What follows belongs to an exercise in optimizing a design on an open flow for small area, a short achievable clock period and few clock cycles per item; a production flow would make more cautious choices.
Function was checked by simulation only, so behaviour that the tests miss may differ from the original.
Not every run is shown, and edits may drop behaviour that the tests do not exercise.

### Routing view, run 1

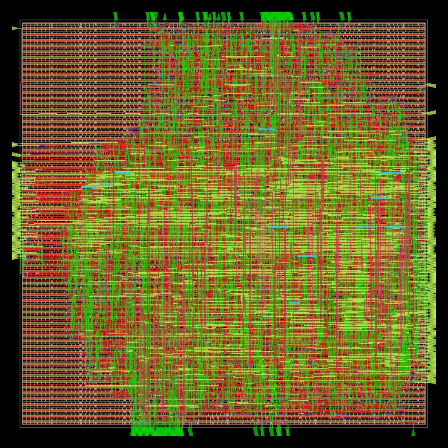
### Ports around the boundary, run 1

Pins as bars across the die edge, other pins in grey.
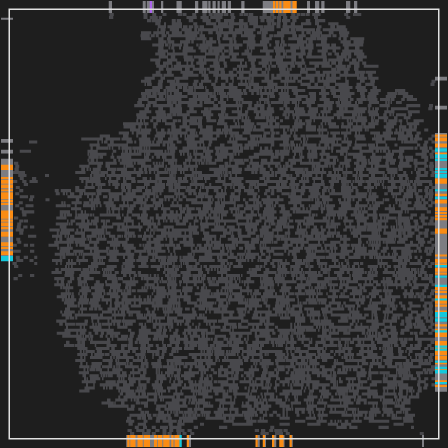
### Placed standard cells, run 1

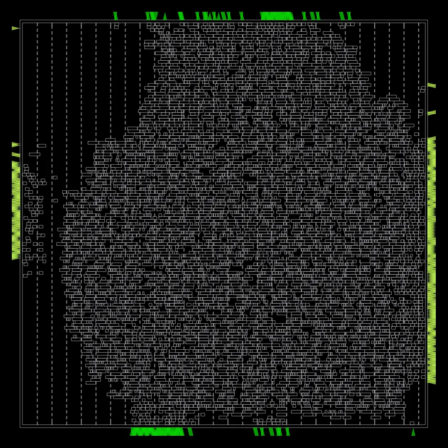
### Layout detail, run 1

Scale bar: 10 um. Window x 275 to 300, y 275 to 300 um. Cells in grey, sequential cells in the stronger grey; small squares are vias.
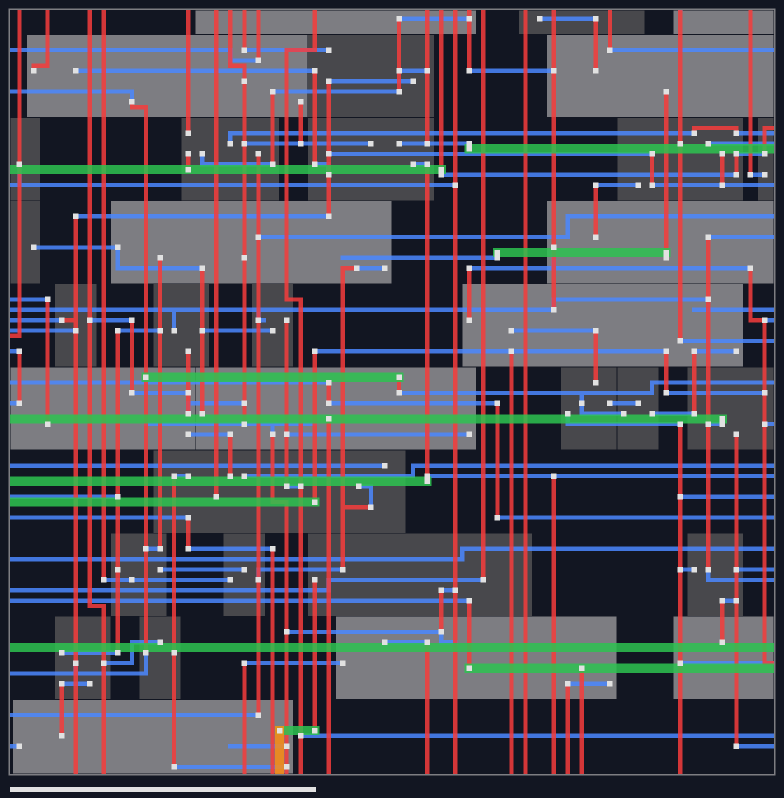
==> design/flow/design.v <==
module cache(
    clk,
    proc_reset,
    proc_read,
    proc_write,
    proc_addr,
    proc_rdata,
    proc_wdata,
    proc_stall,
    mem_read,
    mem_write,
    mem_addr,
    mem_rdata,
    mem_wdata,
    mem_ready
);
	parameter IDLE   = 4'b0000;
	parameter RCOM   = 4'b0001;
	parameter MRMEM  = 4'b0010;
	parameter RMEM   = 4'b0011;
	parameter ROK    = 4'b0100;
	parameter WCOM   = 4'b0101;
	parameter H_WMEM = 4'b0110;
	parameter M_WMEM = 4'b0111;
	parameter WMEM   = 4'b1000;
	parameter WOK    = 4'b1001;
	parameter WMRMEM = 4'b1010;
    input          clk;
    input          proc_reset;
    input          proc_read, proc_write;
    input   [29:0] proc_addr;
    input   [31:0] proc_wdata;
    output         proc_stall;
    output  [31:0] proc_rdata;
    input  [127:0] mem_rdata;
    input          mem_ready;
    output         mem_read, mem_write;
    output  [27:0] mem_addr;
    output [127:0] mem_wdata;
    reg proc_stall;
	reg mem_read;
	reg mem_write;
	wire [24:0] tag;
	wire [2:0] index;
	wire [1:0] offset;
	reg  [153:0] c[7:0];
	reg  [3:0] curr_state;
	reg  [3:0] next_state;
	wire [153:0] c_chosen;
	wire c_v;
	wire [24:0] c_tag;
	wire [31:0] c_data0;
	wire [31:0] c_data1;
	wire [31:0] c_data2;
	wire [31:0] c_data3;
	wire [31:0] data;
	wire tag_equal;
	wire prehit;
	wire hit;
	assign tag = proc_addr[29:5];
	assign index = proc_addr[4:2];
	assign offset = proc_addr[1:0];
	assign c_chosen = c[index];
	assign c_v = c_chosen[153];
	assign c_tag = c_chosen[152:128];
	assign c_data0 = c_chosen[127:96];
	assign c_data1 = c_chosen[95:64];
	assign c_data2 = c_chosen[63:32];
	assign c_data3 = c_chosen[31:0];
	assign prehit = (tag==c_tag)? 1 : 0;
	assign hit = (c_v&prehit)? 1 : 0;
	assign data = (!offset)? c_data0:
				  (offset==2'b01)? c_data1:
				  (offset==2'b10)? c_data2:
				  c_data3;
	assign proc_rdata=data;
	always@(*)
		case(curr_state)
			IDLE:	if     (proc_read  && !proc_write) next_state = RCOM;
					else if(!proc_read && proc_write ) next_state = WCOM;
					else                               next_state = IDLE;
			RCOM:	if     (hit)                       next_state = ROK;
					else                               next_state = MRMEM;
			MRMEM:	if     (mem_ready)                 next_state = RMEM;
					else                               next_state = MRMEM;
			RMEM:	                                   next_state = ROK;
			ROK:	                                   next_state = IDLE;
			WCOM:	if     (hit)                       next_state = H_WMEM;
					else                               next_state = WMRMEM;
			WMRMEM:	if     (mem_ready)                 next_state = M_WMEM;
					else                               next_state = WMRMEM;
			H_WMEM:                                    next_state = WMEM;
			M_WMEM:                                    next_state = WMEM;
			WMEM:   if     (mem_ready)                 next_state = WOK;
					else                               next_state = WMEM;
			WOK:	                                   next_state = IDLE;    
			default:                                   next_state = IDLE;
		endcase
	always@(*)
		case (curr_state)
			IDLE:begin	
						proc_stall=1;
						mem_read =0;
						mem_write=0;
			end
			RCOM:begin		
						proc_stall=1;
						mem_read =0;
						mem_write=0;
			end
			MRMEM:begin		
						proc_stall=1;
						mem_read =1;
						mem_write=0;
			end
			RMEM:begin		
						proc_stall=1;
						mem_read =0;
						mem_write=0;
			end
			ROK:begin		
						proc_stall=0;
						mem_read =0;
						mem_write=0;
			end
			WCOM:begin		
						proc_stall=1;
						mem_read =0;
						mem_write=0;
			end
			H_WMEM:begin	
						proc_stall=1;
						mem_read =0;
						mem_write=0; 
			end
			M_WMEM:begin		
						proc_stall=1;
						mem_read =0;
						mem_write=0;
			end
			WMRMEM:begin		
						proc_stall=1;
						mem_read =1;
						mem_write=0;
			end
			WMEM:begin		
						proc_stall=1;
						mem_read =0;
						mem_write=1;
			end
			WOK:begin
						proc_stall=0;
						mem_read =0;
						mem_write=0;
			end
			default: begin
						proc_stall=0;
						mem_read =0;
						mem_write=1;
			end
		endcase
	assign mem_wdata =  (!offset)?       {c_data3,c_data2,c_data1,proc_wdata}:
						(offset==2'b01)? {c_data3,c_data2,proc_wdata,c_data0}:
						(offset==2'b10)? {c_data3,proc_wdata,c_data1,c_data0}:
						{proc_wdata,c_data2,c_data1,c_data0};
	assign mem_addr = {tag,index};
always@( posedge clk or posedge proc_reset ) begin
    if( proc_reset ) begin
		c[0]<=154'b0;
		c[1]<=154'b0;
		c[2]<=154'b0;
		c[3]<=154'b0;
		c[4]<=154'b0;
		c[5]<=154'b0;
		c[6]<=154'b0;
		c[7]<=154'b0;
		curr_state<=IDLE;
    end
    else begin
		curr_state <= next_state;
		if( curr_state == M_WMEM ) begin
			case(offset)
				2'b00: c[index]<={1'b1,tag,proc_wdata,mem_rdata[63:32],mem_rdata[95:64],mem_rdata[127:96]};
				2'b01: c[index]<={1'b1,tag,mem_rdata[31:0],proc_wdata,mem_rdata[95:64],mem_rdata[127:96]};
				2'b10: c[index]<={1'b1,tag,mem_rdata[31:0],mem_rdata[63:32],proc_wdata,mem_rdata[127:96]};
				2'b11: c[index]<={1'b1,tag,mem_rdata[31:0],mem_rdata[63:32],mem_rdata[95:64],proc_wdata};
				default: c[index]<=154'b0;
			endcase
		end
		else if( curr_state == H_WMEM ) begin
			case(offset)
				2'b00: c[index]<={1'b1,tag,proc_wdata,c_data1,c_data2,c_data3};
				2'b01: c[index]<={1'b1,tag,c_data0,proc_wdata,c_data2,c_data3};
				2'b10: c[index]<={1'b1,tag,c_data0,c_data1,proc_wdata,c_data3};   
				2'b11: c[index]<={1'b1,tag,c_data0,c_data1,c_data2,proc_wdata};
				default: c[index]<=154'b0;
			endcase
		end
		else if(curr_state == RMEM)
			c[index]<={1'b1,tag,mem_rdata[31:0],mem_rdata[63:32],mem_rdata[95:64],mem_rdata[127:96]};
    end
end
endmodule
==> design/flow/run.sh <==
#!/bin/bash
# synth_recipe.tcl (not shown) runs the flow's synth.tcl, then flattens the netlist and writes it again
# the make line also repeats each setting of config.mk as NAME=value (left out here)
make -C /OpenROAD-flow-scripts/flow DESIGN_CONFIG=/design/flow/config.mk WORK_HOME=/design/flow/orfs CLKGATE_MAP_FILE= SYNTH_SCRIPT=/design/flow/synth_recipe.tcl finish
==> design/flow/config.mk <==
export PLATFORM = sky130hd
export DESIGN_NAME = cache
export DESIGN_NICKNAME = cache
export VERILOG_FILES = /design/flow/design.v
export SDC_FILE = /design/flow/constraint.sdc
export NUM_CORES = 4
export LEC_CHECK = 0
export CAP_MARGIN = 20
export CORE_MARGIN = 2
export CORE_UTILIZATION = 40
export SETUP_SLACK_MARGIN = 0.5
export SLEW_MARGIN = 20
==> design/flow/constraint.sdc <==
create_clock -name core_clock -period 5.0 [get_ports {clk}]
set_input_delay 1.0000 -clock core_clock [delete_from_list [all_inputs] [get_ports {clk}]]
set_output_delay 1.0000 -clock core_clock [all_outputs]
set_load 0.01 [all_outputs]
==> results.tsv, run 1 <==
stage	metric	value	unit
logic_synthesis	sequential share of the synthesized area	0.537	
detailed_routing	max layer used	met5	
grt	Total GRT Usage	0.317	
sta	Final Hold Viols	0	
setup_path	start point of the critical path	proc_addr[4]	
cells_and_area	Layout Cells excl Fill	8039	
sta	max_slew headroom	0.148	
logic_synthesis	Mapped Avg Cell Area	10.2	um^2
worst_hold_path	Hold Path Class	reg2reg	
floorplan	die width	384	um
cells_and_area	Biggest Area Class	registers	
grt	vias in the first global route	46000	
detailed_routing	Pre-antenna DRT Iters	10	
cells_and_area	multi-input combinational area share	0.350	
worst_hold_path	Min-Delay Endpoint	c[1][153]	
cells_and_area	seq_cells	1236	
sta	post-route clock skew	34.5	ps
logic_synthesis	Synth Area in XOR/XNOR	0.00334	
floorplan	Std-Cell Core Area	143000	um^2
cells_and_area	Sequential cell area	30900	um^2
placement	placed insts	7761	
clocking	Clock Tree Root	clkbuf_16	
logic_synthesis	Yosys warnings	2	
grt	GRT overflow	0	
logic_synthesis	post-synthesis mux area share	0.135	
cells_and_area	invs w/o clock	16	
cells_and_area	share of layout cells above drive strength 1	0.198	
clocking	CTS resizes	91	
sta	worst hold slack	457	ps
cells_and_area	post-layout instance area	70900	um^2
sta	minimum clock period	4660	ps
cells_and_area	number of diodes	8	
logic_synthesis	largest family of logic cells by synthesized area	compound AO/OA/AOI/OAI gates	
logic_synthesis	Synth Area in Simple Gates	0.101	
clocking	Post-CTS Setup Repair Bufs	14	
clocking	clock latency (worst-skew pair)	790	ps
logic_synthesis	ys flop type	dfrtp_1	
cells_and_area	most frequent cells in the layout	1236 x dfrtp_1, 1087 x nand2_1, 960 x o21ai_0	
clocking	Clock Tree Buf Depth	3	
detailed_routing	Metal-1 WL	95300	um
logic_synthesis	complex-gate fraction of the synthesized area	0.180	
setup_path	worst reg2reg path endpoint	c[3][24]	
worst_hold_path	hold path cells	1	
setup_path	Worst path max stage delay	620	ps
floorplan	Die ar.	147000	um^2
logic_synthesis	most common cell in the netlist	dfrtp_1	
detailed_routing	vias per cell	6.02	
setup_path	worst-path cell chain	buf_12 > nand2b_2 > buf_6 > buf_4 > o21ai_0 > o221ai_1 > o21a_1 > mux2i_2 > a21oi_1 > clkdlybuf4s50_1	
logic_synthesis	flops & latches, synth	1236	
floorplan	DIE HEIGHT	384	um
cells_and_area	Fill cells	13000	
clocking	clk slew on worst S/H paths	50	ps
logic_synthesis	Syn Nets	5838	
sta	final setup margin	344	ps
run	# Max-Cap Violations	0	
logic_synthesis	Syn Std Cell Area	57600	um^2
floorplan	Rows	139	
placement	Post-DP HPWL	156000	um
sta	Worst-Margin Slew	1270	ps
setup_path	critical-path maximum fanout	21	
floorplan	Tapcells	1903	
worst_hold_path	Hold Crit Start	c[1][153]	
logic_synthesis	Area contributors post-synth	dfrtp_1 54%, o21ai_0 8.4%, mux2_2 7.7%	
placement	DP Area	65300	um^2
grt	routing usage on met3	0.114	
cells_and_area	Signal buffers	782	
setup_path	crit path kind	in2out	
placement	Setup WS pre-CTS	-74.3	ps
sta	Slew Viols, Final	0	
setup_path	r2r setup slk	1300	ps
setup_path	startpoint type of the worst setup path	input port	
clocking	Num CTS Buffers	135	
setup_path	Crit. End Element	output port	
cells_and_area	clock buffer count	209	
logic_synthesis	Post-synth EDFFs	0	
clocking	CTS tree	done	
logic_synthesis	adder-cell share of the synthesized area	0.00109	
logic_synthesis	count of unique library cells instantiated by Yosys	60	
logic_synthesis	Yosys top cell area share	0.537	
run_status	status	complete, no violations	
grt	GR peak layer	met2	
sta	setup TNS	0	ps
setup_path	Crit path max-delay family	buffers and inverters	
cells_and_area	non-clk buf share	0.116	
cells_and_area	most common cell after layout, fill and taps aside	dfrtp_1	
grt	pin count of the biggest net entering global routing	205	
setup_path	origin of the critical flop-to-flop path	curr_state[0]	
placement	Buffers on Ports	385	
grt	GR Layer Usage met2	0.441	
cells_and_area	clk cell area share	0.0629	
grt	first-pass GRT wire length	339000	um
setup_path	worst r2r path cells	7	
detailed_routing	Post-DRT Antenna Nets	0	
grt	antenna violations before repair	35	
cells_and_area	area of the multi-input gates	24800	um^2
detailed_routing	DR iter-0 viols	6001	
Testbench counts for the RTL of run 1, summed over its fixed seeds: cycles 208,236, items 32,000.
-- 'Routing view' (at the start) --
Vias: 48400
final WL: 236000 um
Routed met3 length: 30500 um
met2 WL: 96400 um
average wire per standard cell: 29.4 um

-- 'Ports around the boundary' (at the start) --
- mem_write: purple (pins 1; direction output; edge north)
- proc_wdata: cyan (pins 32; direction input; edge 28 east, 3 west, 1 south)
- mem_wdata: orange (pins 128; direction output; edge 54 east, 33 south, 32 west, 9 north)

-- 'Placed standard cells' (at the start) --
sequential fraction of total cell area: 0.436
post-layout util: 0.494

-- 'Layout detail' (at the start) --
- metal 1: blue
- metal 3: green
- metal 4: orange
- metal 2: red
- most frequent: dfrtp_1 (9), nand2_1 (5), o21ai_0 (5)
- cells with their middle in the window: 26
- netlist names of flops here include: c (9)
- sequential cells in the window: 9

--- run 2 (diff from run 1) ---
==> design/flow/design.v (replaced) <==
module cache(
    clk,
    proc_reset,
    proc_read,
    proc_write,
    proc_addr,
    proc_rdata,
    proc_wdata,
    proc_stall,
    mem_read,
    mem_write,
    mem_addr,
    mem_rdata,
    mem_wdata,
    mem_ready
);
    input          clk;
    input          proc_reset;
    input          proc_read, proc_write;
    input   [29:0] proc_addr;
    input   [31:0] proc_wdata;
    output         proc_stall;
    output  [31:0] proc_rdata;
    input  [127:0] mem_rdata;
    input          mem_ready;
    output         mem_read, mem_write;
    output  [27:0] mem_addr;
    output [127:0] mem_wdata;
    localparam S_IDLE = 2'd0;
    localparam S_RD   = 2'd1;
    localparam S_WR   = 2'd2;
    reg  [1:0]   state;
    reg  [1:0]   next_state;
    reg  [7:0]   valid;
    reg  [24:0]  tags  [0:7];
    reg  [127:0] lines [0:7];
    wire [24:0]  tag    = proc_addr[29:5];
    wire [2:0]   index  = proc_addr[4:2];
    wire [1:0]   offset = proc_addr[1:0];
    wire [127:0] line = lines[index];
    wire         hit  = valid[index] && (tags[index] == tag);
    wire s_idle = (state == S_IDLE);
    wire s_rd   = (state == S_RD);
    wire s_wr   = (state == S_WR);
    reg  [127:0] merged;
    reg  [127:0] fill;
    always @(*) begin
        merged = line;
        merged[offset*32 +: 32] = proc_wdata;
        fill = mem_rdata;
        if (proc_write) fill[offset*32 +: 32] = proc_wdata;
    end
    wire [31:0] cache_word = line[offset*32 +: 32];
    wire [31:0] mem_word   = mem_rdata[offset*32 +: 32];
    assign proc_rdata = s_rd ? mem_word : cache_word;
    assign mem_addr   = proc_addr[29:2];
    assign mem_wdata  = merged;
    assign mem_read   = (s_idle && (proc_read || proc_write) && !hit) || s_rd;
    assign mem_write  = (s_idle && proc_write && hit) || s_wr;
    assign proc_stall = s_idle ? !(hit && !proc_write)
                               : !(mem_ready && (s_wr || !proc_write));
    always @(*) begin
        next_state = state;
        case (state)
            S_IDLE: if (proc_write && hit)                      next_state = S_WR;
                    else if ((proc_read || proc_write) && !hit) next_state = S_RD;
            S_RD:   if (mem_ready) next_state = proc_write ? S_WR : S_IDLE;
            S_WR:   if (mem_ready) next_state = S_IDLE;
            default:               next_state = S_IDLE;
        endcase
    end
    always @(posedge clk or posedge proc_reset) begin
        if (proc_reset) begin
            state <= S_IDLE;
            valid <= 8'b0;
        end else begin
            state <= next_state;
            if (s_rd) valid[index] <= 1'b1;
        end
    end
    integer i, w;
    always @(posedge clk) begin
        for (i = 0; i < 8; i = i + 1) begin
            if (s_rd && index == i) tags[i] <= tag;
            for (w = 0; w < 4; w = w + 1)
                if (index == i && (s_rd || (s_wr && offset == w)))
                    lines[i][w*32 +: 32] <= fill[w*32 +: 32];
        end
    end
endmodule
==> results.tsv, run 2 <==
stage	metric	value	unit	change
sta	Worst-Margin Slew	1190	ps	-87.5 ps
clocking	Clock Tree Root	clkbuf_16		
run_status	status	complete, no violations		
logic_synthesis	adder-cell share of the synthesized area	0.00267		+0.00159
detailed_routing	vias per cell	6.24		+3.7%
cells_and_area	invs w/o clock	9		-7
logic_synthesis	Syn Nets	3620		-38%
setup_path	start point of the critical path	proc_addr[3]		
cells_and_area	seq_cells	1234		-0.16%
setup_path	crit path kind	in2out		
setup_path	critical-path maximum fanout	10		-52%
grt	pin count of the biggest net entering global routing	82		-60%
cells_and_area	most common cell after layout, fill and taps aside	edfxtp_1		
sta	setup TNS	0	ps	unchanged
detailed_routing	Post-DRT Antenna Nets	0		unchanged
clocking	Num CTS Buffers	130		-3.7%
setup_path	worst-path cell chain	buf_8 > buf_8 > ha_4 > buf_12 > bufbuf_16 > a222oi_1 > nand3_1 > o211ai_1 > xor2_1 > nand4_1 > or3_4 > nor4_4 > buf_4 > o31ai_2 > buf_2		
sta	post-route clock skew	34.9	ps	+0.313 ps
cells_and_area	non-clk buf share	0.149		+0.0335
floorplan	die width	363	um	-5.4%
cells_and_area	share of layout cells above drive strength 1	0.311		+0.113
clocking	CTS tree	done		
floorplan	Tapcells	1662		-13%
cells_and_area	Sequential cell area	37000	um^2	+20%
grt	vias in the first global route	35700		-22%
cells_and_area	post-layout util	0.532		+0.0374
sta	Final Hold Viols	0		unchanged
placement	Setup WS pre-CTS	-806	ps	-732 ps
grt	antenna violations before repair	16		-54%
setup_path	r2r setup slk	1660	ps	+360 ps
logic_synthesis	post-synthesis mux area share	0.0585		-0.0767
logic_synthesis	flops & latches, synth	1234		-0.16%
setup_path	worst r2r path cells	4		-3
logic_synthesis	most common cell in the netlist	edfxtp_1		
sta	minimum clock period	4730	ps	+75.3 ps
detailed_routing	average wire per standard cell	32.4	um	+10%
logic_synthesis	complex-gate fraction of the synthesized area	0.143		-0.0372
setup_path	origin of the critical flop-to-flop path	state[1]		
sta	Slew Viols, Final	0		unchanged
sta	final setup margin	269	ps	-75.3 ps
detailed_routing	Metal-1 WL	73400	um	-23%
worst_hold_path	hold path cells	1		unchanged
detailed_routing	Pre-antenna DRT Iters	8		-2
logic_synthesis	Mapped Avg Cell Area	15.1	um^2	+47%
clocking	clock latency (worst-skew pair)	760	ps	-30 ps
cells_and_area	area of the multi-input gates	14600	um^2	-41%
cells_and_area	clock buffer count	160		-23%
grt	first-pass GRT wire length	267000	um	-21%
floorplan	DIE HEIGHT	363	um	-5.4%
placement	placed insts	5592		-28%
cells_and_area	Signal buffers	991		+27%
cells_and_area	most frequent cells in the layout	1224 x edfxtp_1, 455 x buf_4, 234 x clkdlybuf4s50_1		
grt	GR peak layer	met2		
grt	routing usage on met3	0.104		-0.00996
logic_synthesis	sequential share of the synthesized area	0.719		+0.182
logic_synthesis	Post-synth EDFFs	1224		+1224
worst_hold_path	Min-Delay Endpoint	valid[1]		
logic_synthesis	Yosys warnings	3		+1
clocking	Clock Tree Buf Depth	3		unchanged
detailed_routing	DR iter-0 viols	5121		-15%
cells_and_area	post-layout instance area	67900	um^2	-4.2%
cells_and_area	Fill cells	10300		-21%
Testbench counts for the RTL of run 2, summed over its fixed seeds: cycles 109,150, items 32,000.
### Routing view, run 2

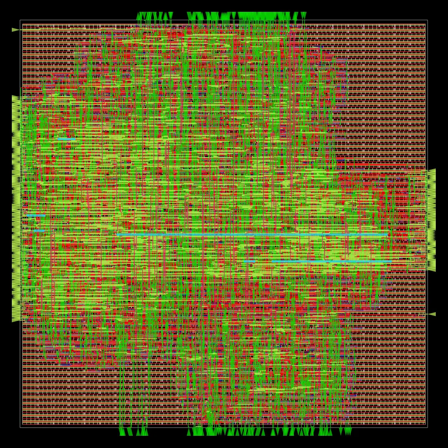
max layer used: met5
Routed met3 length: 27400 um
final WL: 194000 um
Vias: 37300
Total GRT Usage: 0.285

### Placed standard cells, run 2

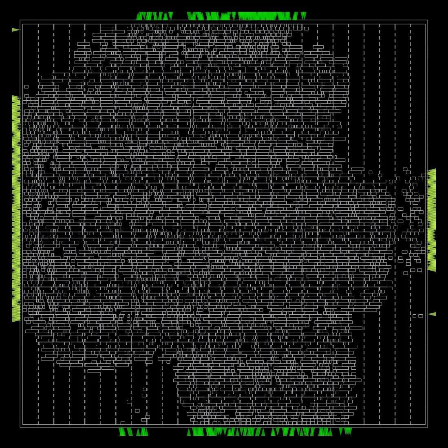
Rows: 131
Std-Cell Core Area: 128000 um^2

### Layout detail, run 2

Scale bar: 10 um. Window x 260 to 285, y 260 to 285 um. Cells in grey, sequential cells in the stronger grey; small squares are vias.
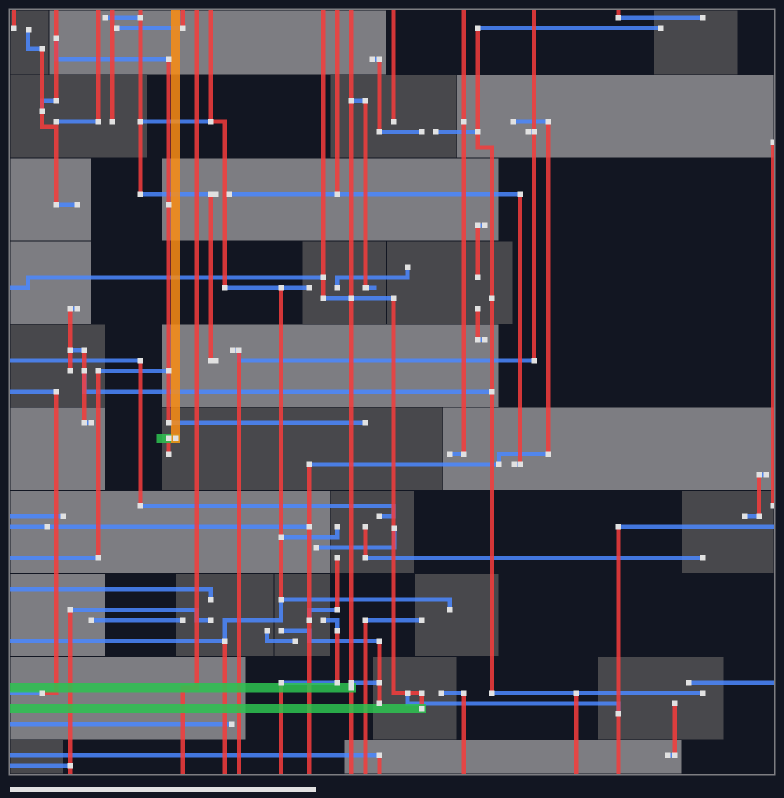
- metal 1: blue
- metal 4: orange
- metal 3: green
- metal 2: red
- cells with their middle in the window: 21
- most frequent: edfxtp_1 (7), mux2_2 (5), a22oi_1 (3)
- sequential cells in the window: 7
- netlist names of flops here include: lines (7)

--- run 3 (diff from run 2) ---
==> design/flow/flow/run.sh (new file) <==
#!/bin/bash
# Layout flow: the standard ORFS flow (standard.sh, standard synthesis
# unchanged), with two changes to how the layout is made:
#  - the port buffers that global placement inserts are buf_2 cells rather
#    than the delay cells the resizer picks by default;
#  - clock tree synthesis runs with ORFS's default arguments plus
#    -dont_use_dummy_load, so no dummy loads are added to the clock tree.
# make's full output goes to standard.log in this folder; ORFS's per-step
# logs stay under orfs/logs/.
set -euo pipefail
export BUFFER_PORTS_ARGS="-buffer_cell sky130_fd_sc_hd__buf_2"
export CTS_ARGS="-sink_clustering_enable -repair_clock_nets -dont_use_dummy_load"
bash standard.sh > standard.log 2>&1
==> design/flow/standard.sh (new file) <==
#!/bin/bash
# synth_recipe.tcl (not shown) runs the flow's synth.tcl, then flattens the netlist and writes it again
# the make line also repeats each setting of config.mk as NAME=value (left out here)
make -C /OpenROAD-flow-scripts/flow DESIGN_CONFIG=/design/flow/config.mk WORK_HOME=/design/flow/orfs CLKGATE_MAP_FILE= SYNTH_SCRIPT=/design/flow/synth_recipe.tcl "${@:-finish}"
removed: design/flow/run.sh
==> results.tsv, run 3 <==
stage	metric	value	unit	change
detailed_routing	final WL	187000	um	-3.7%
logic_synthesis	Syn Std Cell Area	51500	um^2	
setup_path	startpoint type of the worst setup path	input port		
setup_path	start point of the critical path	proc_addr[2]		
sta	f_max	212	MHz	
logic_synthesis	Yosys top cell area share	0.714		
logic_synthesis	Synth Area in Simple Gates	0.0441		
setup_path	CP max stage cell	mux4_2		
clocking	Hold Buf Count CTS	0		
setup_path	worst reg2reg path endpoint	lines[2][120]		
sta	Final period util	0.943		
worst_hold_path	Hold Path Class	in2async		
setup_path	WP data arrival	3710	ps	
setup_path	Crit path max-delay family	buffers and inverters		
sta	final setup margin	287	ps	+18.3 ps
clocking	H-tree Lvls	3		
floorplan	Die ar.	132000	um^2	
detailed_routing	max layer used	met5		
logic_synthesis	most common cell in the netlist	edfxtp_1		
cells_and_area	Biggest Area Class	registers		
logic_synthesis	sequential share of the synthesized area	0.719		unchanged
cells_and_area	non-clk buf share	0.0987		-0.0506
clocking	clk slew on worst S/H paths	50	ps	
setup_path	Worst path max stage delay	670	ps	
grt	vias in the first global route	34200		-4.3%
logic_synthesis	Syn Nets	3620		unchanged
cells_and_area	most common cell after layout, fill and taps aside	edfxtp_1		
grt	pin count of the biggest net entering global routing	76		-7.3%
floorplan	Rows	131		unchanged
cells_and_area	post-layout util	0.489		-0.0430
setup_path	Critical Path RT	4000	ps	
setup_path	WP buf/inv	6		
clocking	CTS tree	done		
detailed_routing	DR iter-0 viols	5386		+5.2%
cells_and_area	clk cell area share	0.0485		
detailed_routing	vias per cell	6.43		+3.0%
logic_synthesis	largest family of logic cells by synthesized area	compound AO/OA/AOI/OAI gates		
sta	Final Hold Viols	0		unchanged
floorplan	Initial Utilization	0.403		
cells_and_area	multi-input gates	1842		
sta	max_slew headroom	0.332		
cells_and_area	invs w/o clock	9		unchanged
setup_path	CP endpoint	proc_rdata[10]		
cells_and_area	clock buffer count	121		-24%
cells_and_area	number of diodes	9		
run	# Max-Cap Violations	0		
clocking	clock latency (worst-skew pair)	740	ps	-20 ps
floorplan	Std-Cell Core Area	128000	um^2	unchanged
grt	antenna violations before repair	30		+14
logic_synthesis	post-synthesis mux area share	0.0585		unchanged
setup_path	WP depth	13		
detailed_routing	Pre-antenna DRT Iters	8		unchanged
sta	worst hold slack	339	ps	
grt	met1 GRT Util	0.371		
detailed_routing	Post-DRT Antenna Nets	0		unchanged
logic_synthesis	fraction of registers with async set/reset	0.00810		
cells_and_area	Area Overhead vs Synth	21.3	%	
setup_path	most frequent CP cell	buf_12		
placement	placed insts	5376		-3.9%
setup_path	critical-path maximum fanout	18		+8
cells_and_area	area of the multi-input gates	14100	um^2	-3.3%
logic_synthesis	leading area contributor after synthesis	edfxtp_1		
setup_path	origin of the critical flop-to-flop path	state[0]		
setup_path	Crit. End Element	output port		
grt	GRT overflow	0		
logic_synthesis	Yosys warnings	3		unchanged
grt	routing usage on met3	0.0803		-0.0239
logic_synthesis	Synth Area in XOR/XNOR	0.00426		
clocking	Clock Tree Root	clkbuf_16		
logic_synthesis	Gate Count Post-Synth	3414		
detailed_routing	Routed met3 length	25900	um	-5.4%
cells_and_area	Sequential cell area	37000	um^2	unchanged
placement	GPL Wtd Cong	0.875		
clocking	Post-CTS Setup Repair Bufs	57		
run_status	status	complete, no violations		
logic_synthesis	complex-gate fraction of the synthesized area	0.143		unchanged
sta	RSZ-0062 raised after global routing	yes		
clocking	CTS resizes	153		
cells_and_area	sequential fraction of total cell area	0.593		
sta	Slew Viols, Final	0		unchanged
floorplan	Tapcells	1662		unchanged
logic_synthesis	Post-synth top cells	1224 x edfxtp_1, 263 x o21ai_0, 239 x nand2_1		
cells_and_area	registers with the most flip-flops	lines: 1024 flops, tags: 200 flops, valid: 8 flops		
clocking	CTS sink count	1234		
setup_path	crit path kind	in2out		
placement	Setup WS pre-CTS	-148	ps	+658 ps
logic_synthesis	adder-cell share of the synthesized area	0.00267		unchanged
clocking	Clock Tree Buf Depth	3		unchanged
sta	Final setup violation count	0		
grt	first-pass GRT wire length	254000	um	-4.6%
logic_synthesis	count of unique library cells instantiated by Yosys	62		
logic_synthesis	Mapped Avg Cell Area	15.1	um^2	unchanged
floorplan	IO Count	386		
clocking	Num CTS Buffers	121		-6.9%
logic_synthesis	flops & latches, synth	1234		unchanged
cells_and_area	nets	4154		
detailed_routing	met2 WL	82500	um	
cells_and_area	most frequent cells in the layout	1224 x edfxtp_1, 373 x buf_2, 241 x buf_4		
sta	Worst-Margin Slew	999	ps	-188 ps
logic_synthesis	ys flop type	edfxtp_1		
sta	minimum clock period	4710	ps	-18.3 ps
cells_and_area	share of layout cells above drive strength 1	0.330		+0.0191
cells_and_area	multi-input combinational area share	0.226		
grt	GR peak layer	met2		
logic_synthesis	Post-synth EDFFs	1224		unchanged
cells_and_area	Biggest register	lines		
logic_synthesis	Area contributors post-synth	edfxtp_1 71%, mux2_2 4.5%, a22o_1 2.9%		
setup_path	worst r2r path cells	5		+1
detailed_routing	average wire per standard cell	33.2	um	+2.4%
sta	post-route clock skew	99.3	ps	+64.5 ps
cells_and_area	post-layout instance area	62400	um^2	-8.1%
placement	DP Area	56900	um^2	
cells_and_area	Signal buffers	740		-25%
detailed_routing	# DRC	0		
placement	Post-DP HPWL	115000	um	
grt	GR Layer Usage met2	0.410		
setup_path	r2r setup slk	2060	ps	+400 ps
sta	setup TNS	0	ps	unchanged
setup_path	worst-path cell chain	buf_8 > buf_6 > ha_4 > or3_4 > buf_12 > buf_12 > buf_4 > nor2_1 > a21oi_1 > mux4_2 > nand2_1 > o21ai_0 > buf_2		
cells_and_area	max reg flops	1024		
### Routing view, run 3

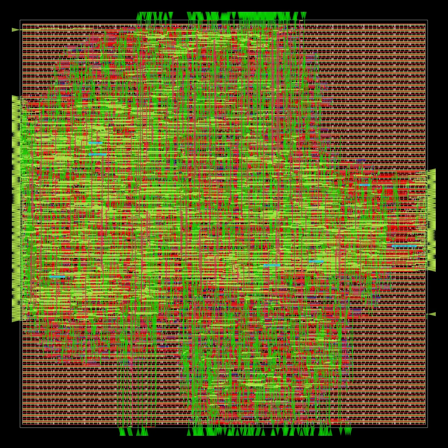
Vias: 36100
Total GRT Usage: 0.271
Metal-1 WL: 70700 um

### Placed standard cells, run 3

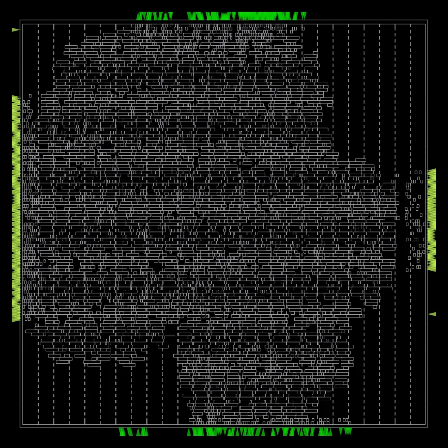
Layout Cells excl Fill: 5617
Fill cells: 10700
seq_cells: 1234

### Ports around the boundary, run 3

Pins as bars across the die edge, other pins in grey.
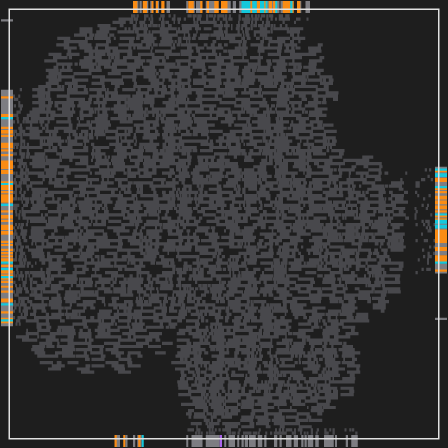
- mem_wdata: orange (pins 128; direction output; edge 58 west, 38 north, 29 east, 3 south)
- mem_write: purple (pins 1; direction output; edge south)
- proc_wdata: cyan (pins 32; direction input; edge 13 north, 10 east, 8 west, 1 south)
die width: 363 um
Buffers on Ports: 385
DIE HEIGHT: 363 um

--- run 4 (diff from run 3) ---
--- a/design/flow/design.v
+++ b/design/flow/design.v
@@ -31,24 +31,43 @@
     localparam S_WR   = 2'd2;
     reg  [1:0]   state;
     reg  [1:0]   next_state;
-    reg  [7:0]   valid;
-    reg  [24:0]  tags  [0:7];
-    reg  [127:0] lines [0:7];
     wire [24:0]  tag    = proc_addr[29:5];
     wire [2:0]   index  = proc_addr[4:2];
     wire [1:0]   offset = proc_addr[1:0];
-    wire [127:0] line = lines[index];
-    wire         hit  = valid[index] && (tags[index] == tag);
     wire s_idle = (state == S_IDLE);
     wire s_rd   = (state == S_RD);
     wire s_wr   = (state == S_WR);
+    reg  [127:0] fill;
+    always @(*) begin
+        fill = mem_rdata;
+        if (proc_write) fill[offset*32 +: 32] = proc_wdata;
+    end
+    reg  [7:0]   valid;
+    wire [7:0]   line_hit;
+    wire [127:0] line_data [0:7];
+    genvar gi, gw;
+    generate
+        for (gi = 0; gi < 8; gi = gi + 1) begin : g_line
+            reg  [24:0]  ltag;
+            reg  [127:0] ldata;
+            wire sel = (index == gi);
+            assign line_hit[gi]  = valid[gi] && (ltag == tag);
+            assign line_data[gi] = ldata;
+            always @(posedge clk)
+                if (sel && s_rd) ltag <= tag;
+            for (gw = 0; gw < 4; gw = gw + 1) begin : g_word
+                always @(posedge clk)
+                    if (sel && (s_rd || (s_wr && offset == gw)))
+                        ldata[gw*32 +: 32] <= fill[gw*32 +: 32];
+            end
+        end
+    endgenerate
+    wire         hit  = line_hit[index];
+    wire [127:0] line = line_data[index];
     reg  [127:0] merged;
-    reg  [127:0] fill;
     always @(*) begin
         merged = line;
         merged[offset*32 +: 32] = proc_wdata;
-        fill = mem_rdata;
-        if (proc_write) fill[offset*32 +: 32] = proc_wdata;
     end
     wire [31:0] cache_word = line[offset*32 +: 32];
     wire [31:0] mem_word   = mem_rdata[offset*32 +: 32];
@@ -78,13 +97,4 @@
             if (s_rd) valid[index] <= 1'b1;
         end
     end
-    integer i, w;
-    always @(posedge clk) begin
-        for (i = 0; i < 8; i = i + 1) begin
-            if (s_rd && index == i) tags[i] <= tag;
-            for (w = 0; w < 4; w = w + 1)
-                if (index == i && (s_rd || (s_wr && offset == w)))
-                    lines[i][w*32 +: 32] <= fill[w*32 +: 32];
-        end
-    end
 endmodule
==> design/flow/run.sh (new file) <==
#!/bin/bash
# synth_recipe.tcl (not shown) runs the flow's synth.tcl, then flattens the netlist and writes it again
# the make line also repeats each setting of config.mk as NAME=value (left out here)
make -C /OpenROAD-flow-scripts/flow DESIGN_CONFIG=/design/flow/config.mk WORK_HOME=/design/flow/orfs CLKGATE_MAP_FILE= SYNTH_SCRIPT=/design/flow/synth_recipe.tcl finish
removed: design/flow/flow/run.sh
removed: design/flow/standard.sh
==> results.tsv, run 4 <==
stage	metric	value	unit	change
sta	f_max	212	MHz	-0.12%
grt	pin count of the biggest net entering global routing	68		-11%
setup_path	worst-path cell chain	buf_12 > buf_8 > ha_4 > buf_12 > buf_16 > buf_4 > buf_12 > buf_6 > a222oi_1 > nand2_1 > a221o_1 > o21ai_2 > o211ai_1 > nand3_1 > o31ai_4 > buf_4 > buf_6		
cells_and_area	multi-input gates	1813		-1.6%
cells_and_area	Biggest register	g_line.ldata		
logic_synthesis	Synth Area in Simple Gates	0.0450		+0.000888
sta	minimum clock period	4720	ps	+5.75 ps
grt	routing usage on met3	0.105		+0.0245
setup_path	Worst path max stage delay	380	ps	-290 ps
grt	GR peak layer	met2		
cells_and_area	share of layout cells above drive strength 1	0.291		-0.0397
cells_and_area	area of the multi-input gates	14200	um^2	+1.2%
cells_and_area	registers with the most flip-flops	g_line.ldata: 1024 flops, g_line.ltag: 200 flops, valid: 8 flops		
grt	first-pass GRT wire length	277000	um	+8.8%
floorplan	die width	361	um	-0.47%
sta	Worst-Margin Slew	1190	ps	+191 ps
sta	max_slew headroom	0.204		-0.128
detailed_routing	max layer used	met5		
cells_and_area	most frequent cells in the layout	1224 x edfxtp_1, 483 x buf_4, 328 x nand2_1		
cells_and_area	post-layout instance area	68200	um^2	+9.3%
setup_path	CP endpoint	proc_rdata[6]		
sta	final setup margin	282	ps	-5.75 ps
cells_and_area	multi-input combinational area share	0.209		-0.0166
sta	Slew Viols, Final	0		unchanged
setup_path	most frequent CP cell	buf_12		
floorplan	Die ar.	130000	um^2	-0.94%
logic_synthesis	count of unique library cells instantiated by Yosys	58		-6.5%
setup_path	WP depth	17		+4
setup_path	WP buf/inv	9		+3
logic_synthesis	complex-gate fraction of the synthesized area	0.155		+0.0121
cells_and_area	most common cell after layout, fill and taps aside	edfxtp_1		
logic_synthesis	Synth Area in XOR/XNOR	0.0344		+0.0301
cells_and_area	clk cell area share	0.0571		+0.00857
floorplan	Tapcells	1650		-0.72%
worst_hold_path	Hold Path Class	reg2reg		
logic_synthesis	ys flop type	edfxtp_1		
grt	antenna violations before repair	21		-30%
logic_synthesis	Post-synth top cells	1224 x edfxtp_1, 332 x nand2_1, 246 x o21ai_0		
cells_and_area	non-clk buf share	0.160		+0.0613
clocking	Num CTS Buffers	121		unchanged
grt	GRT overflow	0		unchanged
cells_and_area	Signal buffers	1074		+45%
grt	Total GRT Usage	0.300		+0.0291
logic_synthesis	Post-synth EDFFs	1224		unchanged
clocking	Post-CTS Setup Repair Bufs	61		+7.0%
cells_and_area	Layout Cells excl Fill	6011		+7.0%
logic_synthesis	Mapped Avg Cell Area	15.0	um^2	-0.54%
cells_and_area	Biggest Area Class	registers		
logic_synthesis	largest family of logic cells by synthesized area	compound AO/OA/AOI/OAI gates		
setup_path	worst reg2reg path endpoint	g_line[7].ldata[22]		
setup_path	origin of the critical flop-to-flop path	state[1]		
clocking	Hold Buf Count CTS	0		unchanged
logic_synthesis	post-synthesis mux area share	0.00724		-0.0512
detailed_routing	Vias	38200		+5.9%
placement	DP Area	61000	um^2	+7.1%
detailed_routing	# DRC	0		unchanged
setup_path	Crit. End Element	output port		
placement	Post-DP HPWL	130000	um	+13%
cells_and_area	clock buffer count	143		+18%
clocking	clk slew on worst S/H paths	60	ps	about the same
floorplan	DIE HEIGHT	361	um	-0.47%
clocking	clock latency (worst-skew pair)	750	ps	about the same
cells_and_area	Fill cells	10000		-6.3%
setup_path	Critical Path RT	4000	ps	about the same
clocking	CTS sink count	1234		unchanged
run_status	status	complete, no violations		
detailed_routing	met2 WL	84400	um	+2.4%
detailed_routing	DR iter-0 viols	7087		+32%
sta	post-route clock skew	54.7	ps	-44.6 ps
grt	GR Layer Usage met2	0.429		+0.0184
setup_path	CP max stage cell	a222oi_1		
placement	placed insts	5660		+5.3%
logic_synthesis	Area contributors post-synth	edfxtp_1 72%, a222oi_1 4.4%, a22o_1 2.7%		
logic_synthesis	Syn Nets	3606		-0.39%
cells_and_area	max reg flops	1024		unchanged
detailed_routing	average wire per standard cell	33.5	um	+0.95%
logic_synthesis	fraction of registers with async set/reset	0.00810		unchanged
cells_and_area	Area Overhead vs Synth	33.8	%	
clocking	H-tree Lvls	3		unchanged
logic_synthesis	sequential share of the synthesized area	0.726		+0.00688
placement	Buffers on Ports	385		unchanged
logic_synthesis	Syn Std Cell Area	51000	um^2	-0.95%
grt	vias in the first global route	36000		+5.1%
clocking	Clock Tree Root	clkbuf_16		
Testbench counts for the RTL of run 4, summed over its fixed seeds: cycles 109,150, items 32,000.
### Port wiring, run 4

Scale bar: 100 um.
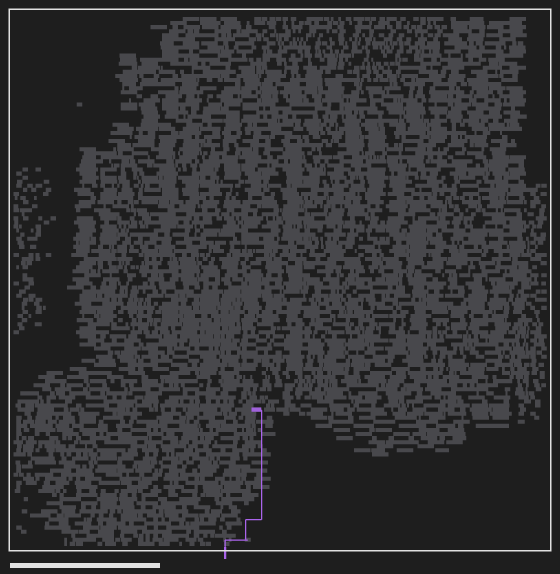
- mem_write: purple (bits 1; direction output; edge south; end cells 1; buffers 1; wire 119 um)

### Layout detail, run 4

Scale bar: 10 um. Window x 258 to 283, y 258 to 283 um. Cells in grey, sequential cells in the stronger grey; small squares are vias.
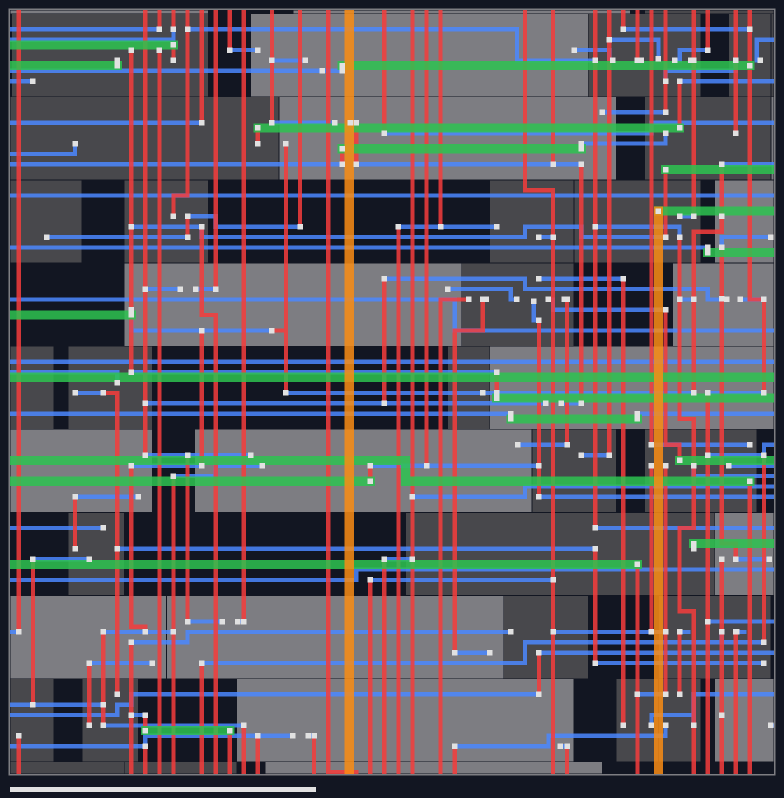
- metal 3: green
- metal 4: orange
- metal 1: blue
- metal 2: red
- most frequent: edfxtp_1 (7), buf_4 (7), nand2_1 (3)
- cells with their middle in the window: 29
- netlist names of flops here include: g_line.ldata (7)
- sequential cells in the window: 7

### Where the registers sit, run 4

Other sequential cells in the stronger grey, the rest of the logic in the fainter grey.
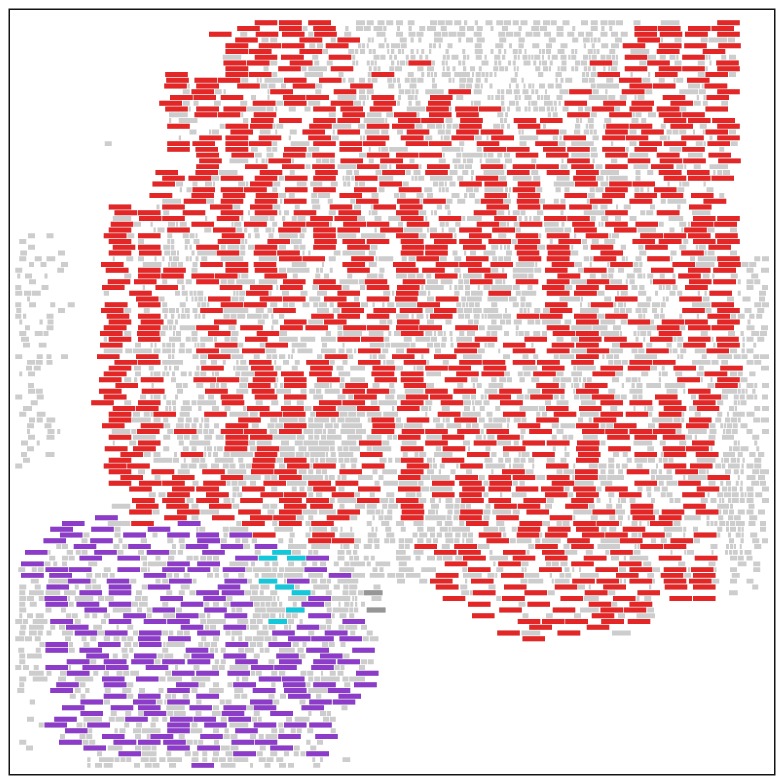
- g_line.ltag: purple (flops 200; where south-west)
- valid: cyan (flops 8)
- g_line.ldata: red (flops 1024)
sequential fraction of total cell area: 0.543
Sequential cell area: 37000 um^2
post-layout util: 0.541

--- run 5 (diff from run 4) ---
--- a/design/flow/config.mk
+++ b/design/flow/config.mk
@@ -8,5 +8,5 @@
 export CAP_MARGIN = 20
 export CORE_MARGIN = 2
 export CORE_UTILIZATION = 40
-export SETUP_SLACK_MARGIN = 0.5
+export SETUP_SLACK_MARGIN = 1.8
 export SLEW_MARGIN = 20
==> results.tsv, run 5 <==
stage	metric	value	unit	change
run_status	status	complete, no violations		
worst_hold_path	hold path cells	1		
placement	Post-DP HPWL	131000	um	+0.74%
setup_path	WP buf/inv	7		-2
logic_synthesis	Area contributors post-synth	edfxtp_1 72%, a222oi_1 4.4%, a22o_1 2.7%		
detailed_routing	Vias	38800		+1.4%
placement	DP Area	61900	um^2	+1.6%
floorplan	Die ar.	130000	um^2	unchanged
clocking	clock latency (worst-skew pair)	760	ps	about the same
grt	antenna violations before repair	6		-71%
floorplan	Rows	130		
sta	Worst-Margin Slew	1190	ps	-2.53 ps
cells_and_area	multi-input combinational area share	0.222		+0.0125
clocking	CTS sink count	1234		unchanged
setup_path	CP max stage cell	or4_4		
logic_synthesis	Post-synth EDFFs	1224		unchanged
logic_synthesis	complex-gate fraction of the synthesized area	0.155		unchanged
worst_hold_path	Hold Path Class	in2reg		
cells_and_area	multi-input gates	1814		+0.055%
grt	GRT overflow	0		unchanged
logic_synthesis	fraction of registers with async set/reset	0.00810		unchanged
cells_and_area	clock buffer count	164		+15%
grt	GR Layer Usage met2	0.431		+0.00241
sta	minimum clock period	4780	ps	+66.2 ps
floorplan	Tapcells	1650		unchanged
sta	RSZ-0062 raised after global routing	yes		
floorplan	DIE HEIGHT	361	um	unchanged
cells_and_area	area of the multi-input gates	15600	um^2	+9.8%
setup_path	Crit path max-delay family	buffers and inverters		
sta	max_slew headroom	0.206		+0.00202
detailed_routing	Metal-1 WL	76700	um	
logic_synthesis	most common cell in the netlist	edfxtp_1		
grt	first-pass GRT wire length	279000	um	+0.80%
logic_synthesis	largest family of logic cells by synthesized area	compound AO/OA/AOI/OAI gates		
sta	Final period util	0.957		
clocking	clk slew on worst S/H paths	60	ps	about the same
logic_synthesis	Synth Area in Simple Gates	0.0450		unchanged
cells_and_area	most common cell after layout, fill and taps aside	edfxtp_1		
floorplan	Std-Cell Core Area	126000	um^2	
grt	vias in the first global route	36100		+0.36%
setup_path	WP depth	14		-3
grt	routing usage on met3	0.117		+0.0124
grt	pin count of the biggest net entering global routing	74		+8.8%
setup_path	worst reg2reg path endpoint	g_line[4].ldata[22]		
worst_hold_path	Hold Crit Start	proc_addr[24]		
setup_path	Critical Path RT	4000	ps	about the same
grt	GR peak layer	met2		
sta	f_max	209	MHz	-1.4%
sta	Slew Viols, Final	0		unchanged
placement	placed insts	5667		+0.12%
cells_and_area	clk cell area share	0.0585		+0.00142
cells_and_area	Sequential cell area	37000	um^2	unchanged
placement	Setup WS pre-CTS	-883	ps	
logic_synthesis	ys flop type	edfxtp_1		
setup_path	Worst path max stage delay	650	ps	+270 ps
logic_synthesis	Post-synth top cells	1224 x edfxtp_1, 332 x nand2_1, 246 x o21ai_0		
detailed_routing	max layer used	met5		
cells_and_area	Fill cells	9914		-1.1%
detailed_routing	met2 WL	87100	um	+3.2%
logic_synthesis	post-synthesis mux area share	0.00724		unchanged
cells_and_area	post-layout instance area	70600	um^2	+3.6%
detailed_routing	# DRC	0		unchanged
logic_synthesis	Synth Area in XOR/XNOR	0.0344		unchanged
clocking	Clock Tree Root	clkbuf_16		
setup_path	origin of the critical flop-to-flop path	state[0]		
setup_path	CP endpoint	proc_rdata[15]		
cells_and_area	Area Overhead vs Synth	38.6	%	
setup_path	startpoint type of the worst setup path	input port		
clocking	Num CTS Buffers	131		+8.3%
logic_synthesis	Syn Nets	3606		unchanged
cells_and_area	share of layout cells above drive strength 1	0.352		+0.0619
cells_and_area	max reg flops	1024		unchanged
setup_path	start point of the critical path	proc_addr[3]		
cells_and_area	non-clk buf share	0.166		+0.00594
cells_and_area	Layout Cells excl Fill	6066		+0.91%
cells_and_area	invs w/o clock	13		
placement	Buffers on Ports	385		unchanged
setup_path	worst-path cell chain	buf_12 > clkinvlp_4 > ha_4 > ha_4 > or4_4 > buf_12 > buf_16 > o21ai_4 > o211ai_1 > buf_4 > o211ai_1 > buf_4 > o31ai_4 > buf_2		
clocking	H-tree Lvls	4		+1
detailed_routing	DR iter-0 viols	6487		-8.5%
logic_synthesis	Mapped Avg Cell Area	15.0	um^2	unchanged
logic_synthesis	sequential share of the synthesized area	0.726		unchanged
cells_and_area	Signal buffers	1123		+4.6%
setup_path	crit path kind	in2out		
logic_synthesis	Yosys top cell area share	0.721		
sta	post-route clock skew	30.5	ps	-24.2 ps
cells_and_area	Biggest register	g_line.ldata		
cells_and_area	most frequent cells in the layout	1224 x edfxtp_1, 462 x buf_4, 327 x nand2_1		
logic_synthesis	count of unique library cells instantiated by Yosys	58		unchanged
clocking	Post-CTS Setup Repair Bufs	70		+15%
sta	final setup margin	215	ps	-66.2 ps
cells_and_area	Biggest Area Class	registers		
setup_path	Crit. End Element	output port		
clocking	Hold Buf Count CTS	0		unchanged
floorplan	die width	361	um	unchanged
logic_synthesis	Syn Std Cell Area	51000	um^2	unchanged
detailed_routing	vias per cell	6.39		
cells_and_area	registers with the most flip-flops	g_line.ldata: 1024 flops, g_line.ltag: 200 flops, valid: 8 flops		
### Port wiring, run 5

Scale bar: 100 um.
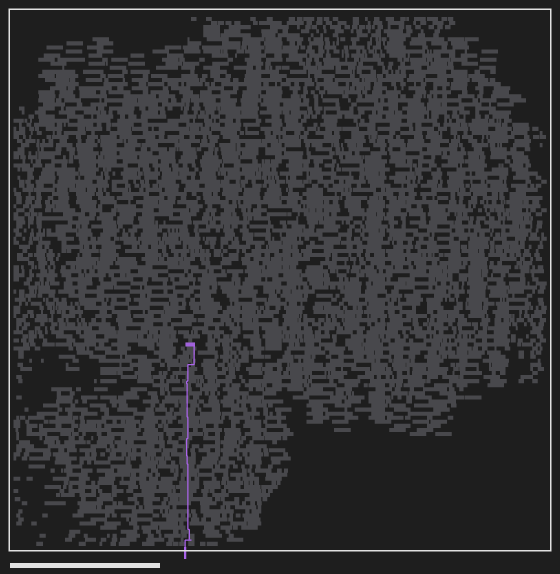
- mem_write: purple (bits 1; direction output; edge south; end cells 1; buffers 1; wire 149 um)
IO Count: 386

### Routing view, run 5

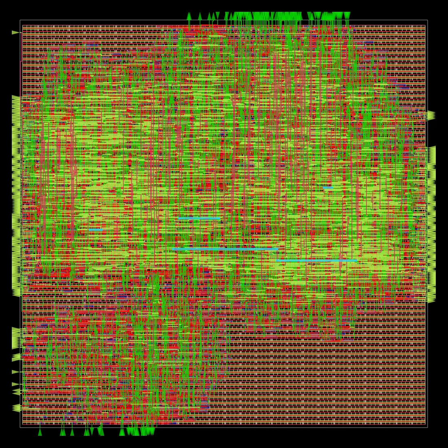
average wire per standard cell: 34.0 um
Routed met3 length: 33100 um
Total GRT Usage: 0.303
final WL: 206000 um

### Where the registers sit, run 5

Other sequential cells in the stronger grey, the rest of the logic in the fainter grey.
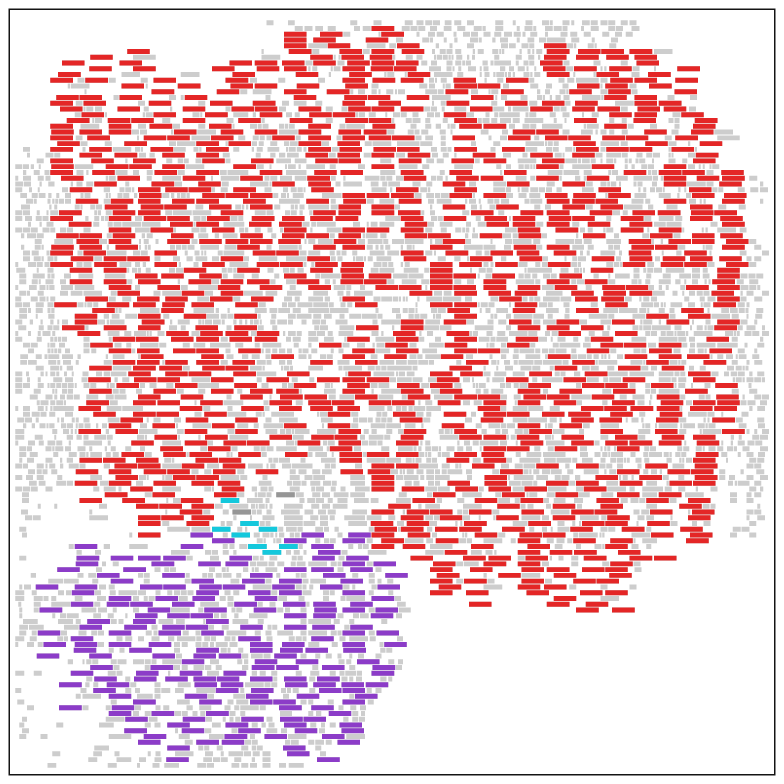
- valid: cyan (flops 8)
- g_line.ltag: purple (flops 200)
- g_line.ldata: red (flops 1024)
- not coloured: 2
post-layout util: 0.560
sequential fraction of total cell area: 0.524

--- run 6 (diff from run 5) ---
--- a/design/flow/config.mk
+++ b/design/flow/config.mk
@@ -5,8 +5,10 @@
 export SDC_FILE = /design/flow/constraint.sdc
 export NUM_CORES = 4
 export LEC_CHECK = 0
+export ABC_CLOCK_PERIOD_IN_PS = 1500
 export CAP_MARGIN = 20
 export CORE_MARGIN = 2
 export CORE_UTILIZATION = 40
+export CTS_BUF_LIST = sky130_fd_sc_hd__clkbuf_8
 export SETUP_SLACK_MARGIN = 1.8
 export SLEW_MARGIN = 20
==> results.tsv, run 6 <==
stage	metric	value	unit	change
logic_synthesis	Post-synth EDFFs	1224		unchanged
cells_and_area	invs w/o clock	13		unchanged
floorplan	Std-Cell Core Area	126000	um^2	unchanged
setup_path	origin of the critical flop-to-flop path	state[0]		
cells_and_area	Biggest Area Class	registers		
clocking	Hold Buf Count CTS	0		unchanged
placement	DP Area	61900	um^2	unchanged
detailed_routing	max layer used	met5		
cells_and_area	multi-input combinational area share	0.220		-0.00181
sta	Slew Viols, Final	0		unchanged
logic_synthesis	most common cell in the netlist	edfxtp_1		
clocking	H-tree Lvls	4		unchanged
logic_synthesis	Mapped Avg Cell Area	15.0	um^2	unchanged
logic_synthesis	largest family of logic cells by synthesized area	compound AO/OA/AOI/OAI gates		
logic_synthesis	complex-gate fraction of the synthesized area	0.155		unchanged
detailed_routing	average wire per standard cell	33.4	um	-1.8%
setup_path	crit path kind	in2out		
clocking	clk slew on worst S/H paths	60	ps	about the same
logic_synthesis	Post-synth top cells	1224 x edfxtp_1, 332 x nand2_1, 246 x o21ai_0		
grt	antenna violations before repair	8		+2
run_status	status	complete, no violations		
setup_path	CP endpoint	proc_rdata[17]		
placement	Setup WS pre-CTS	-883	ps	unchanged
sta	f_max	211	MHz	+0.91%
detailed_routing	# DRC	0		unchanged
logic_synthesis	ys flop type	edfxtp_1		
cells_and_area	share of layout cells above drive strength 1	0.346		-0.00617
cells_and_area	max reg flops	1024		unchanged
floorplan	Die ar.	130000	um^2	unchanged
placement	placed insts	5667		unchanged
sta	final setup margin	259	ps	+43.3 ps
cells_and_area	Area Overhead vs Synth	36.1	%	
setup_path	worst reg2reg path endpoint	g_line[4].ldata[23]		
floorplan	IO Count	386		unchanged
logic_synthesis	sequential share of the synthesized area	0.726		unchanged
logic_synthesis	Synth Area in Simple Gates	0.0450		unchanged
cells_and_area	area of the multi-input gates	15200	um^2	-2.6%
placement	Buffers on Ports	385		unchanged
setup_path	startpoint type of the worst setup path	input port		
floorplan	Rows	130		unchanged
floorplan	DIE HEIGHT	361	um	unchanged
clocking	clock latency (worst-skew pair)	940	ps	+180 ps
clocking	CTS sink count	1234		unchanged
logic_synthesis	post-synthesis mux area share	0.00724		unchanged
worst_hold_path	hold path cells	1		unchanged
floorplan	Tapcells	1650		unchanged
detailed_routing	DR iter-0 viols	5877		-9.4%
sta	RSZ-0062 raised after global routing	yes		
cells_and_area	post-layout util	0.550		-0.00992
cells_and_area	Signal buffers	1104		-1.7%
grt	GR Layer Usage met2	0.435		+0.00354
floorplan	die width	361	um	unchanged
setup_path	WP buf/inv	9		+2
worst_hold_path	Hold Path Class	in2reg		
sta	minimum clock period	4740	ps	-43.3 ps
cells_and_area	most frequent cells in the layout	1224 x edfxtp_1, 482 x buf_4, 325 x nand2_1		
### Where the registers sit, run 6

Other sequential cells in the stronger grey, the rest of the logic in the fainter grey.
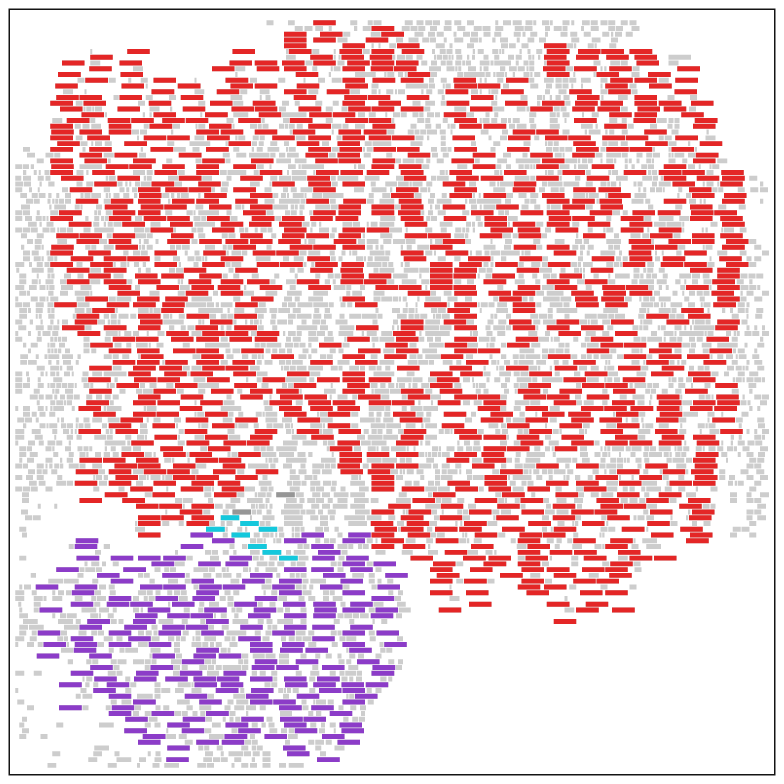
- g_line.ldata: red (flops 1024)
- valid: cyan (flops 8)
- g_line.ltag: purple (flops 200)

### Routing view, run 6

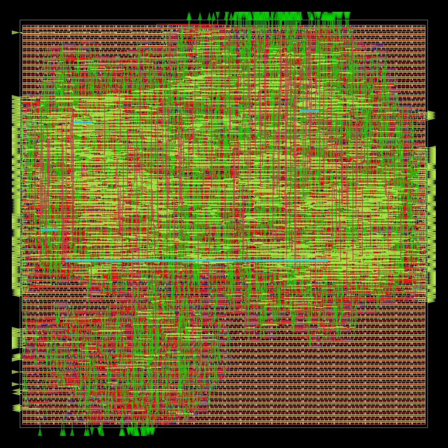
Routed met3 length: 31400 um
Total GRT Usage: 0.306
final WL: 206000 um
Metal-1 WL: 77800 um
Vias: 38900

### Ports around the boundary, run 6

Pins as bars across the die edge, other pins in grey.
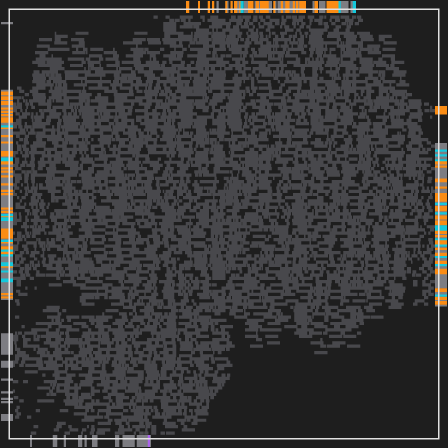
- mem_write: purple (pins 1; direction output; edge south)
- proc_wdata: cyan (pins 32; direction input; edge 14 west, 13 east, 5 north)
- mem_wdata: orange (pins 128; direction output; edge 44 east, 43 west, 41 north)
- all pins by edge: 156 west, 106 east, 93 north, 31 south

--- run 7 (diff from run 6) ---
==> design/flow/design.v (replaced) <==
module cache(
    clk,
    proc_reset,
    proc_read,
    proc_write,
    proc_addr,
    proc_rdata,
    proc_wdata,
    proc_stall,
    mem_read,
    mem_write,
    mem_addr,
    mem_rdata,
    mem_wdata,
    mem_ready
);
    input          clk;
    input          proc_reset;
    input          proc_read, proc_write;
    input   [29:0] proc_addr;
    input   [31:0] proc_wdata;
    output         proc_stall;
    output  [31:0] proc_rdata;
    input  [127:0] mem_rdata;
    input          mem_ready;
    output         mem_read, mem_write;
    output  [27:0] mem_addr;
    output [127:0] mem_wdata;
    localparam S_IDLE = 2'd0;
    localparam S_RD   = 2'd1;
    localparam S_WR   = 2'd2;
    reg  [1:0]   state;
    reg  [1:0]   next_state;
    wire [24:0]  tag    = proc_addr[29:5];
    wire [2:0]   index  = proc_addr[4:2];
    wire [1:0]   offset = proc_addr[1:0];
    wire s_idle = (state == S_IDLE);
    wire s_rd   = (state == S_RD);
    wire s_wr   = (state == S_WR);
    wire req    = proc_read || proc_write;
    reg  [2:0]   lb_idx;
    reg          lb_v;
    reg  [24:0]  lb_tag;
    reg  [127:0] lb_data;
    wire lmatch = (lb_idx == index);
    wire hit    = lb_v && (lb_tag == tag);
    wire go     = s_idle && req && lmatch;
    wire done = (go && hit && !proc_write)
             || (s_rd && mem_ready && !proc_write)
             || (s_wr && mem_ready);
    reg  [127:0] fill;
    always @(*) begin
        fill = mem_rdata;
        if (proc_write) fill[offset*32 +: 32] = proc_wdata;
    end
    reg  [127:0] merged;
    always @(*) begin
        merged = lb_data;
        merged[offset*32 +: 32] = proc_wdata;
    end
    wire [31:0] lb_word  = lb_data[offset*32 +: 32];
    wire [31:0] mem_word = mem_rdata[offset*32 +: 32];
    assign proc_rdata = s_rd ? mem_word : lb_word;
    assign mem_addr   = proc_addr[29:2];
    assign mem_wdata  = merged;
    assign mem_read   = (go && !hit) || s_rd;
    assign mem_write  = (go && hit && proc_write) || s_wr;
    assign proc_stall = !done;
    always @(*) begin
        next_state = state;
        case (state)
            S_IDLE: if (go) next_state = hit ? (proc_write ? S_WR : S_IDLE) : S_RD;
            S_RD:   if (mem_ready) next_state = proc_write ? S_WR : S_IDLE;
            S_WR:   if (mem_ready) next_state = S_IDLE;
            default:               next_state = S_IDLE;
        endcase
    end
    reg  [7:0]   valid;
    reg  [24:0]  tags  [0:7];
    reg  [127:0] lines [0:7];
    wire load_miss = s_idle && req && !lmatch;
    wire load_next = done && (offset == 2'd3);
    wire [2:0] load_idx = load_miss ? index : index + 3'd1;
    always @(posedge clk or posedge proc_reset) begin
        if (proc_reset) begin
            state  <= S_IDLE;
            valid  <= 8'b0;
            lb_idx <= 3'd0;
            lb_v   <= 1'b0;
        end else begin
            state <= next_state;
            if (s_rd) valid[index] <= 1'b1;
            if (load_miss || load_next) begin
                lb_idx <= load_idx;
                lb_v   <= valid[load_idx];
            end else if (s_rd) begin
                lb_v   <= 1'b1;
            end
        end
    end
    integer i, w;
    always @(posedge clk) begin
        for (i = 0; i < 8; i = i + 1) begin
            if (s_rd && index == i) tags[i] <= tag;
            for (w = 0; w < 4; w = w + 1)
                if (index == i && (s_rd || (s_wr && offset == w)))
                    lines[i][w*32 +: 32] <= fill[w*32 +: 32];
        end
        if (load_miss || load_next) begin
            lb_tag  <= tags[load_idx];
            lb_data <= lines[load_idx];
        end else begin
            if (s_rd) lb_tag <= tag;
            for (w = 0; w < 4; w = w + 1)
                if (s_rd || (s_wr && offset == w))
                    lb_data[w*32 +: 32] <= fill[w*32 +: 32];
        end
    end
endmodule
==> design/flow/config.mk (replaced) <==
export PLATFORM = sky130hd
export DESIGN_NAME = cache
export DESIGN_NICKNAME = cache
export VERILOG_FILES = /design/flow/design.v
export SDC_FILE = /design/flow/constraint.sdc
export NUM_CORES = 4
export LEC_CHECK = 0
export CAP_MARGIN = 20
export CORE_MARGIN = 2
export CORE_UTILIZATION = 40
export SETUP_SLACK_MARGIN = 0.5
export SLEW_MARGIN = 20
==> results.tsv, run 7 <==
stage	metric	value	unit	change
placement	Buffers on Ports	385		unchanged
detailed_routing	DR iter-0 viols	5892		+0.26%
logic_synthesis	Post-synth EDFFs	1377		+13%
setup_path	CP endpoint	mem_wdata[64]		
clocking	Hold Buf Count CTS	0		unchanged
floorplan	Die ar.	149000	um^2	+14%
detailed_routing	# DRC	0		unchanged
logic_synthesis	Mapped Avg Cell Area	14.2	um^2	-5.4%
sta	minimum clock period	4530	ps	-210 ps
logic_synthesis	post-synthesis mux area share	0.0433		+0.0360
logic_synthesis	complex-gate fraction of the synthesized area	0.133		-0.0215
logic_synthesis	Synth Area in Simple Gates	0.0653		+0.0203
worst_hold_path	hold path cells	1		unchanged
logic_synthesis	sequential share of the synthesized area	0.715		-0.0111
placement	placed insts	6307		+11%
cells_and_area	post-layout util	0.486		-0.0643
setup_path	critical-path maximum fanout	22		
logic_synthesis	Post-synth top cells	1377 x edfxtp_1, 596 x nand2_1, 484 x o21ai_0		
grt	first-pass GRT wire length	291000	um	
sta	Final setup violation count	0		
sta	f_max	221	MHz	+4.6%
setup_path	most frequent CP cell	buf_4		
detailed_routing	average wire per standard cell	32.1	um	-3.8%
logic_synthesis	largest family of logic cells by synthesized area	compound AO/OA/AOI/OAI gates		
run_status	status	complete, no violations		
detailed_routing	Routed met3 length	27100	um	-14%
setup_path	origin of the critical flop-to-flop path	state[0]		
cells_and_area	Sequential cell area	41700	um^2	
detailed_routing	max layer used	met5		
grt	antenna violations before repair	16		+8
floorplan	Std-Cell Core Area	145000	um^2	+15%
placement	Setup WS pre-CTS	-37.8	ps	+845 ps
grt	routing usage on met3	0.0847		
cells_and_area	Biggest Area Class	registers		
logic_synthesis	adder-cell share of the synthesized area	0.00300		
clocking	CTS resizes	12		
cells_and_area	Area Overhead vs Synth	21.0	%	
grt	vias in the first global route	37700		
setup_path	WP buf/inv	5		-4
sta	Slew Viols, Final	0		unchanged
sta	RSZ-0062 raised after global routing	yes		
detailed_routing	final WL	211000	um	+2.5%
cells_and_area	Signal buffers	620		-44%
cells_and_area	most frequent cells in the layout	1377 x edfxtp_1, 591 x nand2_1, 480 x o21ai_0		
cells_and_area	nets	4745		
grt	GR Layer Usage met2	0.409		-0.0259
floorplan	IO Count	386		unchanged
logic_synthesis	ys flop type	edfxtp_1		
cells_and_area	area of the multi-input gates	15100	um^2	-0.95%
grt	pin count of the biggest net entering global routing	103		
cells_and_area	clk cell area share	0.0647		
cells_and_area	invs w/o clock	136		+123
sta	final setup margin	468	ps	+210 ps
detailed_routing	Vias	40200		+3.2%
clocking	CTS sink count	1391		+13%
logic_synthesis	most common cell in the netlist	edfxtp_1		
cells_and_area	multi-input combinational area share	0.214		-0.00582
cells_and_area	max reg flops	1024		unchanged
clocking	H-tree Lvls	4		unchanged
clocking	clock latency (worst-skew pair)	770	ps	-170 ps
cells_and_area	share of layout cells above drive strength 1	0.128		-0.218
sta	Final Hold Viols	0		
floorplan	Rows	140		+7.7%
detailed_routing	Metal-1 WL	82900	um	+6.5%
setup_path	startpoint type of the worst setup path	input port		
setup_path	crit path kind	in2out		
clocking	clk slew on worst S/H paths	50	ps	about the same
placement	DP Area	65800	um^2	+6.3%
Testbench counts for the RTL of run 7, summed over its fixed seeds: cycles 121,768, items 32,000.
### Port wiring, run 7

Scale bar: 100 um.
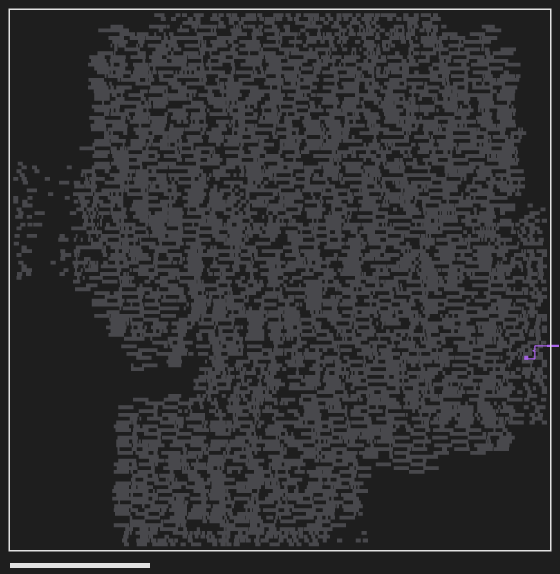
- mem_write: purple (bits 1; direction output; edge east; end cells 1; buffers 1; wire 28.1 um)

### Placed standard cells, run 7

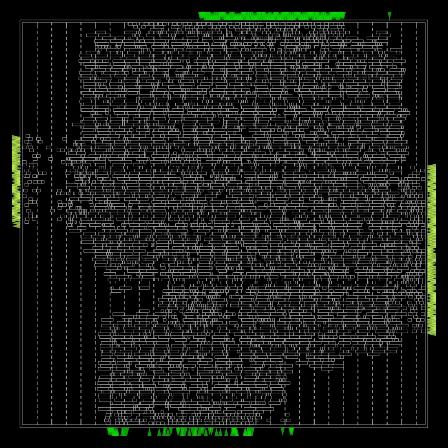
sequential fraction of total cell area: 0.591
Tapcells: 1917
seq_cells: 1391

### Ports around the boundary, run 7

Pins as bars across the die edge, other pins in grey.
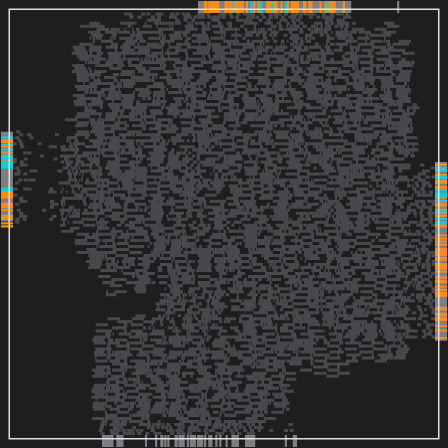
- mem_write: purple (pins 1; direction output; edge east)
- proc_wdata: cyan (pins 32; direction input; edge 13 east, 12 west, 7 north)
- mem_wdata: orange (pins 128; direction output; edge 60 north, 48 east, 20 west)
- all pins by edge: 150 north, 118 east, 61 west, 57 south
DIE HEIGHT: 386 um
die width: 386 um

--- run 8 (diff from run 7) ---
--- a/design/flow/config.mk
+++ b/design/flow/config.mk
@@ -8,5 +8,5 @@
 export CAP_MARGIN = 20
 export CORE_MARGIN = 2
 export CORE_UTILIZATION = 40
-export SETUP_SLACK_MARGIN = 0.5
+export SETUP_SLACK_MARGIN = 2.0
 export SLEW_MARGIN = 20
==> results.tsv, run 8 <==
stage	metric	value	unit	change
clocking	clk slew on worst S/H paths	60	ps	about the same
cells_and_area	max reg flops	1024		unchanged
worst_hold_path	hold path cells	1		unchanged
detailed_routing	average wire per standard cell	34.0	um	+5.7%
sta	Final setup violation count	0		unchanged
clocking	Hold Buf Count CTS	0		unchanged
placement	Buffers on Ports	385		unchanged
logic_synthesis	Mapped Avg Cell Area	14.2	um^2	unchanged
sta	final setup margin	869	ps	+401 ps
logic_synthesis	ys flop type	edfxtp_1		
setup_path	worst r2r path cells	13		
setup_path	critical-path maximum fanout	2		-91%
cells_and_area	area of the multi-input gates	16700	um^2	+10%
grt	routing usage on met3	0.0843		-0.000437
run	# Max-Cap Violations	0		
sta	Slew Viols, Final	0		unchanged
cells_and_area	clk cell area share	0.0579		-0.00684
detailed_routing	DR iter-0 viols	6420		+9.0%
floorplan	Std-Cell Core Area	145000	um^2	unchanged
detailed_routing	Metal-1 WL	85900	um	+3.6%
cells_and_area	invs w/o clock	136		unchanged
clocking	clock latency (worst-skew pair)	790	ps	+20 ps
logic_synthesis	Gate Count Post-Synth	4113		
cells_and_area	most frequent cells in the layout	1377 x edfxtp_1, 439 x nand2_1, 333 x o21ai_0		
detailed_routing	Routed met3 length	31100	um	+15%
sta	f_max	242	MHz	+9.7%
setup_path	r2r setup slk	1730	ps	
logic_synthesis	Post-synth EDFFs	1377		unchanged
floorplan	Rows	140		unchanged
floorplan	Tapcells	1917		unchanged
floorplan	IO Count	386		unchanged
logic_synthesis	Syn Std Cell Area	58300	um^2	
logic_synthesis	largest family of logic cells by synthesized area	compound AO/OA/AOI/OAI gates		
setup_path	start point of the critical path	proc_addr[27]		
placement	placed insts	6272		-0.55%
cells_and_area	seq_cells	1391		unchanged
logic_synthesis	Yosys top cell area share	0.709		
clocking	H-tree Lvls	4		unchanged
logic_synthesis	most common cell in the netlist	edfxtp_1		
logic_synthesis	Synth Area in Simple Gates	0.0653		unchanged
floorplan	DIE HEIGHT	386	um	unchanged
placement	Setup WS pre-CTS	-398	ps	-360 ps
logic_synthesis	Post-synth top cells	1377 x edfxtp_1, 596 x nand2_1, 484 x o21ai_0		
logic_synthesis	complex-gate fraction of the synthesized area	0.133		unchanged
setup_path	crit path kind	in2out		
detailed_routing	Vias	42000		+4.5%
detailed_routing	Post-DRT Antenna Nets	0		
grt	GR Layer Usage met2	0.415		+0.00629
grt	antenna violations before repair	15		-1
cells_and_area	Biggest Area Class	registers		
sta	Worst-Margin Slew	1110	ps	
grt	pin count of the biggest net entering global routing	92		-11%
logic_synthesis	adder-cell share of the synthesized area	0.00300		unchanged
logic_synthesis	Synth Area in XOR/XNOR	0.00465		
setup_path	CP endpoint	proc_stall		
cells_and_area	Signal buffers	820		+32%
logic_synthesis	flops & latches, synth	1391		
detailed_routing	max layer used	met5		
detailed_routing	final WL	230000	um	+8.9%
sta	minimum clock period	4130	ps	-401 ps
floorplan	die width	386	um	unchanged
grt	first-pass GRT wire length	297000	um	+2.0%
sta	RSZ-0062 raised after global routing	yes		
clocking	CTS sink count	1391		unchanged
sta	Final Hold Viols	0		unchanged
run_status	status	complete, no violations		
grt	vias in the first global route	38400		+2.0%
clocking	Clock Tree Root	clkbuf_16		
logic_synthesis	post-synthesis mux area share	0.0433		unchanged
setup_path	WP buf/inv	4		-1
cells_and_area	Area Overhead vs Synth	27.8	%	
cells_and_area	share of layout cells above drive strength 1	0.251		+0.123
clocking	CTS resizes	507		+495
logic_synthesis	sequential share of the synthesized area	0.715		unchanged
setup_path	startpoint type of the worst setup path	input port		
### Where the registers sit, run 8

Other sequential cells in the stronger grey, the rest of the logic in the fainter grey.
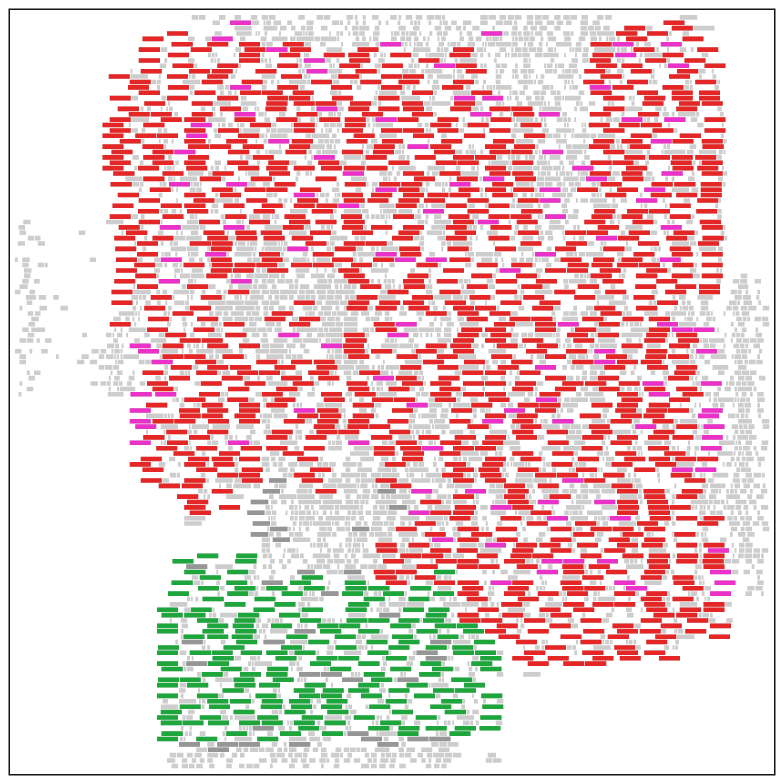
- lines: red (flops 1024)
- lb_data: magenta (flops 128)
- tags: green (flops 200)
sequential fraction of total cell area: 0.559
Sequential cell area: 41700 um^2
post-layout util: 0.513

### Port wiring, run 8

Scale bar: 100 um.
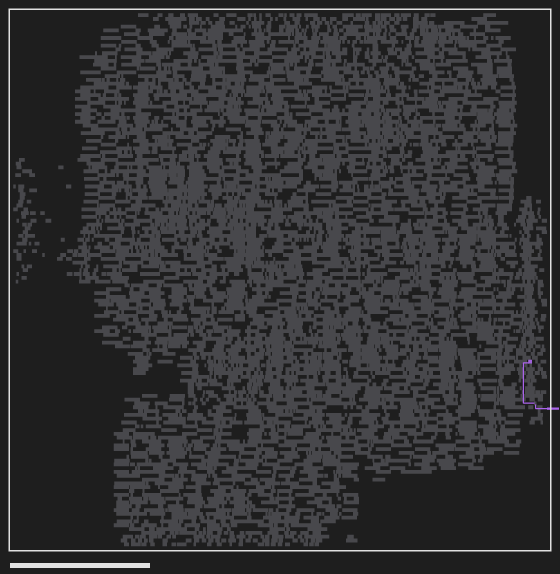
- mem_write: purple (bits 1; direction output; edge east; end cells 1; buffers 1; wire 53.2 um)

### Ports around the boundary, run 8

Pins as bars across the die edge, other pins in grey.
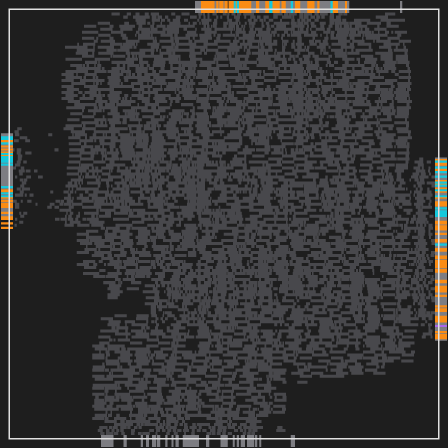
- proc_wdata: cyan (pins 32; direction input; edge 14 east, 12 west, 6 north)
- mem_write: purple (pins 1; direction output; edge east)
- mem_wdata: orange (pins 128; direction output; edge 60 north, 50 east, 18 west)
- all pins by edge: 149 north, 121 east, 59 west, 57 south

--- run 9 (diff from run 8) ---
--- a/design/flow/design.v
+++ b/design/flow/design.v
@@ -79,7 +79,10 @@
     reg  [24:0]  tags  [0:7];
     reg  [127:0] lines [0:7];
     wire load_miss = s_idle && req && !lmatch;
-    wire load_next = done && (offset == 2'd3);
+    wire load_next = (offset == 2'd3)
+                  && ((s_idle && proc_read && lmatch)
+                   || (s_rd && mem_ready && !proc_write)
+                   || (s_wr && mem_ready));
     wire [2:0] load_idx = load_miss ? index : index + 3'd1;
     always @(posedge clk or posedge proc_reset) begin
         if (proc_reset) begin
@@ -94,6 +97,7 @@
                 lb_idx <= load_idx;
                 lb_v   <= valid[load_idx];
             end else if (s_rd) begin
+                lb_idx <= index;
                 lb_v   <= 1'b1;
             end
         end
==> results.tsv, run 9 <==
stage	metric	value	unit	change
run_status	status	complete, no violations		
clocking	clock latency (worst-skew pair)	830	ps	+40 ps
setup_path	origin of the critical flop-to-flop path	state[0]		
cells_and_area	post-layout instance area	83800	um^2	
placement	DP Area	70600	um^2	
cells_and_area	Fill cells	12400		
setup_path	WP depth	10		
logic_synthesis	Gate Count Post-Synth	4630		+13%
logic_synthesis	count of unique library cells instantiated by Yosys	64		
setup_path	startpoint type of the worst setup path	flop		
detailed_routing	Pre-antenna DRT Iters	8		
setup_path	r2r setup slk	1880	ps	+150 ps
floorplan	Initial Utilization	0.403		
cells_and_area	registers with the most flip-flops	lines: 1024 flops, tags: 200 flops, lb_data: 128 flops		
detailed_routing	average wire per standard cell	36.9	um	+8.6%
detailed_routing	DR iter-0 viols	9072		+41%
clocking	CTS tree	done		
sta	post-route clock skew	40.9	ps	
detailed_routing	vias per cell	6.66		
cells_and_area	share of layout cells above drive strength 1	0.351		+0.100
logic_synthesis	most common cell in the netlist	edfxtp_1		
run	# Max-Cap Violations	0		unchanged
grt	GR Layer Usage met2	0.465		+0.0498
cells_and_area	nets	5582		
cells_and_area	most common cell after layout, fill and taps aside	edfxtp_1		
placement	placed insts	6857		+9.3%
cells_and_area	Biggest Area Class	registers		
sta	f_max	243	MHz	+0.50%
cells_and_area	Signal buffers	1022		+25%
detailed_routing	# DRC	0		
logic_synthesis	largest family of logic cells by synthesized area	compound AO/OA/AOI/OAI gates		
worst_hold_path	Hold Path Class	reg2reg		
clocking	H-tree Lvls	4		unchanged
logic_synthesis	Yosys top cell area share	0.666		-0.0429
logic_synthesis	fraction of registers with async set/reset	0.0101		
setup_path	most frequent CP cell	nand4_1		
logic_synthesis	leading area contributor after synthesis	edfxtp_1		
sta	Final Hold Viols	0		unchanged
sta	Worst-Margin Slew	1370	ps	+261 ps
detailed_routing	Post-DRT Antenna Nets	0		unchanged
sta	minimum clock period	4110	ps	-20.5 ps
logic_synthesis	flops & latches, synth	1391		unchanged
logic_synthesis	Syn Nets	4838		
clocking	Num CTS Buffers	149		
clocking	clk slew on worst S/H paths	60	ps	about the same
logic_synthesis	Area contributors post-synth	edfxtp_1 67%, nand2_1 5.6%, o21ai_0 2.4%		
cells_and_area	non-clk buf share	0.149		
cells_and_area	most frequent cells in the layout	1377 x edfxtp_1, 652 x nand2_1, 229 x buf_4		
cells_and_area	seq_cells	1391		unchanged
setup_path	critical-path maximum fanout	2		unchanged
cells_and_area	multi-input combinational area share	0.260		
floorplan	IO Count	386		unchanged
grt	vias in the first global route	46300		+21%
placement	Buffers on Ports	385		unchanged
sta	setup TNS	0	ps	
clocking	CTS sink count	1391		unchanged
setup_path	WP data arrival	3110	ps	
logic_synthesis	post-synthesis mux area share	0.0398		-0.00342
grt	GR peak layer	met2		
grt	routing usage on met3	0.136		+0.0518
cells_and_area	clk cell area share	0.0565		-0.00137
clocking	CTS resizes	1204		+140%
setup_path	start point of the critical path	lb_tag[23]		
cells_and_area	post-layout util	0.544		+0.0309
placement	Post-DP HPWL	151000	um	
cells_and_area	clock buffer count	181		
setup_path	CP endpoint	proc_stall		
logic_synthesis	ys flop type	edfxtp_1		
floorplan	die width	398	um	+3.1%
logic_synthesis	complex-gate fraction of the synthesized area	0.169		+0.0351
placement	Setup WS pre-CTS	249	ps	+646 ps
floorplan	DIE HEIGHT	398	um	+3.1%
cells_and_area	Biggest register	lines		
cells_and_area	max reg flops	1024		unchanged
logic_synthesis	Syn Std Cell Area	62100	um^2	+6.4%
logic_synthesis	Post-synth EDFFs	1377		unchanged
sta	RSZ-0062 raised after global routing	yes		
grt	antenna violations before repair	17		+2
grt	met1 GRT Util	0.437		
setup_path	worst r2r path cells	14		+1
clocking	Clock Tree Buf Depth	3		
sta	Final setup violation count	0		unchanged
detailed_routing	Metal-1 WL	99200	um	+16%
setup_path	crit path kind	reg2out		
logic_synthesis	sequential share of the synthesized area	0.672		-0.0432
logic_synthesis	Synth Area in Simple Gates	0.0729		+0.00760
grt	first-pass GRT wire length	364000	um	+22%
sta	worst hold slack	466	ps	
sta	final setup margin	890	ps	+20.5 ps
detailed_routing	Routed met3 length	47800	um	+54%
detailed_routing	max layer used	met5		
logic_synthesis	Yosys warnings	3		
worst_hold_path	hold path cells	1		unchanged
grt	pin count of the biggest net entering global routing	97		+5.4%
cells_and_area	Area Overhead vs Synth	35.0	%	
logic_synthesis	Mapped Avg Cell Area	13.4	um^2	-5.4%
logic_synthesis	Post-synth top cells	1377 x edfxtp_1, 929 x nand2_1, 297 x o21ai_0		
floorplan	Die ar.	158000	um^2	
cells_and_area	invs w/o clock	136		unchanged
worst_hold_path	Hold Crit Start	valid[6]		
cells_and_area	number of diodes	9		
setup_path	Worst path max stage delay	510	ps	
logic_synthesis	adder-cell share of the synthesized area	0.00262		-0.000383
logic_synthesis	Synth Area in XOR/XNOR	0.00437		-0.000282
cells_and_area	Sequential cell area	41700	um^2	about the same
floorplan	Tapcells	2044		+6.6%
clocking	Post-CTS Setup Repair Bufs	203		
cells_and_area	area of the multi-input gates	21800	um^2	+31%
cells_and_area	multi-input gates	2674		
setup_path	WP buf/inv	3		-1
detailed_routing	final WL	279000	um	+21%
floorplan	Std-Cell Core Area	154000	um^2	+6.1%
floorplan	Rows	144		+2.9%
detailed_routing	Vias	50200		+20%
setup_path	worst reg2reg path endpoint	lb_tag[7]		
sta	Slew Viols, Final	0		unchanged
clocking	Hold Buf Count CTS	0		unchanged
detailed_routing	met2 WL	117000	um	
setup_path	Critical Path RT	4000	ps	
setup_path	Crit path max-delay family	simple AND/OR/NAND/NOR gates		
clocking	Clock Tree Root	clkbuf_16		
Testbench counts for the RTL of run 9, summed over its fixed seeds: cycles 121,768, items 32,000.
### Layout detail, run 9

Scale bar: 10 um. Window x 286 to 311, y 286 to 311 um. Cells in grey, sequential cells in the stronger grey; small squares are vias.
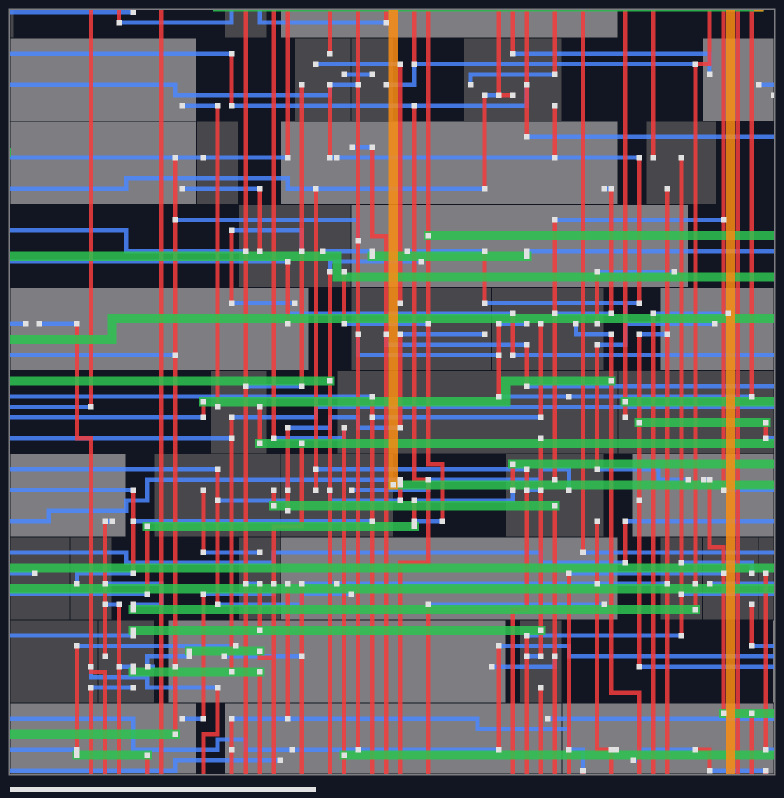
- metal 1: blue
- metal 3: green
- metal 2: red
- metal 4: orange
- most frequent: edfxtp_1 (10), nand2_1 (5)
- netlist names of flops here include: lines (9), lb_data (1)
- cells with their middle in the window: 30
- sequential cells in the window: 10

### Placed standard cells, run 9

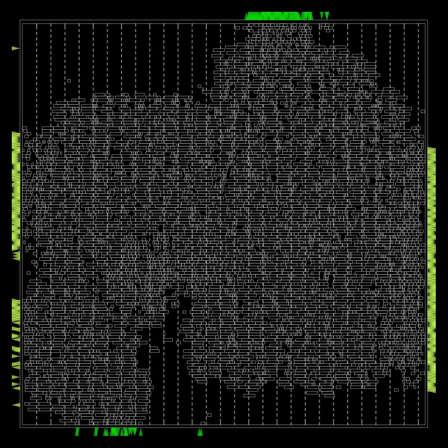
sequential fraction of total cell area: 0.497
Layout Cells excl Fill: 7544

### Port wiring, run 9

Scale bar: 100 um.
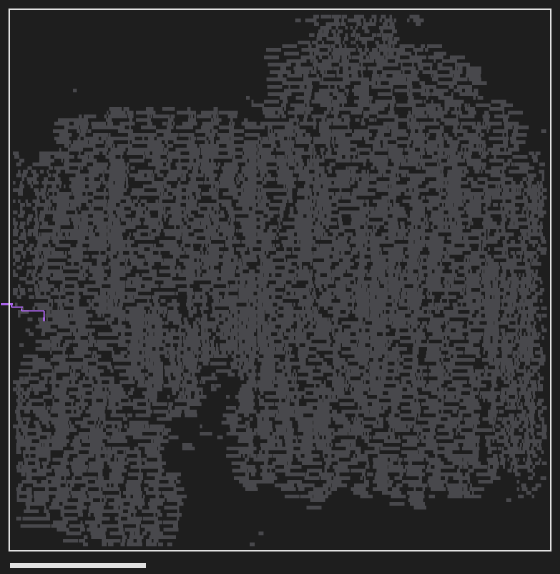
- mem_write: purple (bits 1; direction output; edge west; end cells 1; buffers 1; wire 35.9 um)

--- run 10 (diff from run 9) ---
--- a/design/flow/design.v
+++ b/design/flow/design.v
@@ -43,11 +43,20 @@
     reg  [24:0]  lb_tag;
     reg  [127:0] lb_data;
     wire lmatch = (lb_idx == index);
-    wire hit    = lb_v && (lb_tag == tag);
     wire go     = s_idle && req && lmatch;
-    wire done = (go && hit && !proc_write)
-             || (s_rd && mem_ready && !proc_write)
-             || (s_wr && mem_ready);
+    wire hit;
+    wire done;
+    cache_tag_cmp u_cmp (
+        .v(lb_v), .a(lb_tag), .b(tag), .hit(hit)
+    );
+    cache_ctl_out u_ctl (
+        .hit(hit),
+        .go_rd(go && !proc_write),
+        .go_wr(go && proc_write),
+        .ready_done((s_rd && mem_ready && !proc_write) || (s_wr && mem_ready)),
+        .s_rd(s_rd), .s_wr(s_wr),
+        .mem_read(mem_read), .mem_write(mem_write), .done(done)
+    );
     reg  [127:0] fill;
     always @(*) begin
         fill = mem_rdata;
@@ -63,8 +72,6 @@
     assign proc_rdata = s_rd ? mem_word : lb_word;
     assign mem_addr   = proc_addr[29:2];
     assign mem_wdata  = merged;
-    assign mem_read   = (go && !hit) || s_rd;
-    assign mem_write  = (go && hit && proc_write) || s_wr;
     assign proc_stall = !done;
     always @(*) begin
         next_state = state;
@@ -84,6 +91,16 @@
                    || (s_rd && mem_ready && !proc_write)
                    || (s_wr && mem_ready));
     wire [2:0] load_idx = load_miss ? index : index + 3'd1;
+    wire [7:0]   load_sel = 8'b1 << load_idx;
+    wire [152:0] load_line;
+    cache_sel8 u_sel (
+        .sel(load_sel),
+        .d0({tags[0], lines[0]}), .d1({tags[1], lines[1]}),
+        .d2({tags[2], lines[2]}), .d3({tags[3], lines[3]}),
+        .d4({tags[4], lines[4]}), .d5({tags[5], lines[5]}),
+        .d6({tags[6], lines[6]}), .d7({tags[7], lines[7]}),
+        .q(load_line)
+    );
     always @(posedge clk or posedge proc_reset) begin
         if (proc_reset) begin
             state  <= S_IDLE;
@@ -111,8 +128,7 @@
                     lines[i][w*32 +: 32] <= fill[w*32 +: 32];
         end
         if (load_miss || load_next) begin
-            lb_tag  <= tags[load_idx];
-            lb_data <= lines[load_idx];
+            {lb_tag, lb_data} <= load_line;
         end else begin
             if (s_rd) lb_tag <= tag;
             for (w = 0; w < 4; w = w + 1)
@@ -121,3 +137,26 @@
         end
     end
 endmodule
+module cache_tag_cmp(v, a, b, hit);
+    input        v;
+    input [24:0] a, b;
+    output       hit;
+    assign hit = v && (a == b);
+endmodule
+module cache_ctl_out(hit, go_rd, go_wr, ready_done, s_rd, s_wr,
+                     mem_read, mem_write, done);
+    input  hit, go_rd, go_wr, ready_done, s_rd, s_wr;
+    output mem_read, mem_write, done;
+    assign mem_read  = ((go_rd || go_wr) && !hit) || s_rd;
+    assign mem_write = (go_wr && hit) || s_wr;
+    assign done      = (go_rd && hit) || ready_done;
+endmodule
+module cache_sel8(sel, d0, d1, d2, d3, d4, d5, d6, d7, q);
+    input  [7:0]   sel;
+    input  [152:0] d0, d1, d2, d3, d4, d5, d6, d7;
+    output [152:0] q;
+    assign q = ({153{sel[0]}} & d0) | ({153{sel[1]}} & d1)
+             | ({153{sel[2]}} & d2) | ({153{sel[3]}} & d3)
+             | ({153{sel[4]}} & d4) | ({153{sel[5]}} & d5)
+             | ({153{sel[6]}} & d6) | ({153{sel[7]}} & d7);
+endmodule
--- a/design/flow/config.mk
+++ b/design/flow/config.mk
@@ -10,3 +10,5 @@
 export CORE_UTILIZATION = 40
 export SETUP_SLACK_MARGIN = 2.0
 export SLEW_MARGIN = 20
+export SYNTH_HIERARCHICAL = 1
+export TNS_END_PERCENT = 0
==> results.tsv, run 10 <==
stage	metric	value	unit	change
setup_path	critical-path maximum fanout	8		+6
cells_and_area	non-clk buf share	0.0898		-0.0596
logic_synthesis	Post-synth top cells	1377 x edfxtp_1, 740 x nand2_1, 542 x a22oi_1		
clocking	Hold Buf Count CTS	0		unchanged
clocking	Clock Tree Root	clkbuf_16		
grt	pin count of the biggest net entering global routing	94		-3.1%
sta	Slew Viols, Final	0		unchanged
detailed_routing	Post-DRT Antenna Nets	0		unchanged
grt	vias in the first global route	37000		-20%
grt	met1 GRT Util	0.392		-0.0444
setup_path	origin of the critical flop-to-flop path	state[1]		
cells_and_area	multi-input gates	2048		-23%
detailed_routing	# DRC	0		unchanged
sta	RSZ-0062 raised after global routing	yes		
sta	minimum clock period	3970	ps	-139 ps
logic_synthesis	Post-synth EDFFs	1377		unchanged
floorplan	Rows	139		-3.5%
cells_and_area	share of layout cells above drive strength 1	0.175		-0.176
sta	setup TNS	0	ps	unchanged
logic_synthesis	count of unique library cells instantiated by Yosys	58		-9.4%
grt	antenna violations before repair	12		-5
logic_synthesis	Synth Area in XOR/XNOR	0.00427		-0.000102
grt	first-pass GRT wire length	290000	um	-20%
cells_and_area	post-layout util	0.487		-0.0570
logic_synthesis	Syn Std Cell Area	57400	um^2	-7.5%
grt	GR Layer Usage met2	0.401		-0.0634
grt	GR peak layer	met2		
cells_and_area	most common cell after layout, fill and taps aside	edfxtp_1		
logic_synthesis	post-synthesis mux area share	0.0260		-0.0139
clocking	CTS sink count	1391		unchanged
setup_path	WP depth	4		-6
setup_path	crit path kind	in2out		
detailed_routing	DR iter-0 viols	5869		-35%
worst_hold_path	Hold Path Class	reg2reg		
logic_synthesis	Gate Count Post-Synth	3895		-16%
clocking	H-tree Lvls	4		unchanged
placement	Setup WS pre-CTS	-24.0	ps	-273 ps
cells_and_area	Area Overhead vs Synth	21.5	%	
placement	DP Area	64100	um^2	-9.2%
logic_synthesis	complex-gate fraction of the synthesized area	0.120		-0.0485
sta	post-route clock skew	46.9	ps	+6.02 ps
cells_and_area	post-layout instance area	69700	um^2	-17%
detailed_routing	Vias	39300		-22%
worst_hold_path	Hold Crit Start	valid[6]		
sta	worst hold slack	457	ps	-9.01 ps
logic_synthesis	sequential share of the synthesized area	0.726		+0.0545
clocking	clk slew on worst S/H paths	60	ps	about the same
clocking	CTS resizes	338		-72%
logic_synthesis	Syn Nets	4104		-15%
clocking	clock latency (worst-skew pair)	800	ps	-30 ps
setup_path	worst r2r path cells	13		-1
detailed_routing	Metal-1 WL	80900	um	-18%
cells_and_area	clk cell area share	0.0654		+0.00894
floorplan	Tapcells	1903		-6.9%
run	# Max-Cap Violations	0		unchanged
logic_synthesis	Synth Area in Simple Gates	0.0775		+0.00457
detailed_routing	met2 WL	89600	um	-23%
cells_and_area	invs w/o clock	140		+2.9%
logic_synthesis	adder-cell share of the synthesized area	0.00305		+0.000431
setup_path	worst-path cell chain	clkdlybuf4s50_1 > nand3_1 > o21ai_2 > clkdlybuf4s50_1		
cells_and_area	Layout Cells excl Fill	6366		-16%
cells_and_area	Fill cells	12200		-2.3%
worst_hold_path	hold path cells	2		+1
cells_and_area	Signal buffers	626		-39%
setup_path	WP data arrival	2970	ps	-140 ps
logic_synthesis	Area contributors post-synth	edfxtp_1 72%, a22oi_1 7.1%, nand2_1 4.8%		
floorplan	die width	383	um	-3.8%
setup_path	worst reg2reg path endpoint	lb_data[21]		
setup_path	start point of the critical path	proc_wdata[3]		
cells_and_area	Sequential cell area	41700	um^2	about the same
sta	final setup margin	1030	ps	+139 ps
cells_and_area	Biggest Area Class	registers		
logic_synthesis	most common cell in the netlist	edfxtp_1		
cells_and_area	seq_cells	1391		unchanged
floorplan	Die ar.	147000	um^2	-7.4%
setup_path	Crit path max-delay family	buffers and inverters		
placement	placed insts	6062		-12%
sta	Worst-Margin Slew	1110	ps	-262 ps
setup_path	r2r setup slk	1320	ps	-560 ps
placement	Post-DP HPWL	127000	um	-16%
logic_synthesis	Yosys warnings	9		+6
cells_and_area	sequential fraction of total cell area	0.598		+0.101
clocking	Num CTS Buffers	145		-2.7%
detailed_routing	average wire per standard cell	32.9	um	-11%
cells_and_area	multi-input combinational area share	0.205		-0.0549
cells_and_area	nets	4561		-18%
floorplan	IO Count	386		unchanged
detailed_routing	final WL	209000	um	-25%
cells_and_area	max reg flops	1024		unchanged
sta	Final Hold Viols	0		unchanged
clocking	CTS tree	done		
logic_synthesis	Mapped Avg Cell Area	14.7	um^2	+9.9%
floorplan	Std-Cell Core Area	143000	um^2	-7.1%
cells_and_area	clock buffer count	190		+5.0%
cells_and_area	most frequent cells in the layout	1377 x edfxtp_1, 706 x nand2_1, 542 x a22oi_1		
detailed_routing	max layer used	met5		
sta	f_max	252	MHz	+3.5%
detailed_routing	vias per cell	6.17		-7.3%
logic_synthesis	ys flop type	edfxtp_1		
logic_synthesis	fraction of registers with async set/reset	0.0101		unchanged
grt	routing usage on met3	0.0873		-0.0488
run_status	status	complete, no violations		
sta	Final setup violation count	0		unchanged
logic_synthesis	flops & latches, synth	1391		unchanged
clocking	Post-CTS Setup Repair Bufs	28		-86%
Testbench counts for the RTL of run 10, summed over its fixed seeds: cycles 121,768, items 32,000.
### Layout detail, run 10

Scale bar: 10 um. Window x 275 to 300, y 275 to 300 um. Cells in grey, sequential cells in the stronger grey; small squares are vias.
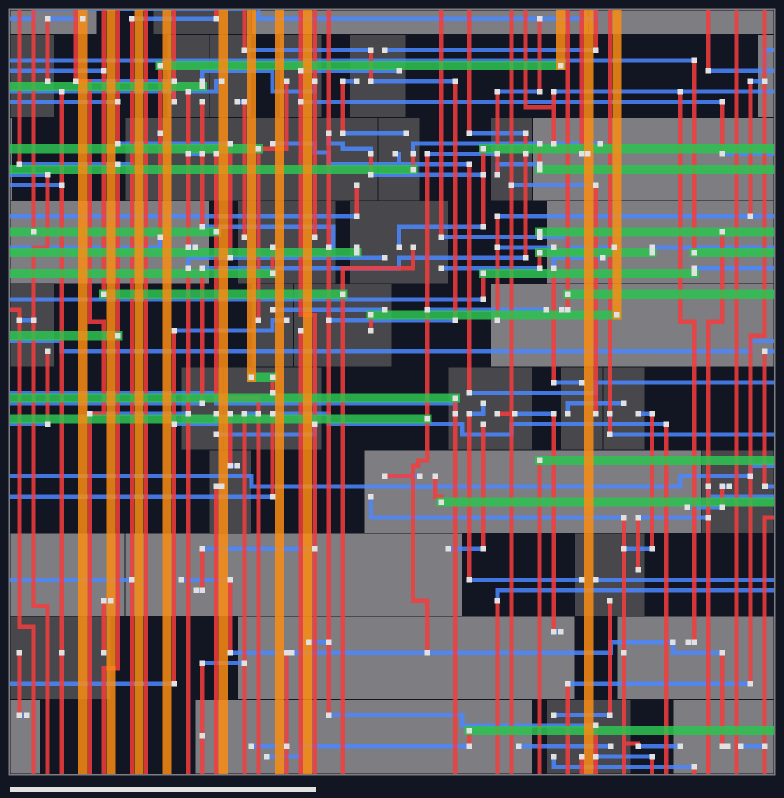
- metal 4: orange
- metal 1: blue
- metal 3: green
- metal 2: red
- netlist names of flops here include: lines (6), lb_data (2)
- sequential cells in the window: 8
- most frequent: edfxtp_1 (8), nand2_1 (7)
- cells with their middle in the window: 29

### Where the registers sit, run 10

Other sequential cells in the stronger grey, the rest of the logic in the fainter grey.
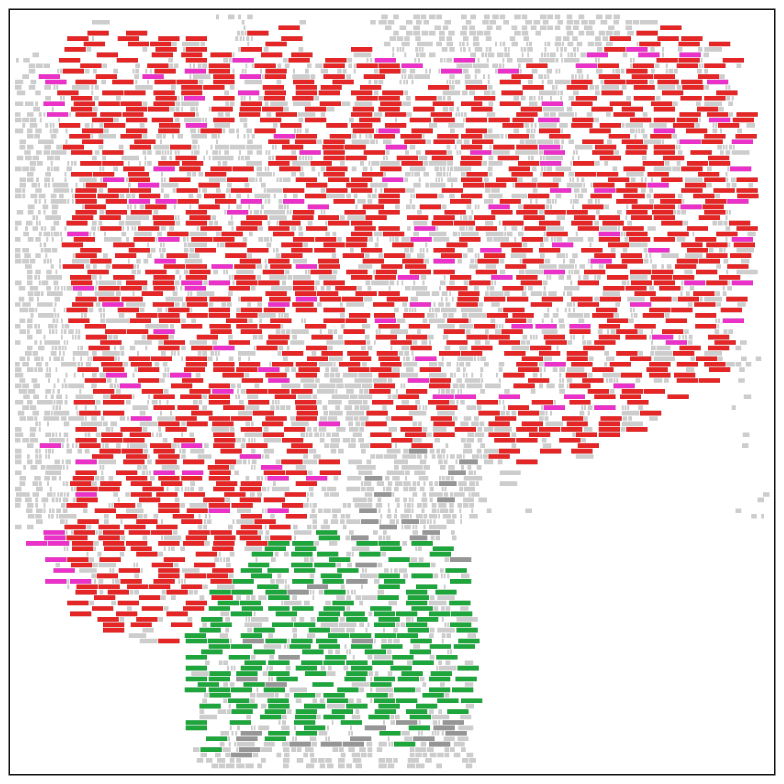
- lb_data: magenta (flops 128)
- lines: red (flops 1024)
- tags: green (flops 200; where south)
- not coloured: 39

### Routing view, run 10

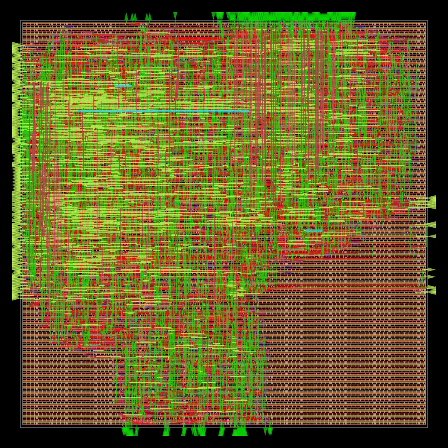
Routed met3 length: 28300 um
Total GRT Usage: 0.279

--- run 11 (diff from run 10) ---
==> design/flow/flow/run.sh (new file) <==
#!/bin/bash
# Layout flow: the standard ORFS flow (standard.sh, standard synthesis
# unchanged), with two changes to how the layout is made:
#  - the port buffers that global placement inserts are buf_2 cells rather
#    than the delay cells the resizer picks by default;
#  - clock tree synthesis runs with ORFS's default arguments plus
#    -dont_use_dummy_load, so no dummy loads are added to the clock tree.
# make's full output goes to standard.log in this folder; ORFS's per-step
# logs stay under orfs/logs/.
set -euo pipefail
export BUFFER_PORTS_ARGS="-buffer_cell sky130_fd_sc_hd__buf_2"
export CTS_ARGS="-sink_clustering_enable -repair_clock_nets -dont_use_dummy_load"
bash standard.sh > standard.log 2>&1
==> design/flow/standard.sh (new file) <==
#!/bin/bash
# synth_recipe.tcl (not shown) runs the flow's synth.tcl, then flattens the netlist and writes it again
# the make line also repeats each setting of config.mk as NAME=value (left out here)
make -C /OpenROAD-flow-scripts/flow DESIGN_CONFIG=/design/flow/config.mk WORK_HOME=/design/flow/orfs CLKGATE_MAP_FILE= SYNTH_SCRIPT=/design/flow/synth_recipe.tcl "${@:-finish}"
removed: design/flow/run.sh
==> results.tsv, run 11 <==
stage	metric	value	unit	change
detailed_routing	Routed met3 length	28000	um	-1.1%
sta	minimum clock period	3730	ps	-241 ps
placement	Post-DP HPWL	120000	um	-5.7%
cells_and_area	post-layout util	0.463		-0.0247
grt	routing usage on met3	0.0946		+0.00731
cells_and_area	Biggest Area Class	registers		
clocking	H-tree Lvls	4		unchanged
floorplan	Std-Cell Core Area	143000	um^2	unchanged
setup_path	WP data arrival	2730	ps	-240 ps
placement	Setup WS pre-CTS	793	ps	+817 ps
clocking	CTS sink count	1391		unchanged
logic_synthesis	Synth Area in XOR/XNOR	0.00427		unchanged
grt	met1 GRT Util	0.369		-0.0239
cells_and_area	non-clk buf share	0.0572		-0.0326
setup_path	r2r setup slk	1570	ps	+250 ps
logic_synthesis	flops & latches, synth	1391		unchanged
logic_synthesis	Post-synth EDFFs	1377		unchanged
clocking	CTS tree	done		
detailed_routing	vias per cell	6.15		-0.33%
setup_path	most frequent CP cell	buf_12		
sta	RSZ-0062 raised after global routing	yes		
grt	first-pass GRT wire length	277000	um	-4.3%
worst_hold_path	Hold Path Class	in2async		
setup_path	startpoint type of the worst setup path	input port		
logic_synthesis	largest family of logic cells by synthesized area	compound AO/OA/AOI/OAI gates		
grt	vias in the first global route	35800		-3.2%
detailed_routing	# DRC	0		unchanged
logic_synthesis	post-synthesis mux area share	0.0260		unchanged
sta	max_slew headroom	0.266		
detailed_routing	max layer used	met5		
cells_and_area	Sequential cell area	41700	um^2	unchanged
floorplan	Rows	139		unchanged
logic_synthesis	Yosys warnings	9		unchanged
sta	worst hold slack	354	ps	-103 ps
clocking	CTS resizes	167		-51%
placement	GPL Wtd Cong	0.971		
cells_and_area	Signal buffers	534		-15%
floorplan	IO Count	386		unchanged
cells_and_area	multi-input combinational area share	0.214		+0.00883
placement	DP Area	61600	um^2	-3.9%
clocking	Hold Buf Count CTS	0		unchanged
floorplan	Tapcells	1903		unchanged
logic_synthesis	ys flop type	edfxtp_1		
setup_path	worst reg2reg path endpoint	lb_data[46]		
logic_synthesis	Syn Std Cell Area	57400	um^2	unchanged
setup_path	worst r2r path cells	13		unchanged
logic_synthesis	Area contributors post-synth	edfxtp_1 72%, a22oi_1 7.1%, nand2_1 4.8%		
logic_synthesis	sequential share of the synthesized area	0.726		unchanged
sta	Final Hold Viols	0		unchanged
cells_and_area	Layout Cells excl Fill	6163		-3.2%
logic_synthesis	most common cell in the netlist	edfxtp_1		
cells_and_area	most common cell after layout, fill and taps aside	edfxtp_1		
setup_path	worst-path cell chain	buf_6 > inv_8 > ha_4 > nor4b_4 > buf_12 > buf_12 > nand2_1 > o21ai_2 > buf_2		
cells_and_area	most frequent cells in the layout	1377 x edfxtp_1, 702 x nand2_1, 542 x a22oi_1		
run	# Max-Cap Violations	0		unchanged
grt	GR Layer Usage met2	0.381		-0.0203
cells_and_area	clock buffer count	146		-23%
detailed_routing	Pre-antenna DRT Iters	6		
cells_and_area	post-layout instance area	66200	um^2	-5.1%
cells_and_area	nets	4466		-2.1%
logic_synthesis	complex-gate fraction of the synthesized area	0.120		unchanged
detailed_routing	Vias	37900		-3.5%
clocking	clock latency (worst-skew pair)	800	ps	about the same
sta	Slew Viols, Final	0		unchanged
logic_synthesis	count of unique library cells instantiated by Yosys	58		unchanged
clocking	Clock Tree Root	clkbuf_16		
run_status	status	complete, no violations		
logic_synthesis	Gate Count Post-Synth	3895		unchanged
logic_synthesis	Synth Area in Simple Gates	0.0775		unchanged
grt	GRT overflow	0		
setup_path	WP depth	9		+5
sta	setup TNS	0	ps	unchanged
logic_synthesis	fraction of registers with async set/reset	0.0101		unchanged
setup_path	start point of the critical path	proc_addr[0]		
setup_path	origin of the critical flop-to-flop path	state[0]		
clocking	Num CTS Buffers	146		+0.69%
logic_synthesis	adder-cell share of the synthesized area	0.00305		unchanged
setup_path	Crit path max-delay family	buffers and inverters		
detailed_routing	Post-DRT Antenna Nets	0		unchanged
cells_and_area	Area Overhead vs Synth	15.3	%	
cells_and_area	Biggest register	lines		
logic_synthesis	Yosys top cell area share	0.720		
cells_and_area	max reg flops	1024		unchanged
floorplan	Die ar.	147000	um^2	unchanged
clocking	clk slew on worst S/H paths	60	ps	about the same
cells_and_area	multi-input gates	2044		-0.20%
setup_path	critical-path maximum fanout	17		+9
detailed_routing	average wire per standard cell	32.6	um	-0.82%
logic_synthesis	Mapped Avg Cell Area	14.7	um^2	unchanged
setup_path	CP max stage cell	ha_4		
cells_and_area	invs w/o clock	140		unchanged
logic_synthesis	Post-synth top cells	1377 x edfxtp_1, 740 x nand2_1, 542 x a22oi_1		
cells_and_area	sequential fraction of total cell area	0.630		+0.0319
detailed_routing	DR iter-0 viols	5398		-8.0%
sta	post-route clock skew	93.7	ps	+46.8 ps
grt	pin count of the biggest net entering global routing	116		+23%
grt	GR peak layer	met2		
sta	f_max	268	MHz	+6.5%
placement	placed insts	5986		-1.3%
sta	final setup margin	1270	ps	+241 ps
cells_and_area	share of layout cells above drive strength 1	0.233		+0.0578
cells_and_area	seq_cells	1391		unchanged
clocking	Post-CTS Setup Repair Bufs	16		-43%
cells_and_area	Fill cells	12500		+2.5%
cells_and_area	clk cell area share	0.0552		-0.0103
sta	Final setup violation count	0		unchanged
sta	Final period util	0.746		
detailed_routing	final WL	201000	um	-4.0%
setup_path	crit path kind	in2out		
grt	antenna violations before repair	21		+9
setup_path	Critical Path RT	4000	ps	
logic_synthesis	Syn Nets	4104		unchanged
sta	Worst-Margin Slew	1100	ps	-5.42 ps
### Ports around the boundary, run 11

Pins as bars across the die edge, other pins in grey.
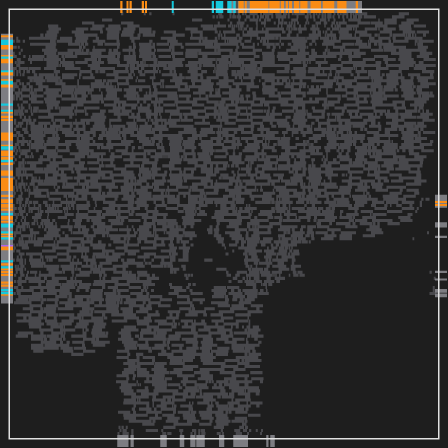
- mem_wdata: orange (pins 128; direction output; edge 67 north, 59 west, 2 east)
- mem_write: purple (pins 1; direction output; edge west)
- proc_wdata: cyan (pins 32; direction input; edge 21 west, 11 north)
die width: 383 um
DIE HEIGHT: 383 um

### Routing view, run 11

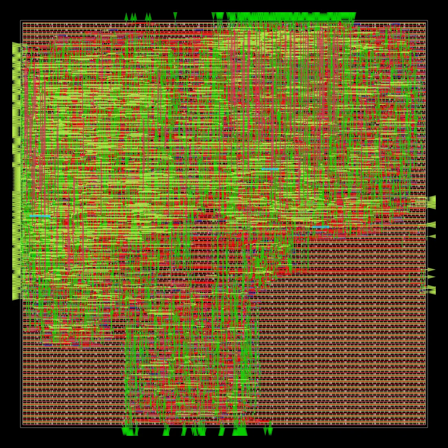
Metal-1 WL: 77100 um
met2 WL: 85700 um
Total GRT Usage: 0.268

### Where the registers sit, run 11

Other sequential cells in the stronger grey, the rest of the logic in the fainter grey.
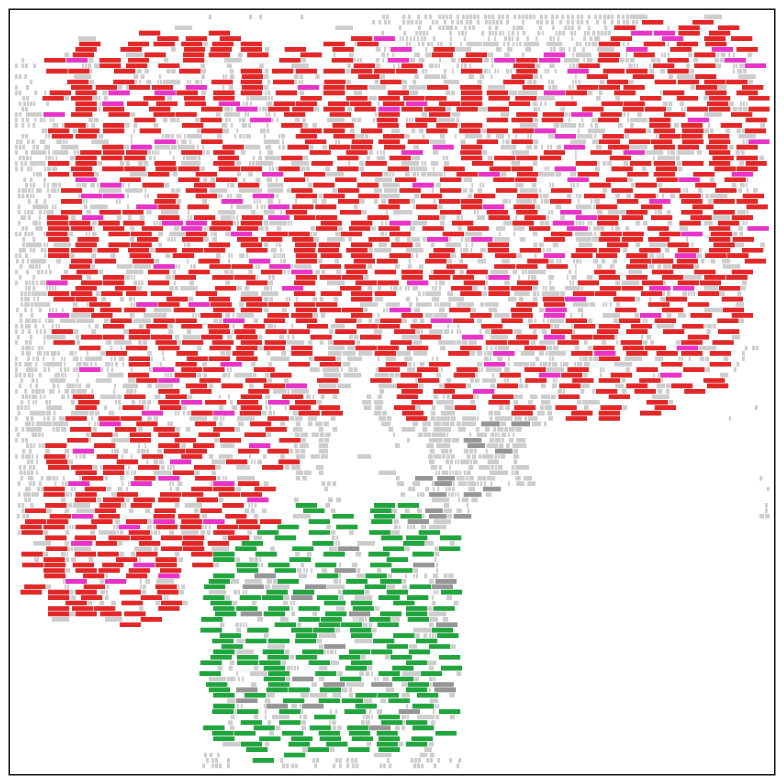
- tags: green (flops 200; where south)
- lines: red (flops 1024)
- lb_data: magenta (flops 128)
- not coloured: 39

--- run 12 (diff from run 11) ---
--- a/design/flow/design.v
+++ b/design/flow/design.v
@@ -38,11 +38,19 @@
     wire s_rd   = (state == S_RD);
     wire s_wr   = (state == S_WR);
     wire req    = proc_read || proc_write;
-    reg  [2:0]   lb_idx;
+    reg  [7:0]   lb_sel;    
     reg          lb_v;
     reg  [24:0]  lb_tag;
     reg  [127:0] lb_data;
-    wire lmatch = (lb_idx == index);
+    wire [7:0] isel;
+    genvar gk;
+    generate
+        for (gk = 0; gk < 8; gk = gk + 1) begin : g_isel
+            assign isel[gk] = (index == gk);
+        end
+    endgenerate
+    wire [7:0] isel_next = {isel[6:0], isel[7]};
+    wire lmatch = |(lb_sel & isel);
     wire go     = s_idle && req && lmatch;
     wire hit;
     wire done;
@@ -57,16 +65,18 @@
         .s_rd(s_rd), .s_wr(s_wr),
         .mem_read(mem_read), .mem_write(mem_write), .done(done)
     );
+    wire [3:0] wsel = {offset == 2'd3, offset == 2'd2, offset == 2'd1, offset == 2'd0};
     reg  [127:0] fill;
-    always @(*) begin
-        fill = mem_rdata;
-        if (proc_write) fill[offset*32 +: 32] = proc_wdata;
-    end
+    integer fw;
+    always @(*)
+        for (fw = 0; fw < 4; fw = fw + 1)
+            fill[fw*32 +: 32] = (proc_write && wsel[fw]) ? proc_wdata
+                                                         : mem_rdata[fw*32 +: 32];
     reg  [127:0] merged;
-    always @(*) begin
-        merged = lb_data;
-        merged[offset*32 +: 32] = proc_wdata;
-    end
+    integer mw;
+    always @(*)
+        for (mw = 0; mw < 4; mw = mw + 1)
+            merged[mw*32 +: 32] = wsel[mw] ? proc_wdata : lb_data[mw*32 +: 32];
     wire [31:0] lb_word  = lb_data[offset*32 +: 32];
     wire [31:0] mem_word = mem_rdata[offset*32 +: 32];
     assign proc_rdata = s_rd ? mem_word : lb_word;
@@ -90,8 +100,7 @@
                   && ((s_idle && proc_read && lmatch)
                    || (s_rd && mem_ready && !proc_write)
                    || (s_wr && mem_ready));
-    wire [2:0] load_idx = load_miss ? index : index + 3'd1;
-    wire [7:0]   load_sel = 8'b1 << load_idx;
+    wire [7:0]   load_sel = load_miss ? isel : isel_next;
     wire [152:0] load_line;
     cache_sel8 u_sel (
         .sel(load_sel),
@@ -105,16 +114,16 @@
         if (proc_reset) begin
             state  <= S_IDLE;
             valid  <= 8'b0;
-            lb_idx <= 3'd0;
+            lb_sel <= 8'b1;
             lb_v   <= 1'b0;
         end else begin
             state <= next_state;
             if (s_rd) valid[index] <= 1'b1;
             if (load_miss || load_next) begin
-                lb_idx <= load_idx;
-                lb_v   <= valid[load_idx];
+                lb_sel <= load_sel;
+                lb_v   <= |(valid & load_sel);
             end else if (s_rd) begin
-                lb_idx <= index;
+                lb_sel <= isel;
                 lb_v   <= 1'b1;
             end
         end
==> results.tsv, run 12 <==
stage	metric	value	unit	change
setup_path	Crit path max-delay family	simple AND/OR/NAND/NOR gates		
setup_path	worst reg2reg path endpoint	lines[0][21]		
logic_synthesis	Syn Nets	4184		+1.9%
cells_and_area	Biggest Area Class	registers		
cells_and_area	most common cell after layout, fill and taps aside	edfxtp_1		
cells_and_area	multi-input combinational area share	0.217		+0.00372
logic_synthesis	ys flop type	edfxtp_1		
grt	first-pass GRT wire length	294000	um	+5.8%
floorplan	Tapcells	1890		-0.68%
cells_and_area	Layout Cells excl Fill	6337		+2.8%
setup_path	most frequent CP cell	buf_6		
logic_synthesis	flops & latches, synth	1396		+0.36%
cells_and_area	post-layout instance area	66600	um^2	+0.57%
sta	f_max	260	MHz	-3.0%
detailed_routing	Pre-antenna DRT Iters	8		+2
clocking	Hold Buf Count CTS	0		unchanged
cells_and_area	multi-input gates	2291		+12%
clocking	CTS sink count	1396		+0.36%
clocking	clock latency (worst-skew pair)	800	ps	about the same
floorplan	Die ar.	146000	um^2	-0.26%
setup_path	crit path kind	in2out		
clocking	Num CTS Buffers	145		-0.68%
logic_synthesis	sequential share of the synthesized area	0.730		+0.00413
grt	GR Layer Usage met2	0.411		+0.0295
floorplan	DIE HEIGHT	382	um	-0.13%
floorplan	Std-Cell Core Area	142000	um^2	-0.96%
grt	met1 GRT Util	0.397		+0.0289
logic_synthesis	Synth Area in Simple Gates	0.0949		+0.0174
setup_path	Critical Path RT	4000	ps	about the same
worst_hold_path	Hold Path Class	in2async		
setup_path	r2r setup slk	1510	ps	-60 ps
sta	minimum clock period	3840	ps	+114 ps
cells_and_area	Fill cells	12300		-0.99%
logic_synthesis	Area contributors post-synth	edfxtp_1 72%, a22oi_1 7.1%, nand2_1 4.2%		
logic_synthesis	count of unique library cells instantiated by Yosys	45		-22%
logic_synthesis	Post-synth top cells	1377 x edfxtp_1, 641 x nand2_1, 545 x a22oi_1		
sta	Final Hold Viols	0		unchanged
floorplan	die width	382	um	-0.13%
placement	placed insts	6127		+2.4%
run_status	status	complete, no violations		
sta	final setup margin	1160	ps	-114 ps
grt	vias in the first global route	36600		+2.2%
cells_and_area	Area Overhead vs Synth	16.3	%	
cells_and_area	invs w/o clock	15		-89%
logic_synthesis	largest family of logic cells by synthesized area	compound AO/OA/AOI/OAI gates		
logic_synthesis	Yosys top cell area share	0.722		+0.00190
clocking	Clock Tree Root	clkbuf_16		
cells_and_area	seq_cells	1396		+0.36%
setup_path	CP max stage cell	or4_4		
grt	GR peak layer	met2		
clocking	Post-CTS Setup Repair Bufs	22		+6
clocking	clk slew on worst S/H paths	60	ps	about the same
logic_synthesis	Yosys warnings	9		unchanged
placement	Post-DP HPWL	131000	um	+9.7%
logic_synthesis	Post-synth EDFFs	1377		unchanged
setup_path	origin of the critical flop-to-flop path	state[0]		
clocking	CTS tree	done		
detailed_routing	# DRC	0		unchanged
grt	pin count of the biggest net entering global routing	104		-10%
setup_path	WP data arrival	2840	ps	+110 ps
setup_path	worst r2r path cells	7		-6
clocking	CTS resizes	98		-41%
logic_synthesis	fraction of registers with async set/reset	0.0136		+0.00355
floorplan	IO Count	386		unchanged
logic_synthesis	Synth Area in XOR/XNOR	0.00382		-0.000448
cells_and_area	Signal buffers	573		+7.3%
sta	Slew Viols, Final	0		unchanged
detailed_routing	max layer used	met5		
sta	Final period util	0.769		+0.0228
sta	post-route clock skew	107	ps	+12.9 ps
cells_and_area	clock buffer count	145		-0.68%
setup_path	worst-path cell chain	buf_4 > nand2_4 > buf_12 > a21oi_2 > buf_6 > or4_4 > buf_6		
detailed_routing	Metal-1 WL	82400	um	+6.8%
logic_synthesis	adder-cell share of the synthesized area	0.00131		-0.00174
placement	DP Area	62000	um^2	+0.61%
run	# Max-Cap Violations	0		unchanged
grt	antenna violations before repair	39		+86%
placement	GPL Wtd Cong	0.938		-3.4%
detailed_routing	vias per cell	6.23		+1.3%
detailed_routing	Post-DRT Antenna Nets	0		unchanged
setup_path	startpoint type of the worst setup path	input port		
sta	worst hold slack	363	ps	+8.72 ps
floorplan	Rows	138		-0.72%
sta	RSZ-0062 raised after global routing	yes		
cells_and_area	share of layout cells above drive strength 1	0.250		+0.0171
sta	setup TNS	0	ps	unchanged
setup_path	critical-path maximum fanout	19		+2
sta	Final setup violation count	0		unchanged
logic_synthesis	Syn Std Cell Area	57300	um^2	-0.26%
Testbench counts for the RTL of run 12, summed over its fixed seeds: cycles 121,768, items 32,000.
### Routing view, run 12

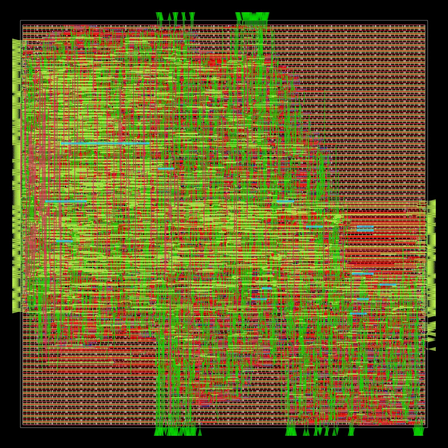
met2 WL: 90900 um
Routed met3 length: 31700 um
final WL: 214000 um
average wire per standard cell: 33.8 um

### Metal layers overlaid, run 12

Two of the layers only.
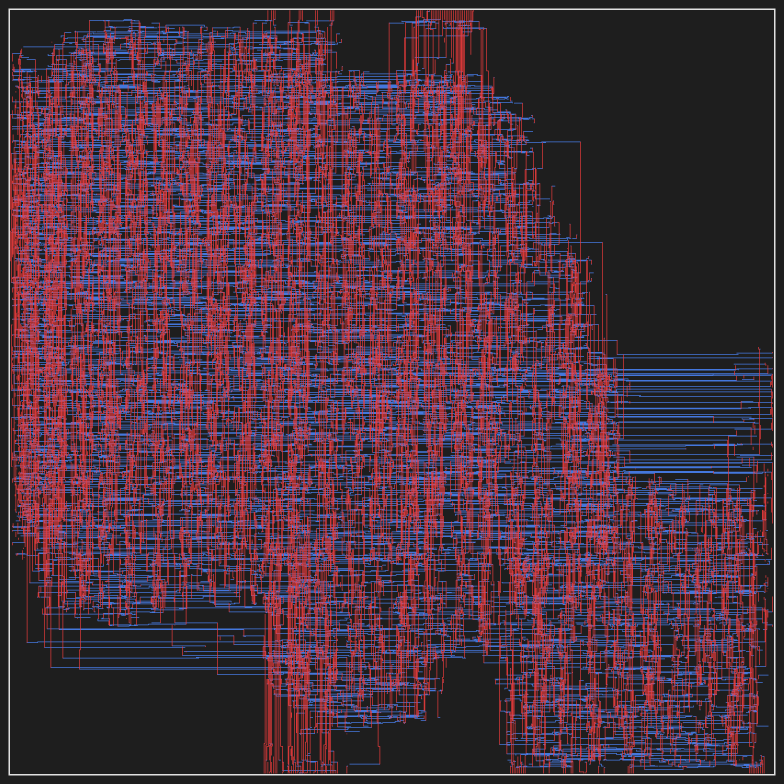
- metal 2: red (wire length 90.9 mm)
- metal 1: blue (wire length 82.4 mm)

### Where the registers sit, run 12

Other sequential cells in the stronger grey, the rest of the logic in the fainter grey.
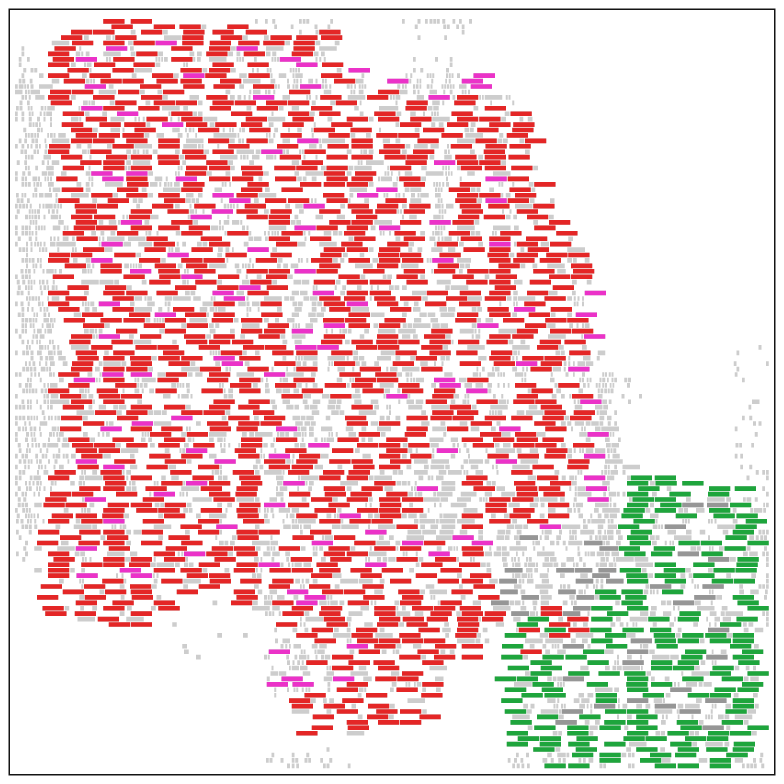
- tags: green (flops 200; where south-east)
- lb_data: magenta (flops 128)
- lines: red (flops 1024)
- not coloured: 44
post-layout util: 0.470
Sequential cell area: 41800 um^2

==> static timing again, ports no longer ideal <==
The results above use ideal ports. As a check the final layouts listed here were re-extracted and re-timed, cells and wires unchanged. Step 1 assumes that a clkbuf_16 drives the clock port and a buf_2 every other input. Step 2 times the ports against the registers' clock, not the clock port: input delays grow and output delays shrink by t, the midpoint of the rising clock arrivals with the driver on. a / b / c = ideal / step 1 / step 2; a / b = the first two.
| run | t (ns) | setup slack, ns | worst hold slack (ns) | worst data-port slew with drivers (ns) | cell pins on the clock port's net |
|---|---|---|---|---|---|
| run 1 | 0.846 | 0.344 / 0.165 / 0.165 | 0.457 / 0.457 / 0.457 | 0.25 | 1 |
| run 2 | 0.825 | 0.269 / 0.227 / 0.227 | 0.467 / 0.467 / 0.467 | 0.21 | 1 |
| run 3 | 0.769 | 0.287 / 0.169 / 0.169 | 0.339 / 0.277 / 0.462 | 0.20 | 1 |
| run 4 | 0.807 | 0.282 / 0.231 / 0.231 | 0.458 / 0.458 / 0.458 | 0.18 | 1 |
| run 5 | 0.816 | 0.215 / 0.139 / 0.139 | 0.451 / 0.409 / 0.477 | 0.08 | 1 |
| run 6 | 0.991 | 0.259 / 0.183 / 0.183 | 0.343 / 0.286 / 0.481 | 0.08 | 1 |
| run 7 | 0.840 | 0.468 / 0.434 / 0.320 | 0.452 / 0.452 / 0.452 | 0.18 | 1 |
| run 8 | 0.859 | 0.869 / 0.788 / 0.850 | 0.454 / 0.454 / 0.454 | 0.16 | 1 |
| run 9 | 0.892 | 0.890 / 0.806 / 0.879 | 0.466 / 0.466 / 0.466 | 0.16 | 1 |
| run 10 | 0.838 | 1.029 / 0.977 / 0.330 | 0.457 / 0.457 / 0.457 | 0.16 | 1 |
| run 11 | 0.812 | 1.270 / 1.226 / 0.846 | 0.354 / 0.376 / 0.452 | 0.12 | 1 |
| run 12 | 0.842 | 1.156 / 1.082 / 0.660 | 0.363 / 0.295 / 0.465 | 0.17 | 1 |
After both steps every run listed still meets setup and hold. For run 10, which loses most, drivers alone change the setup slack by -0.052 ns; drivers and shift together by -0.699 ns.
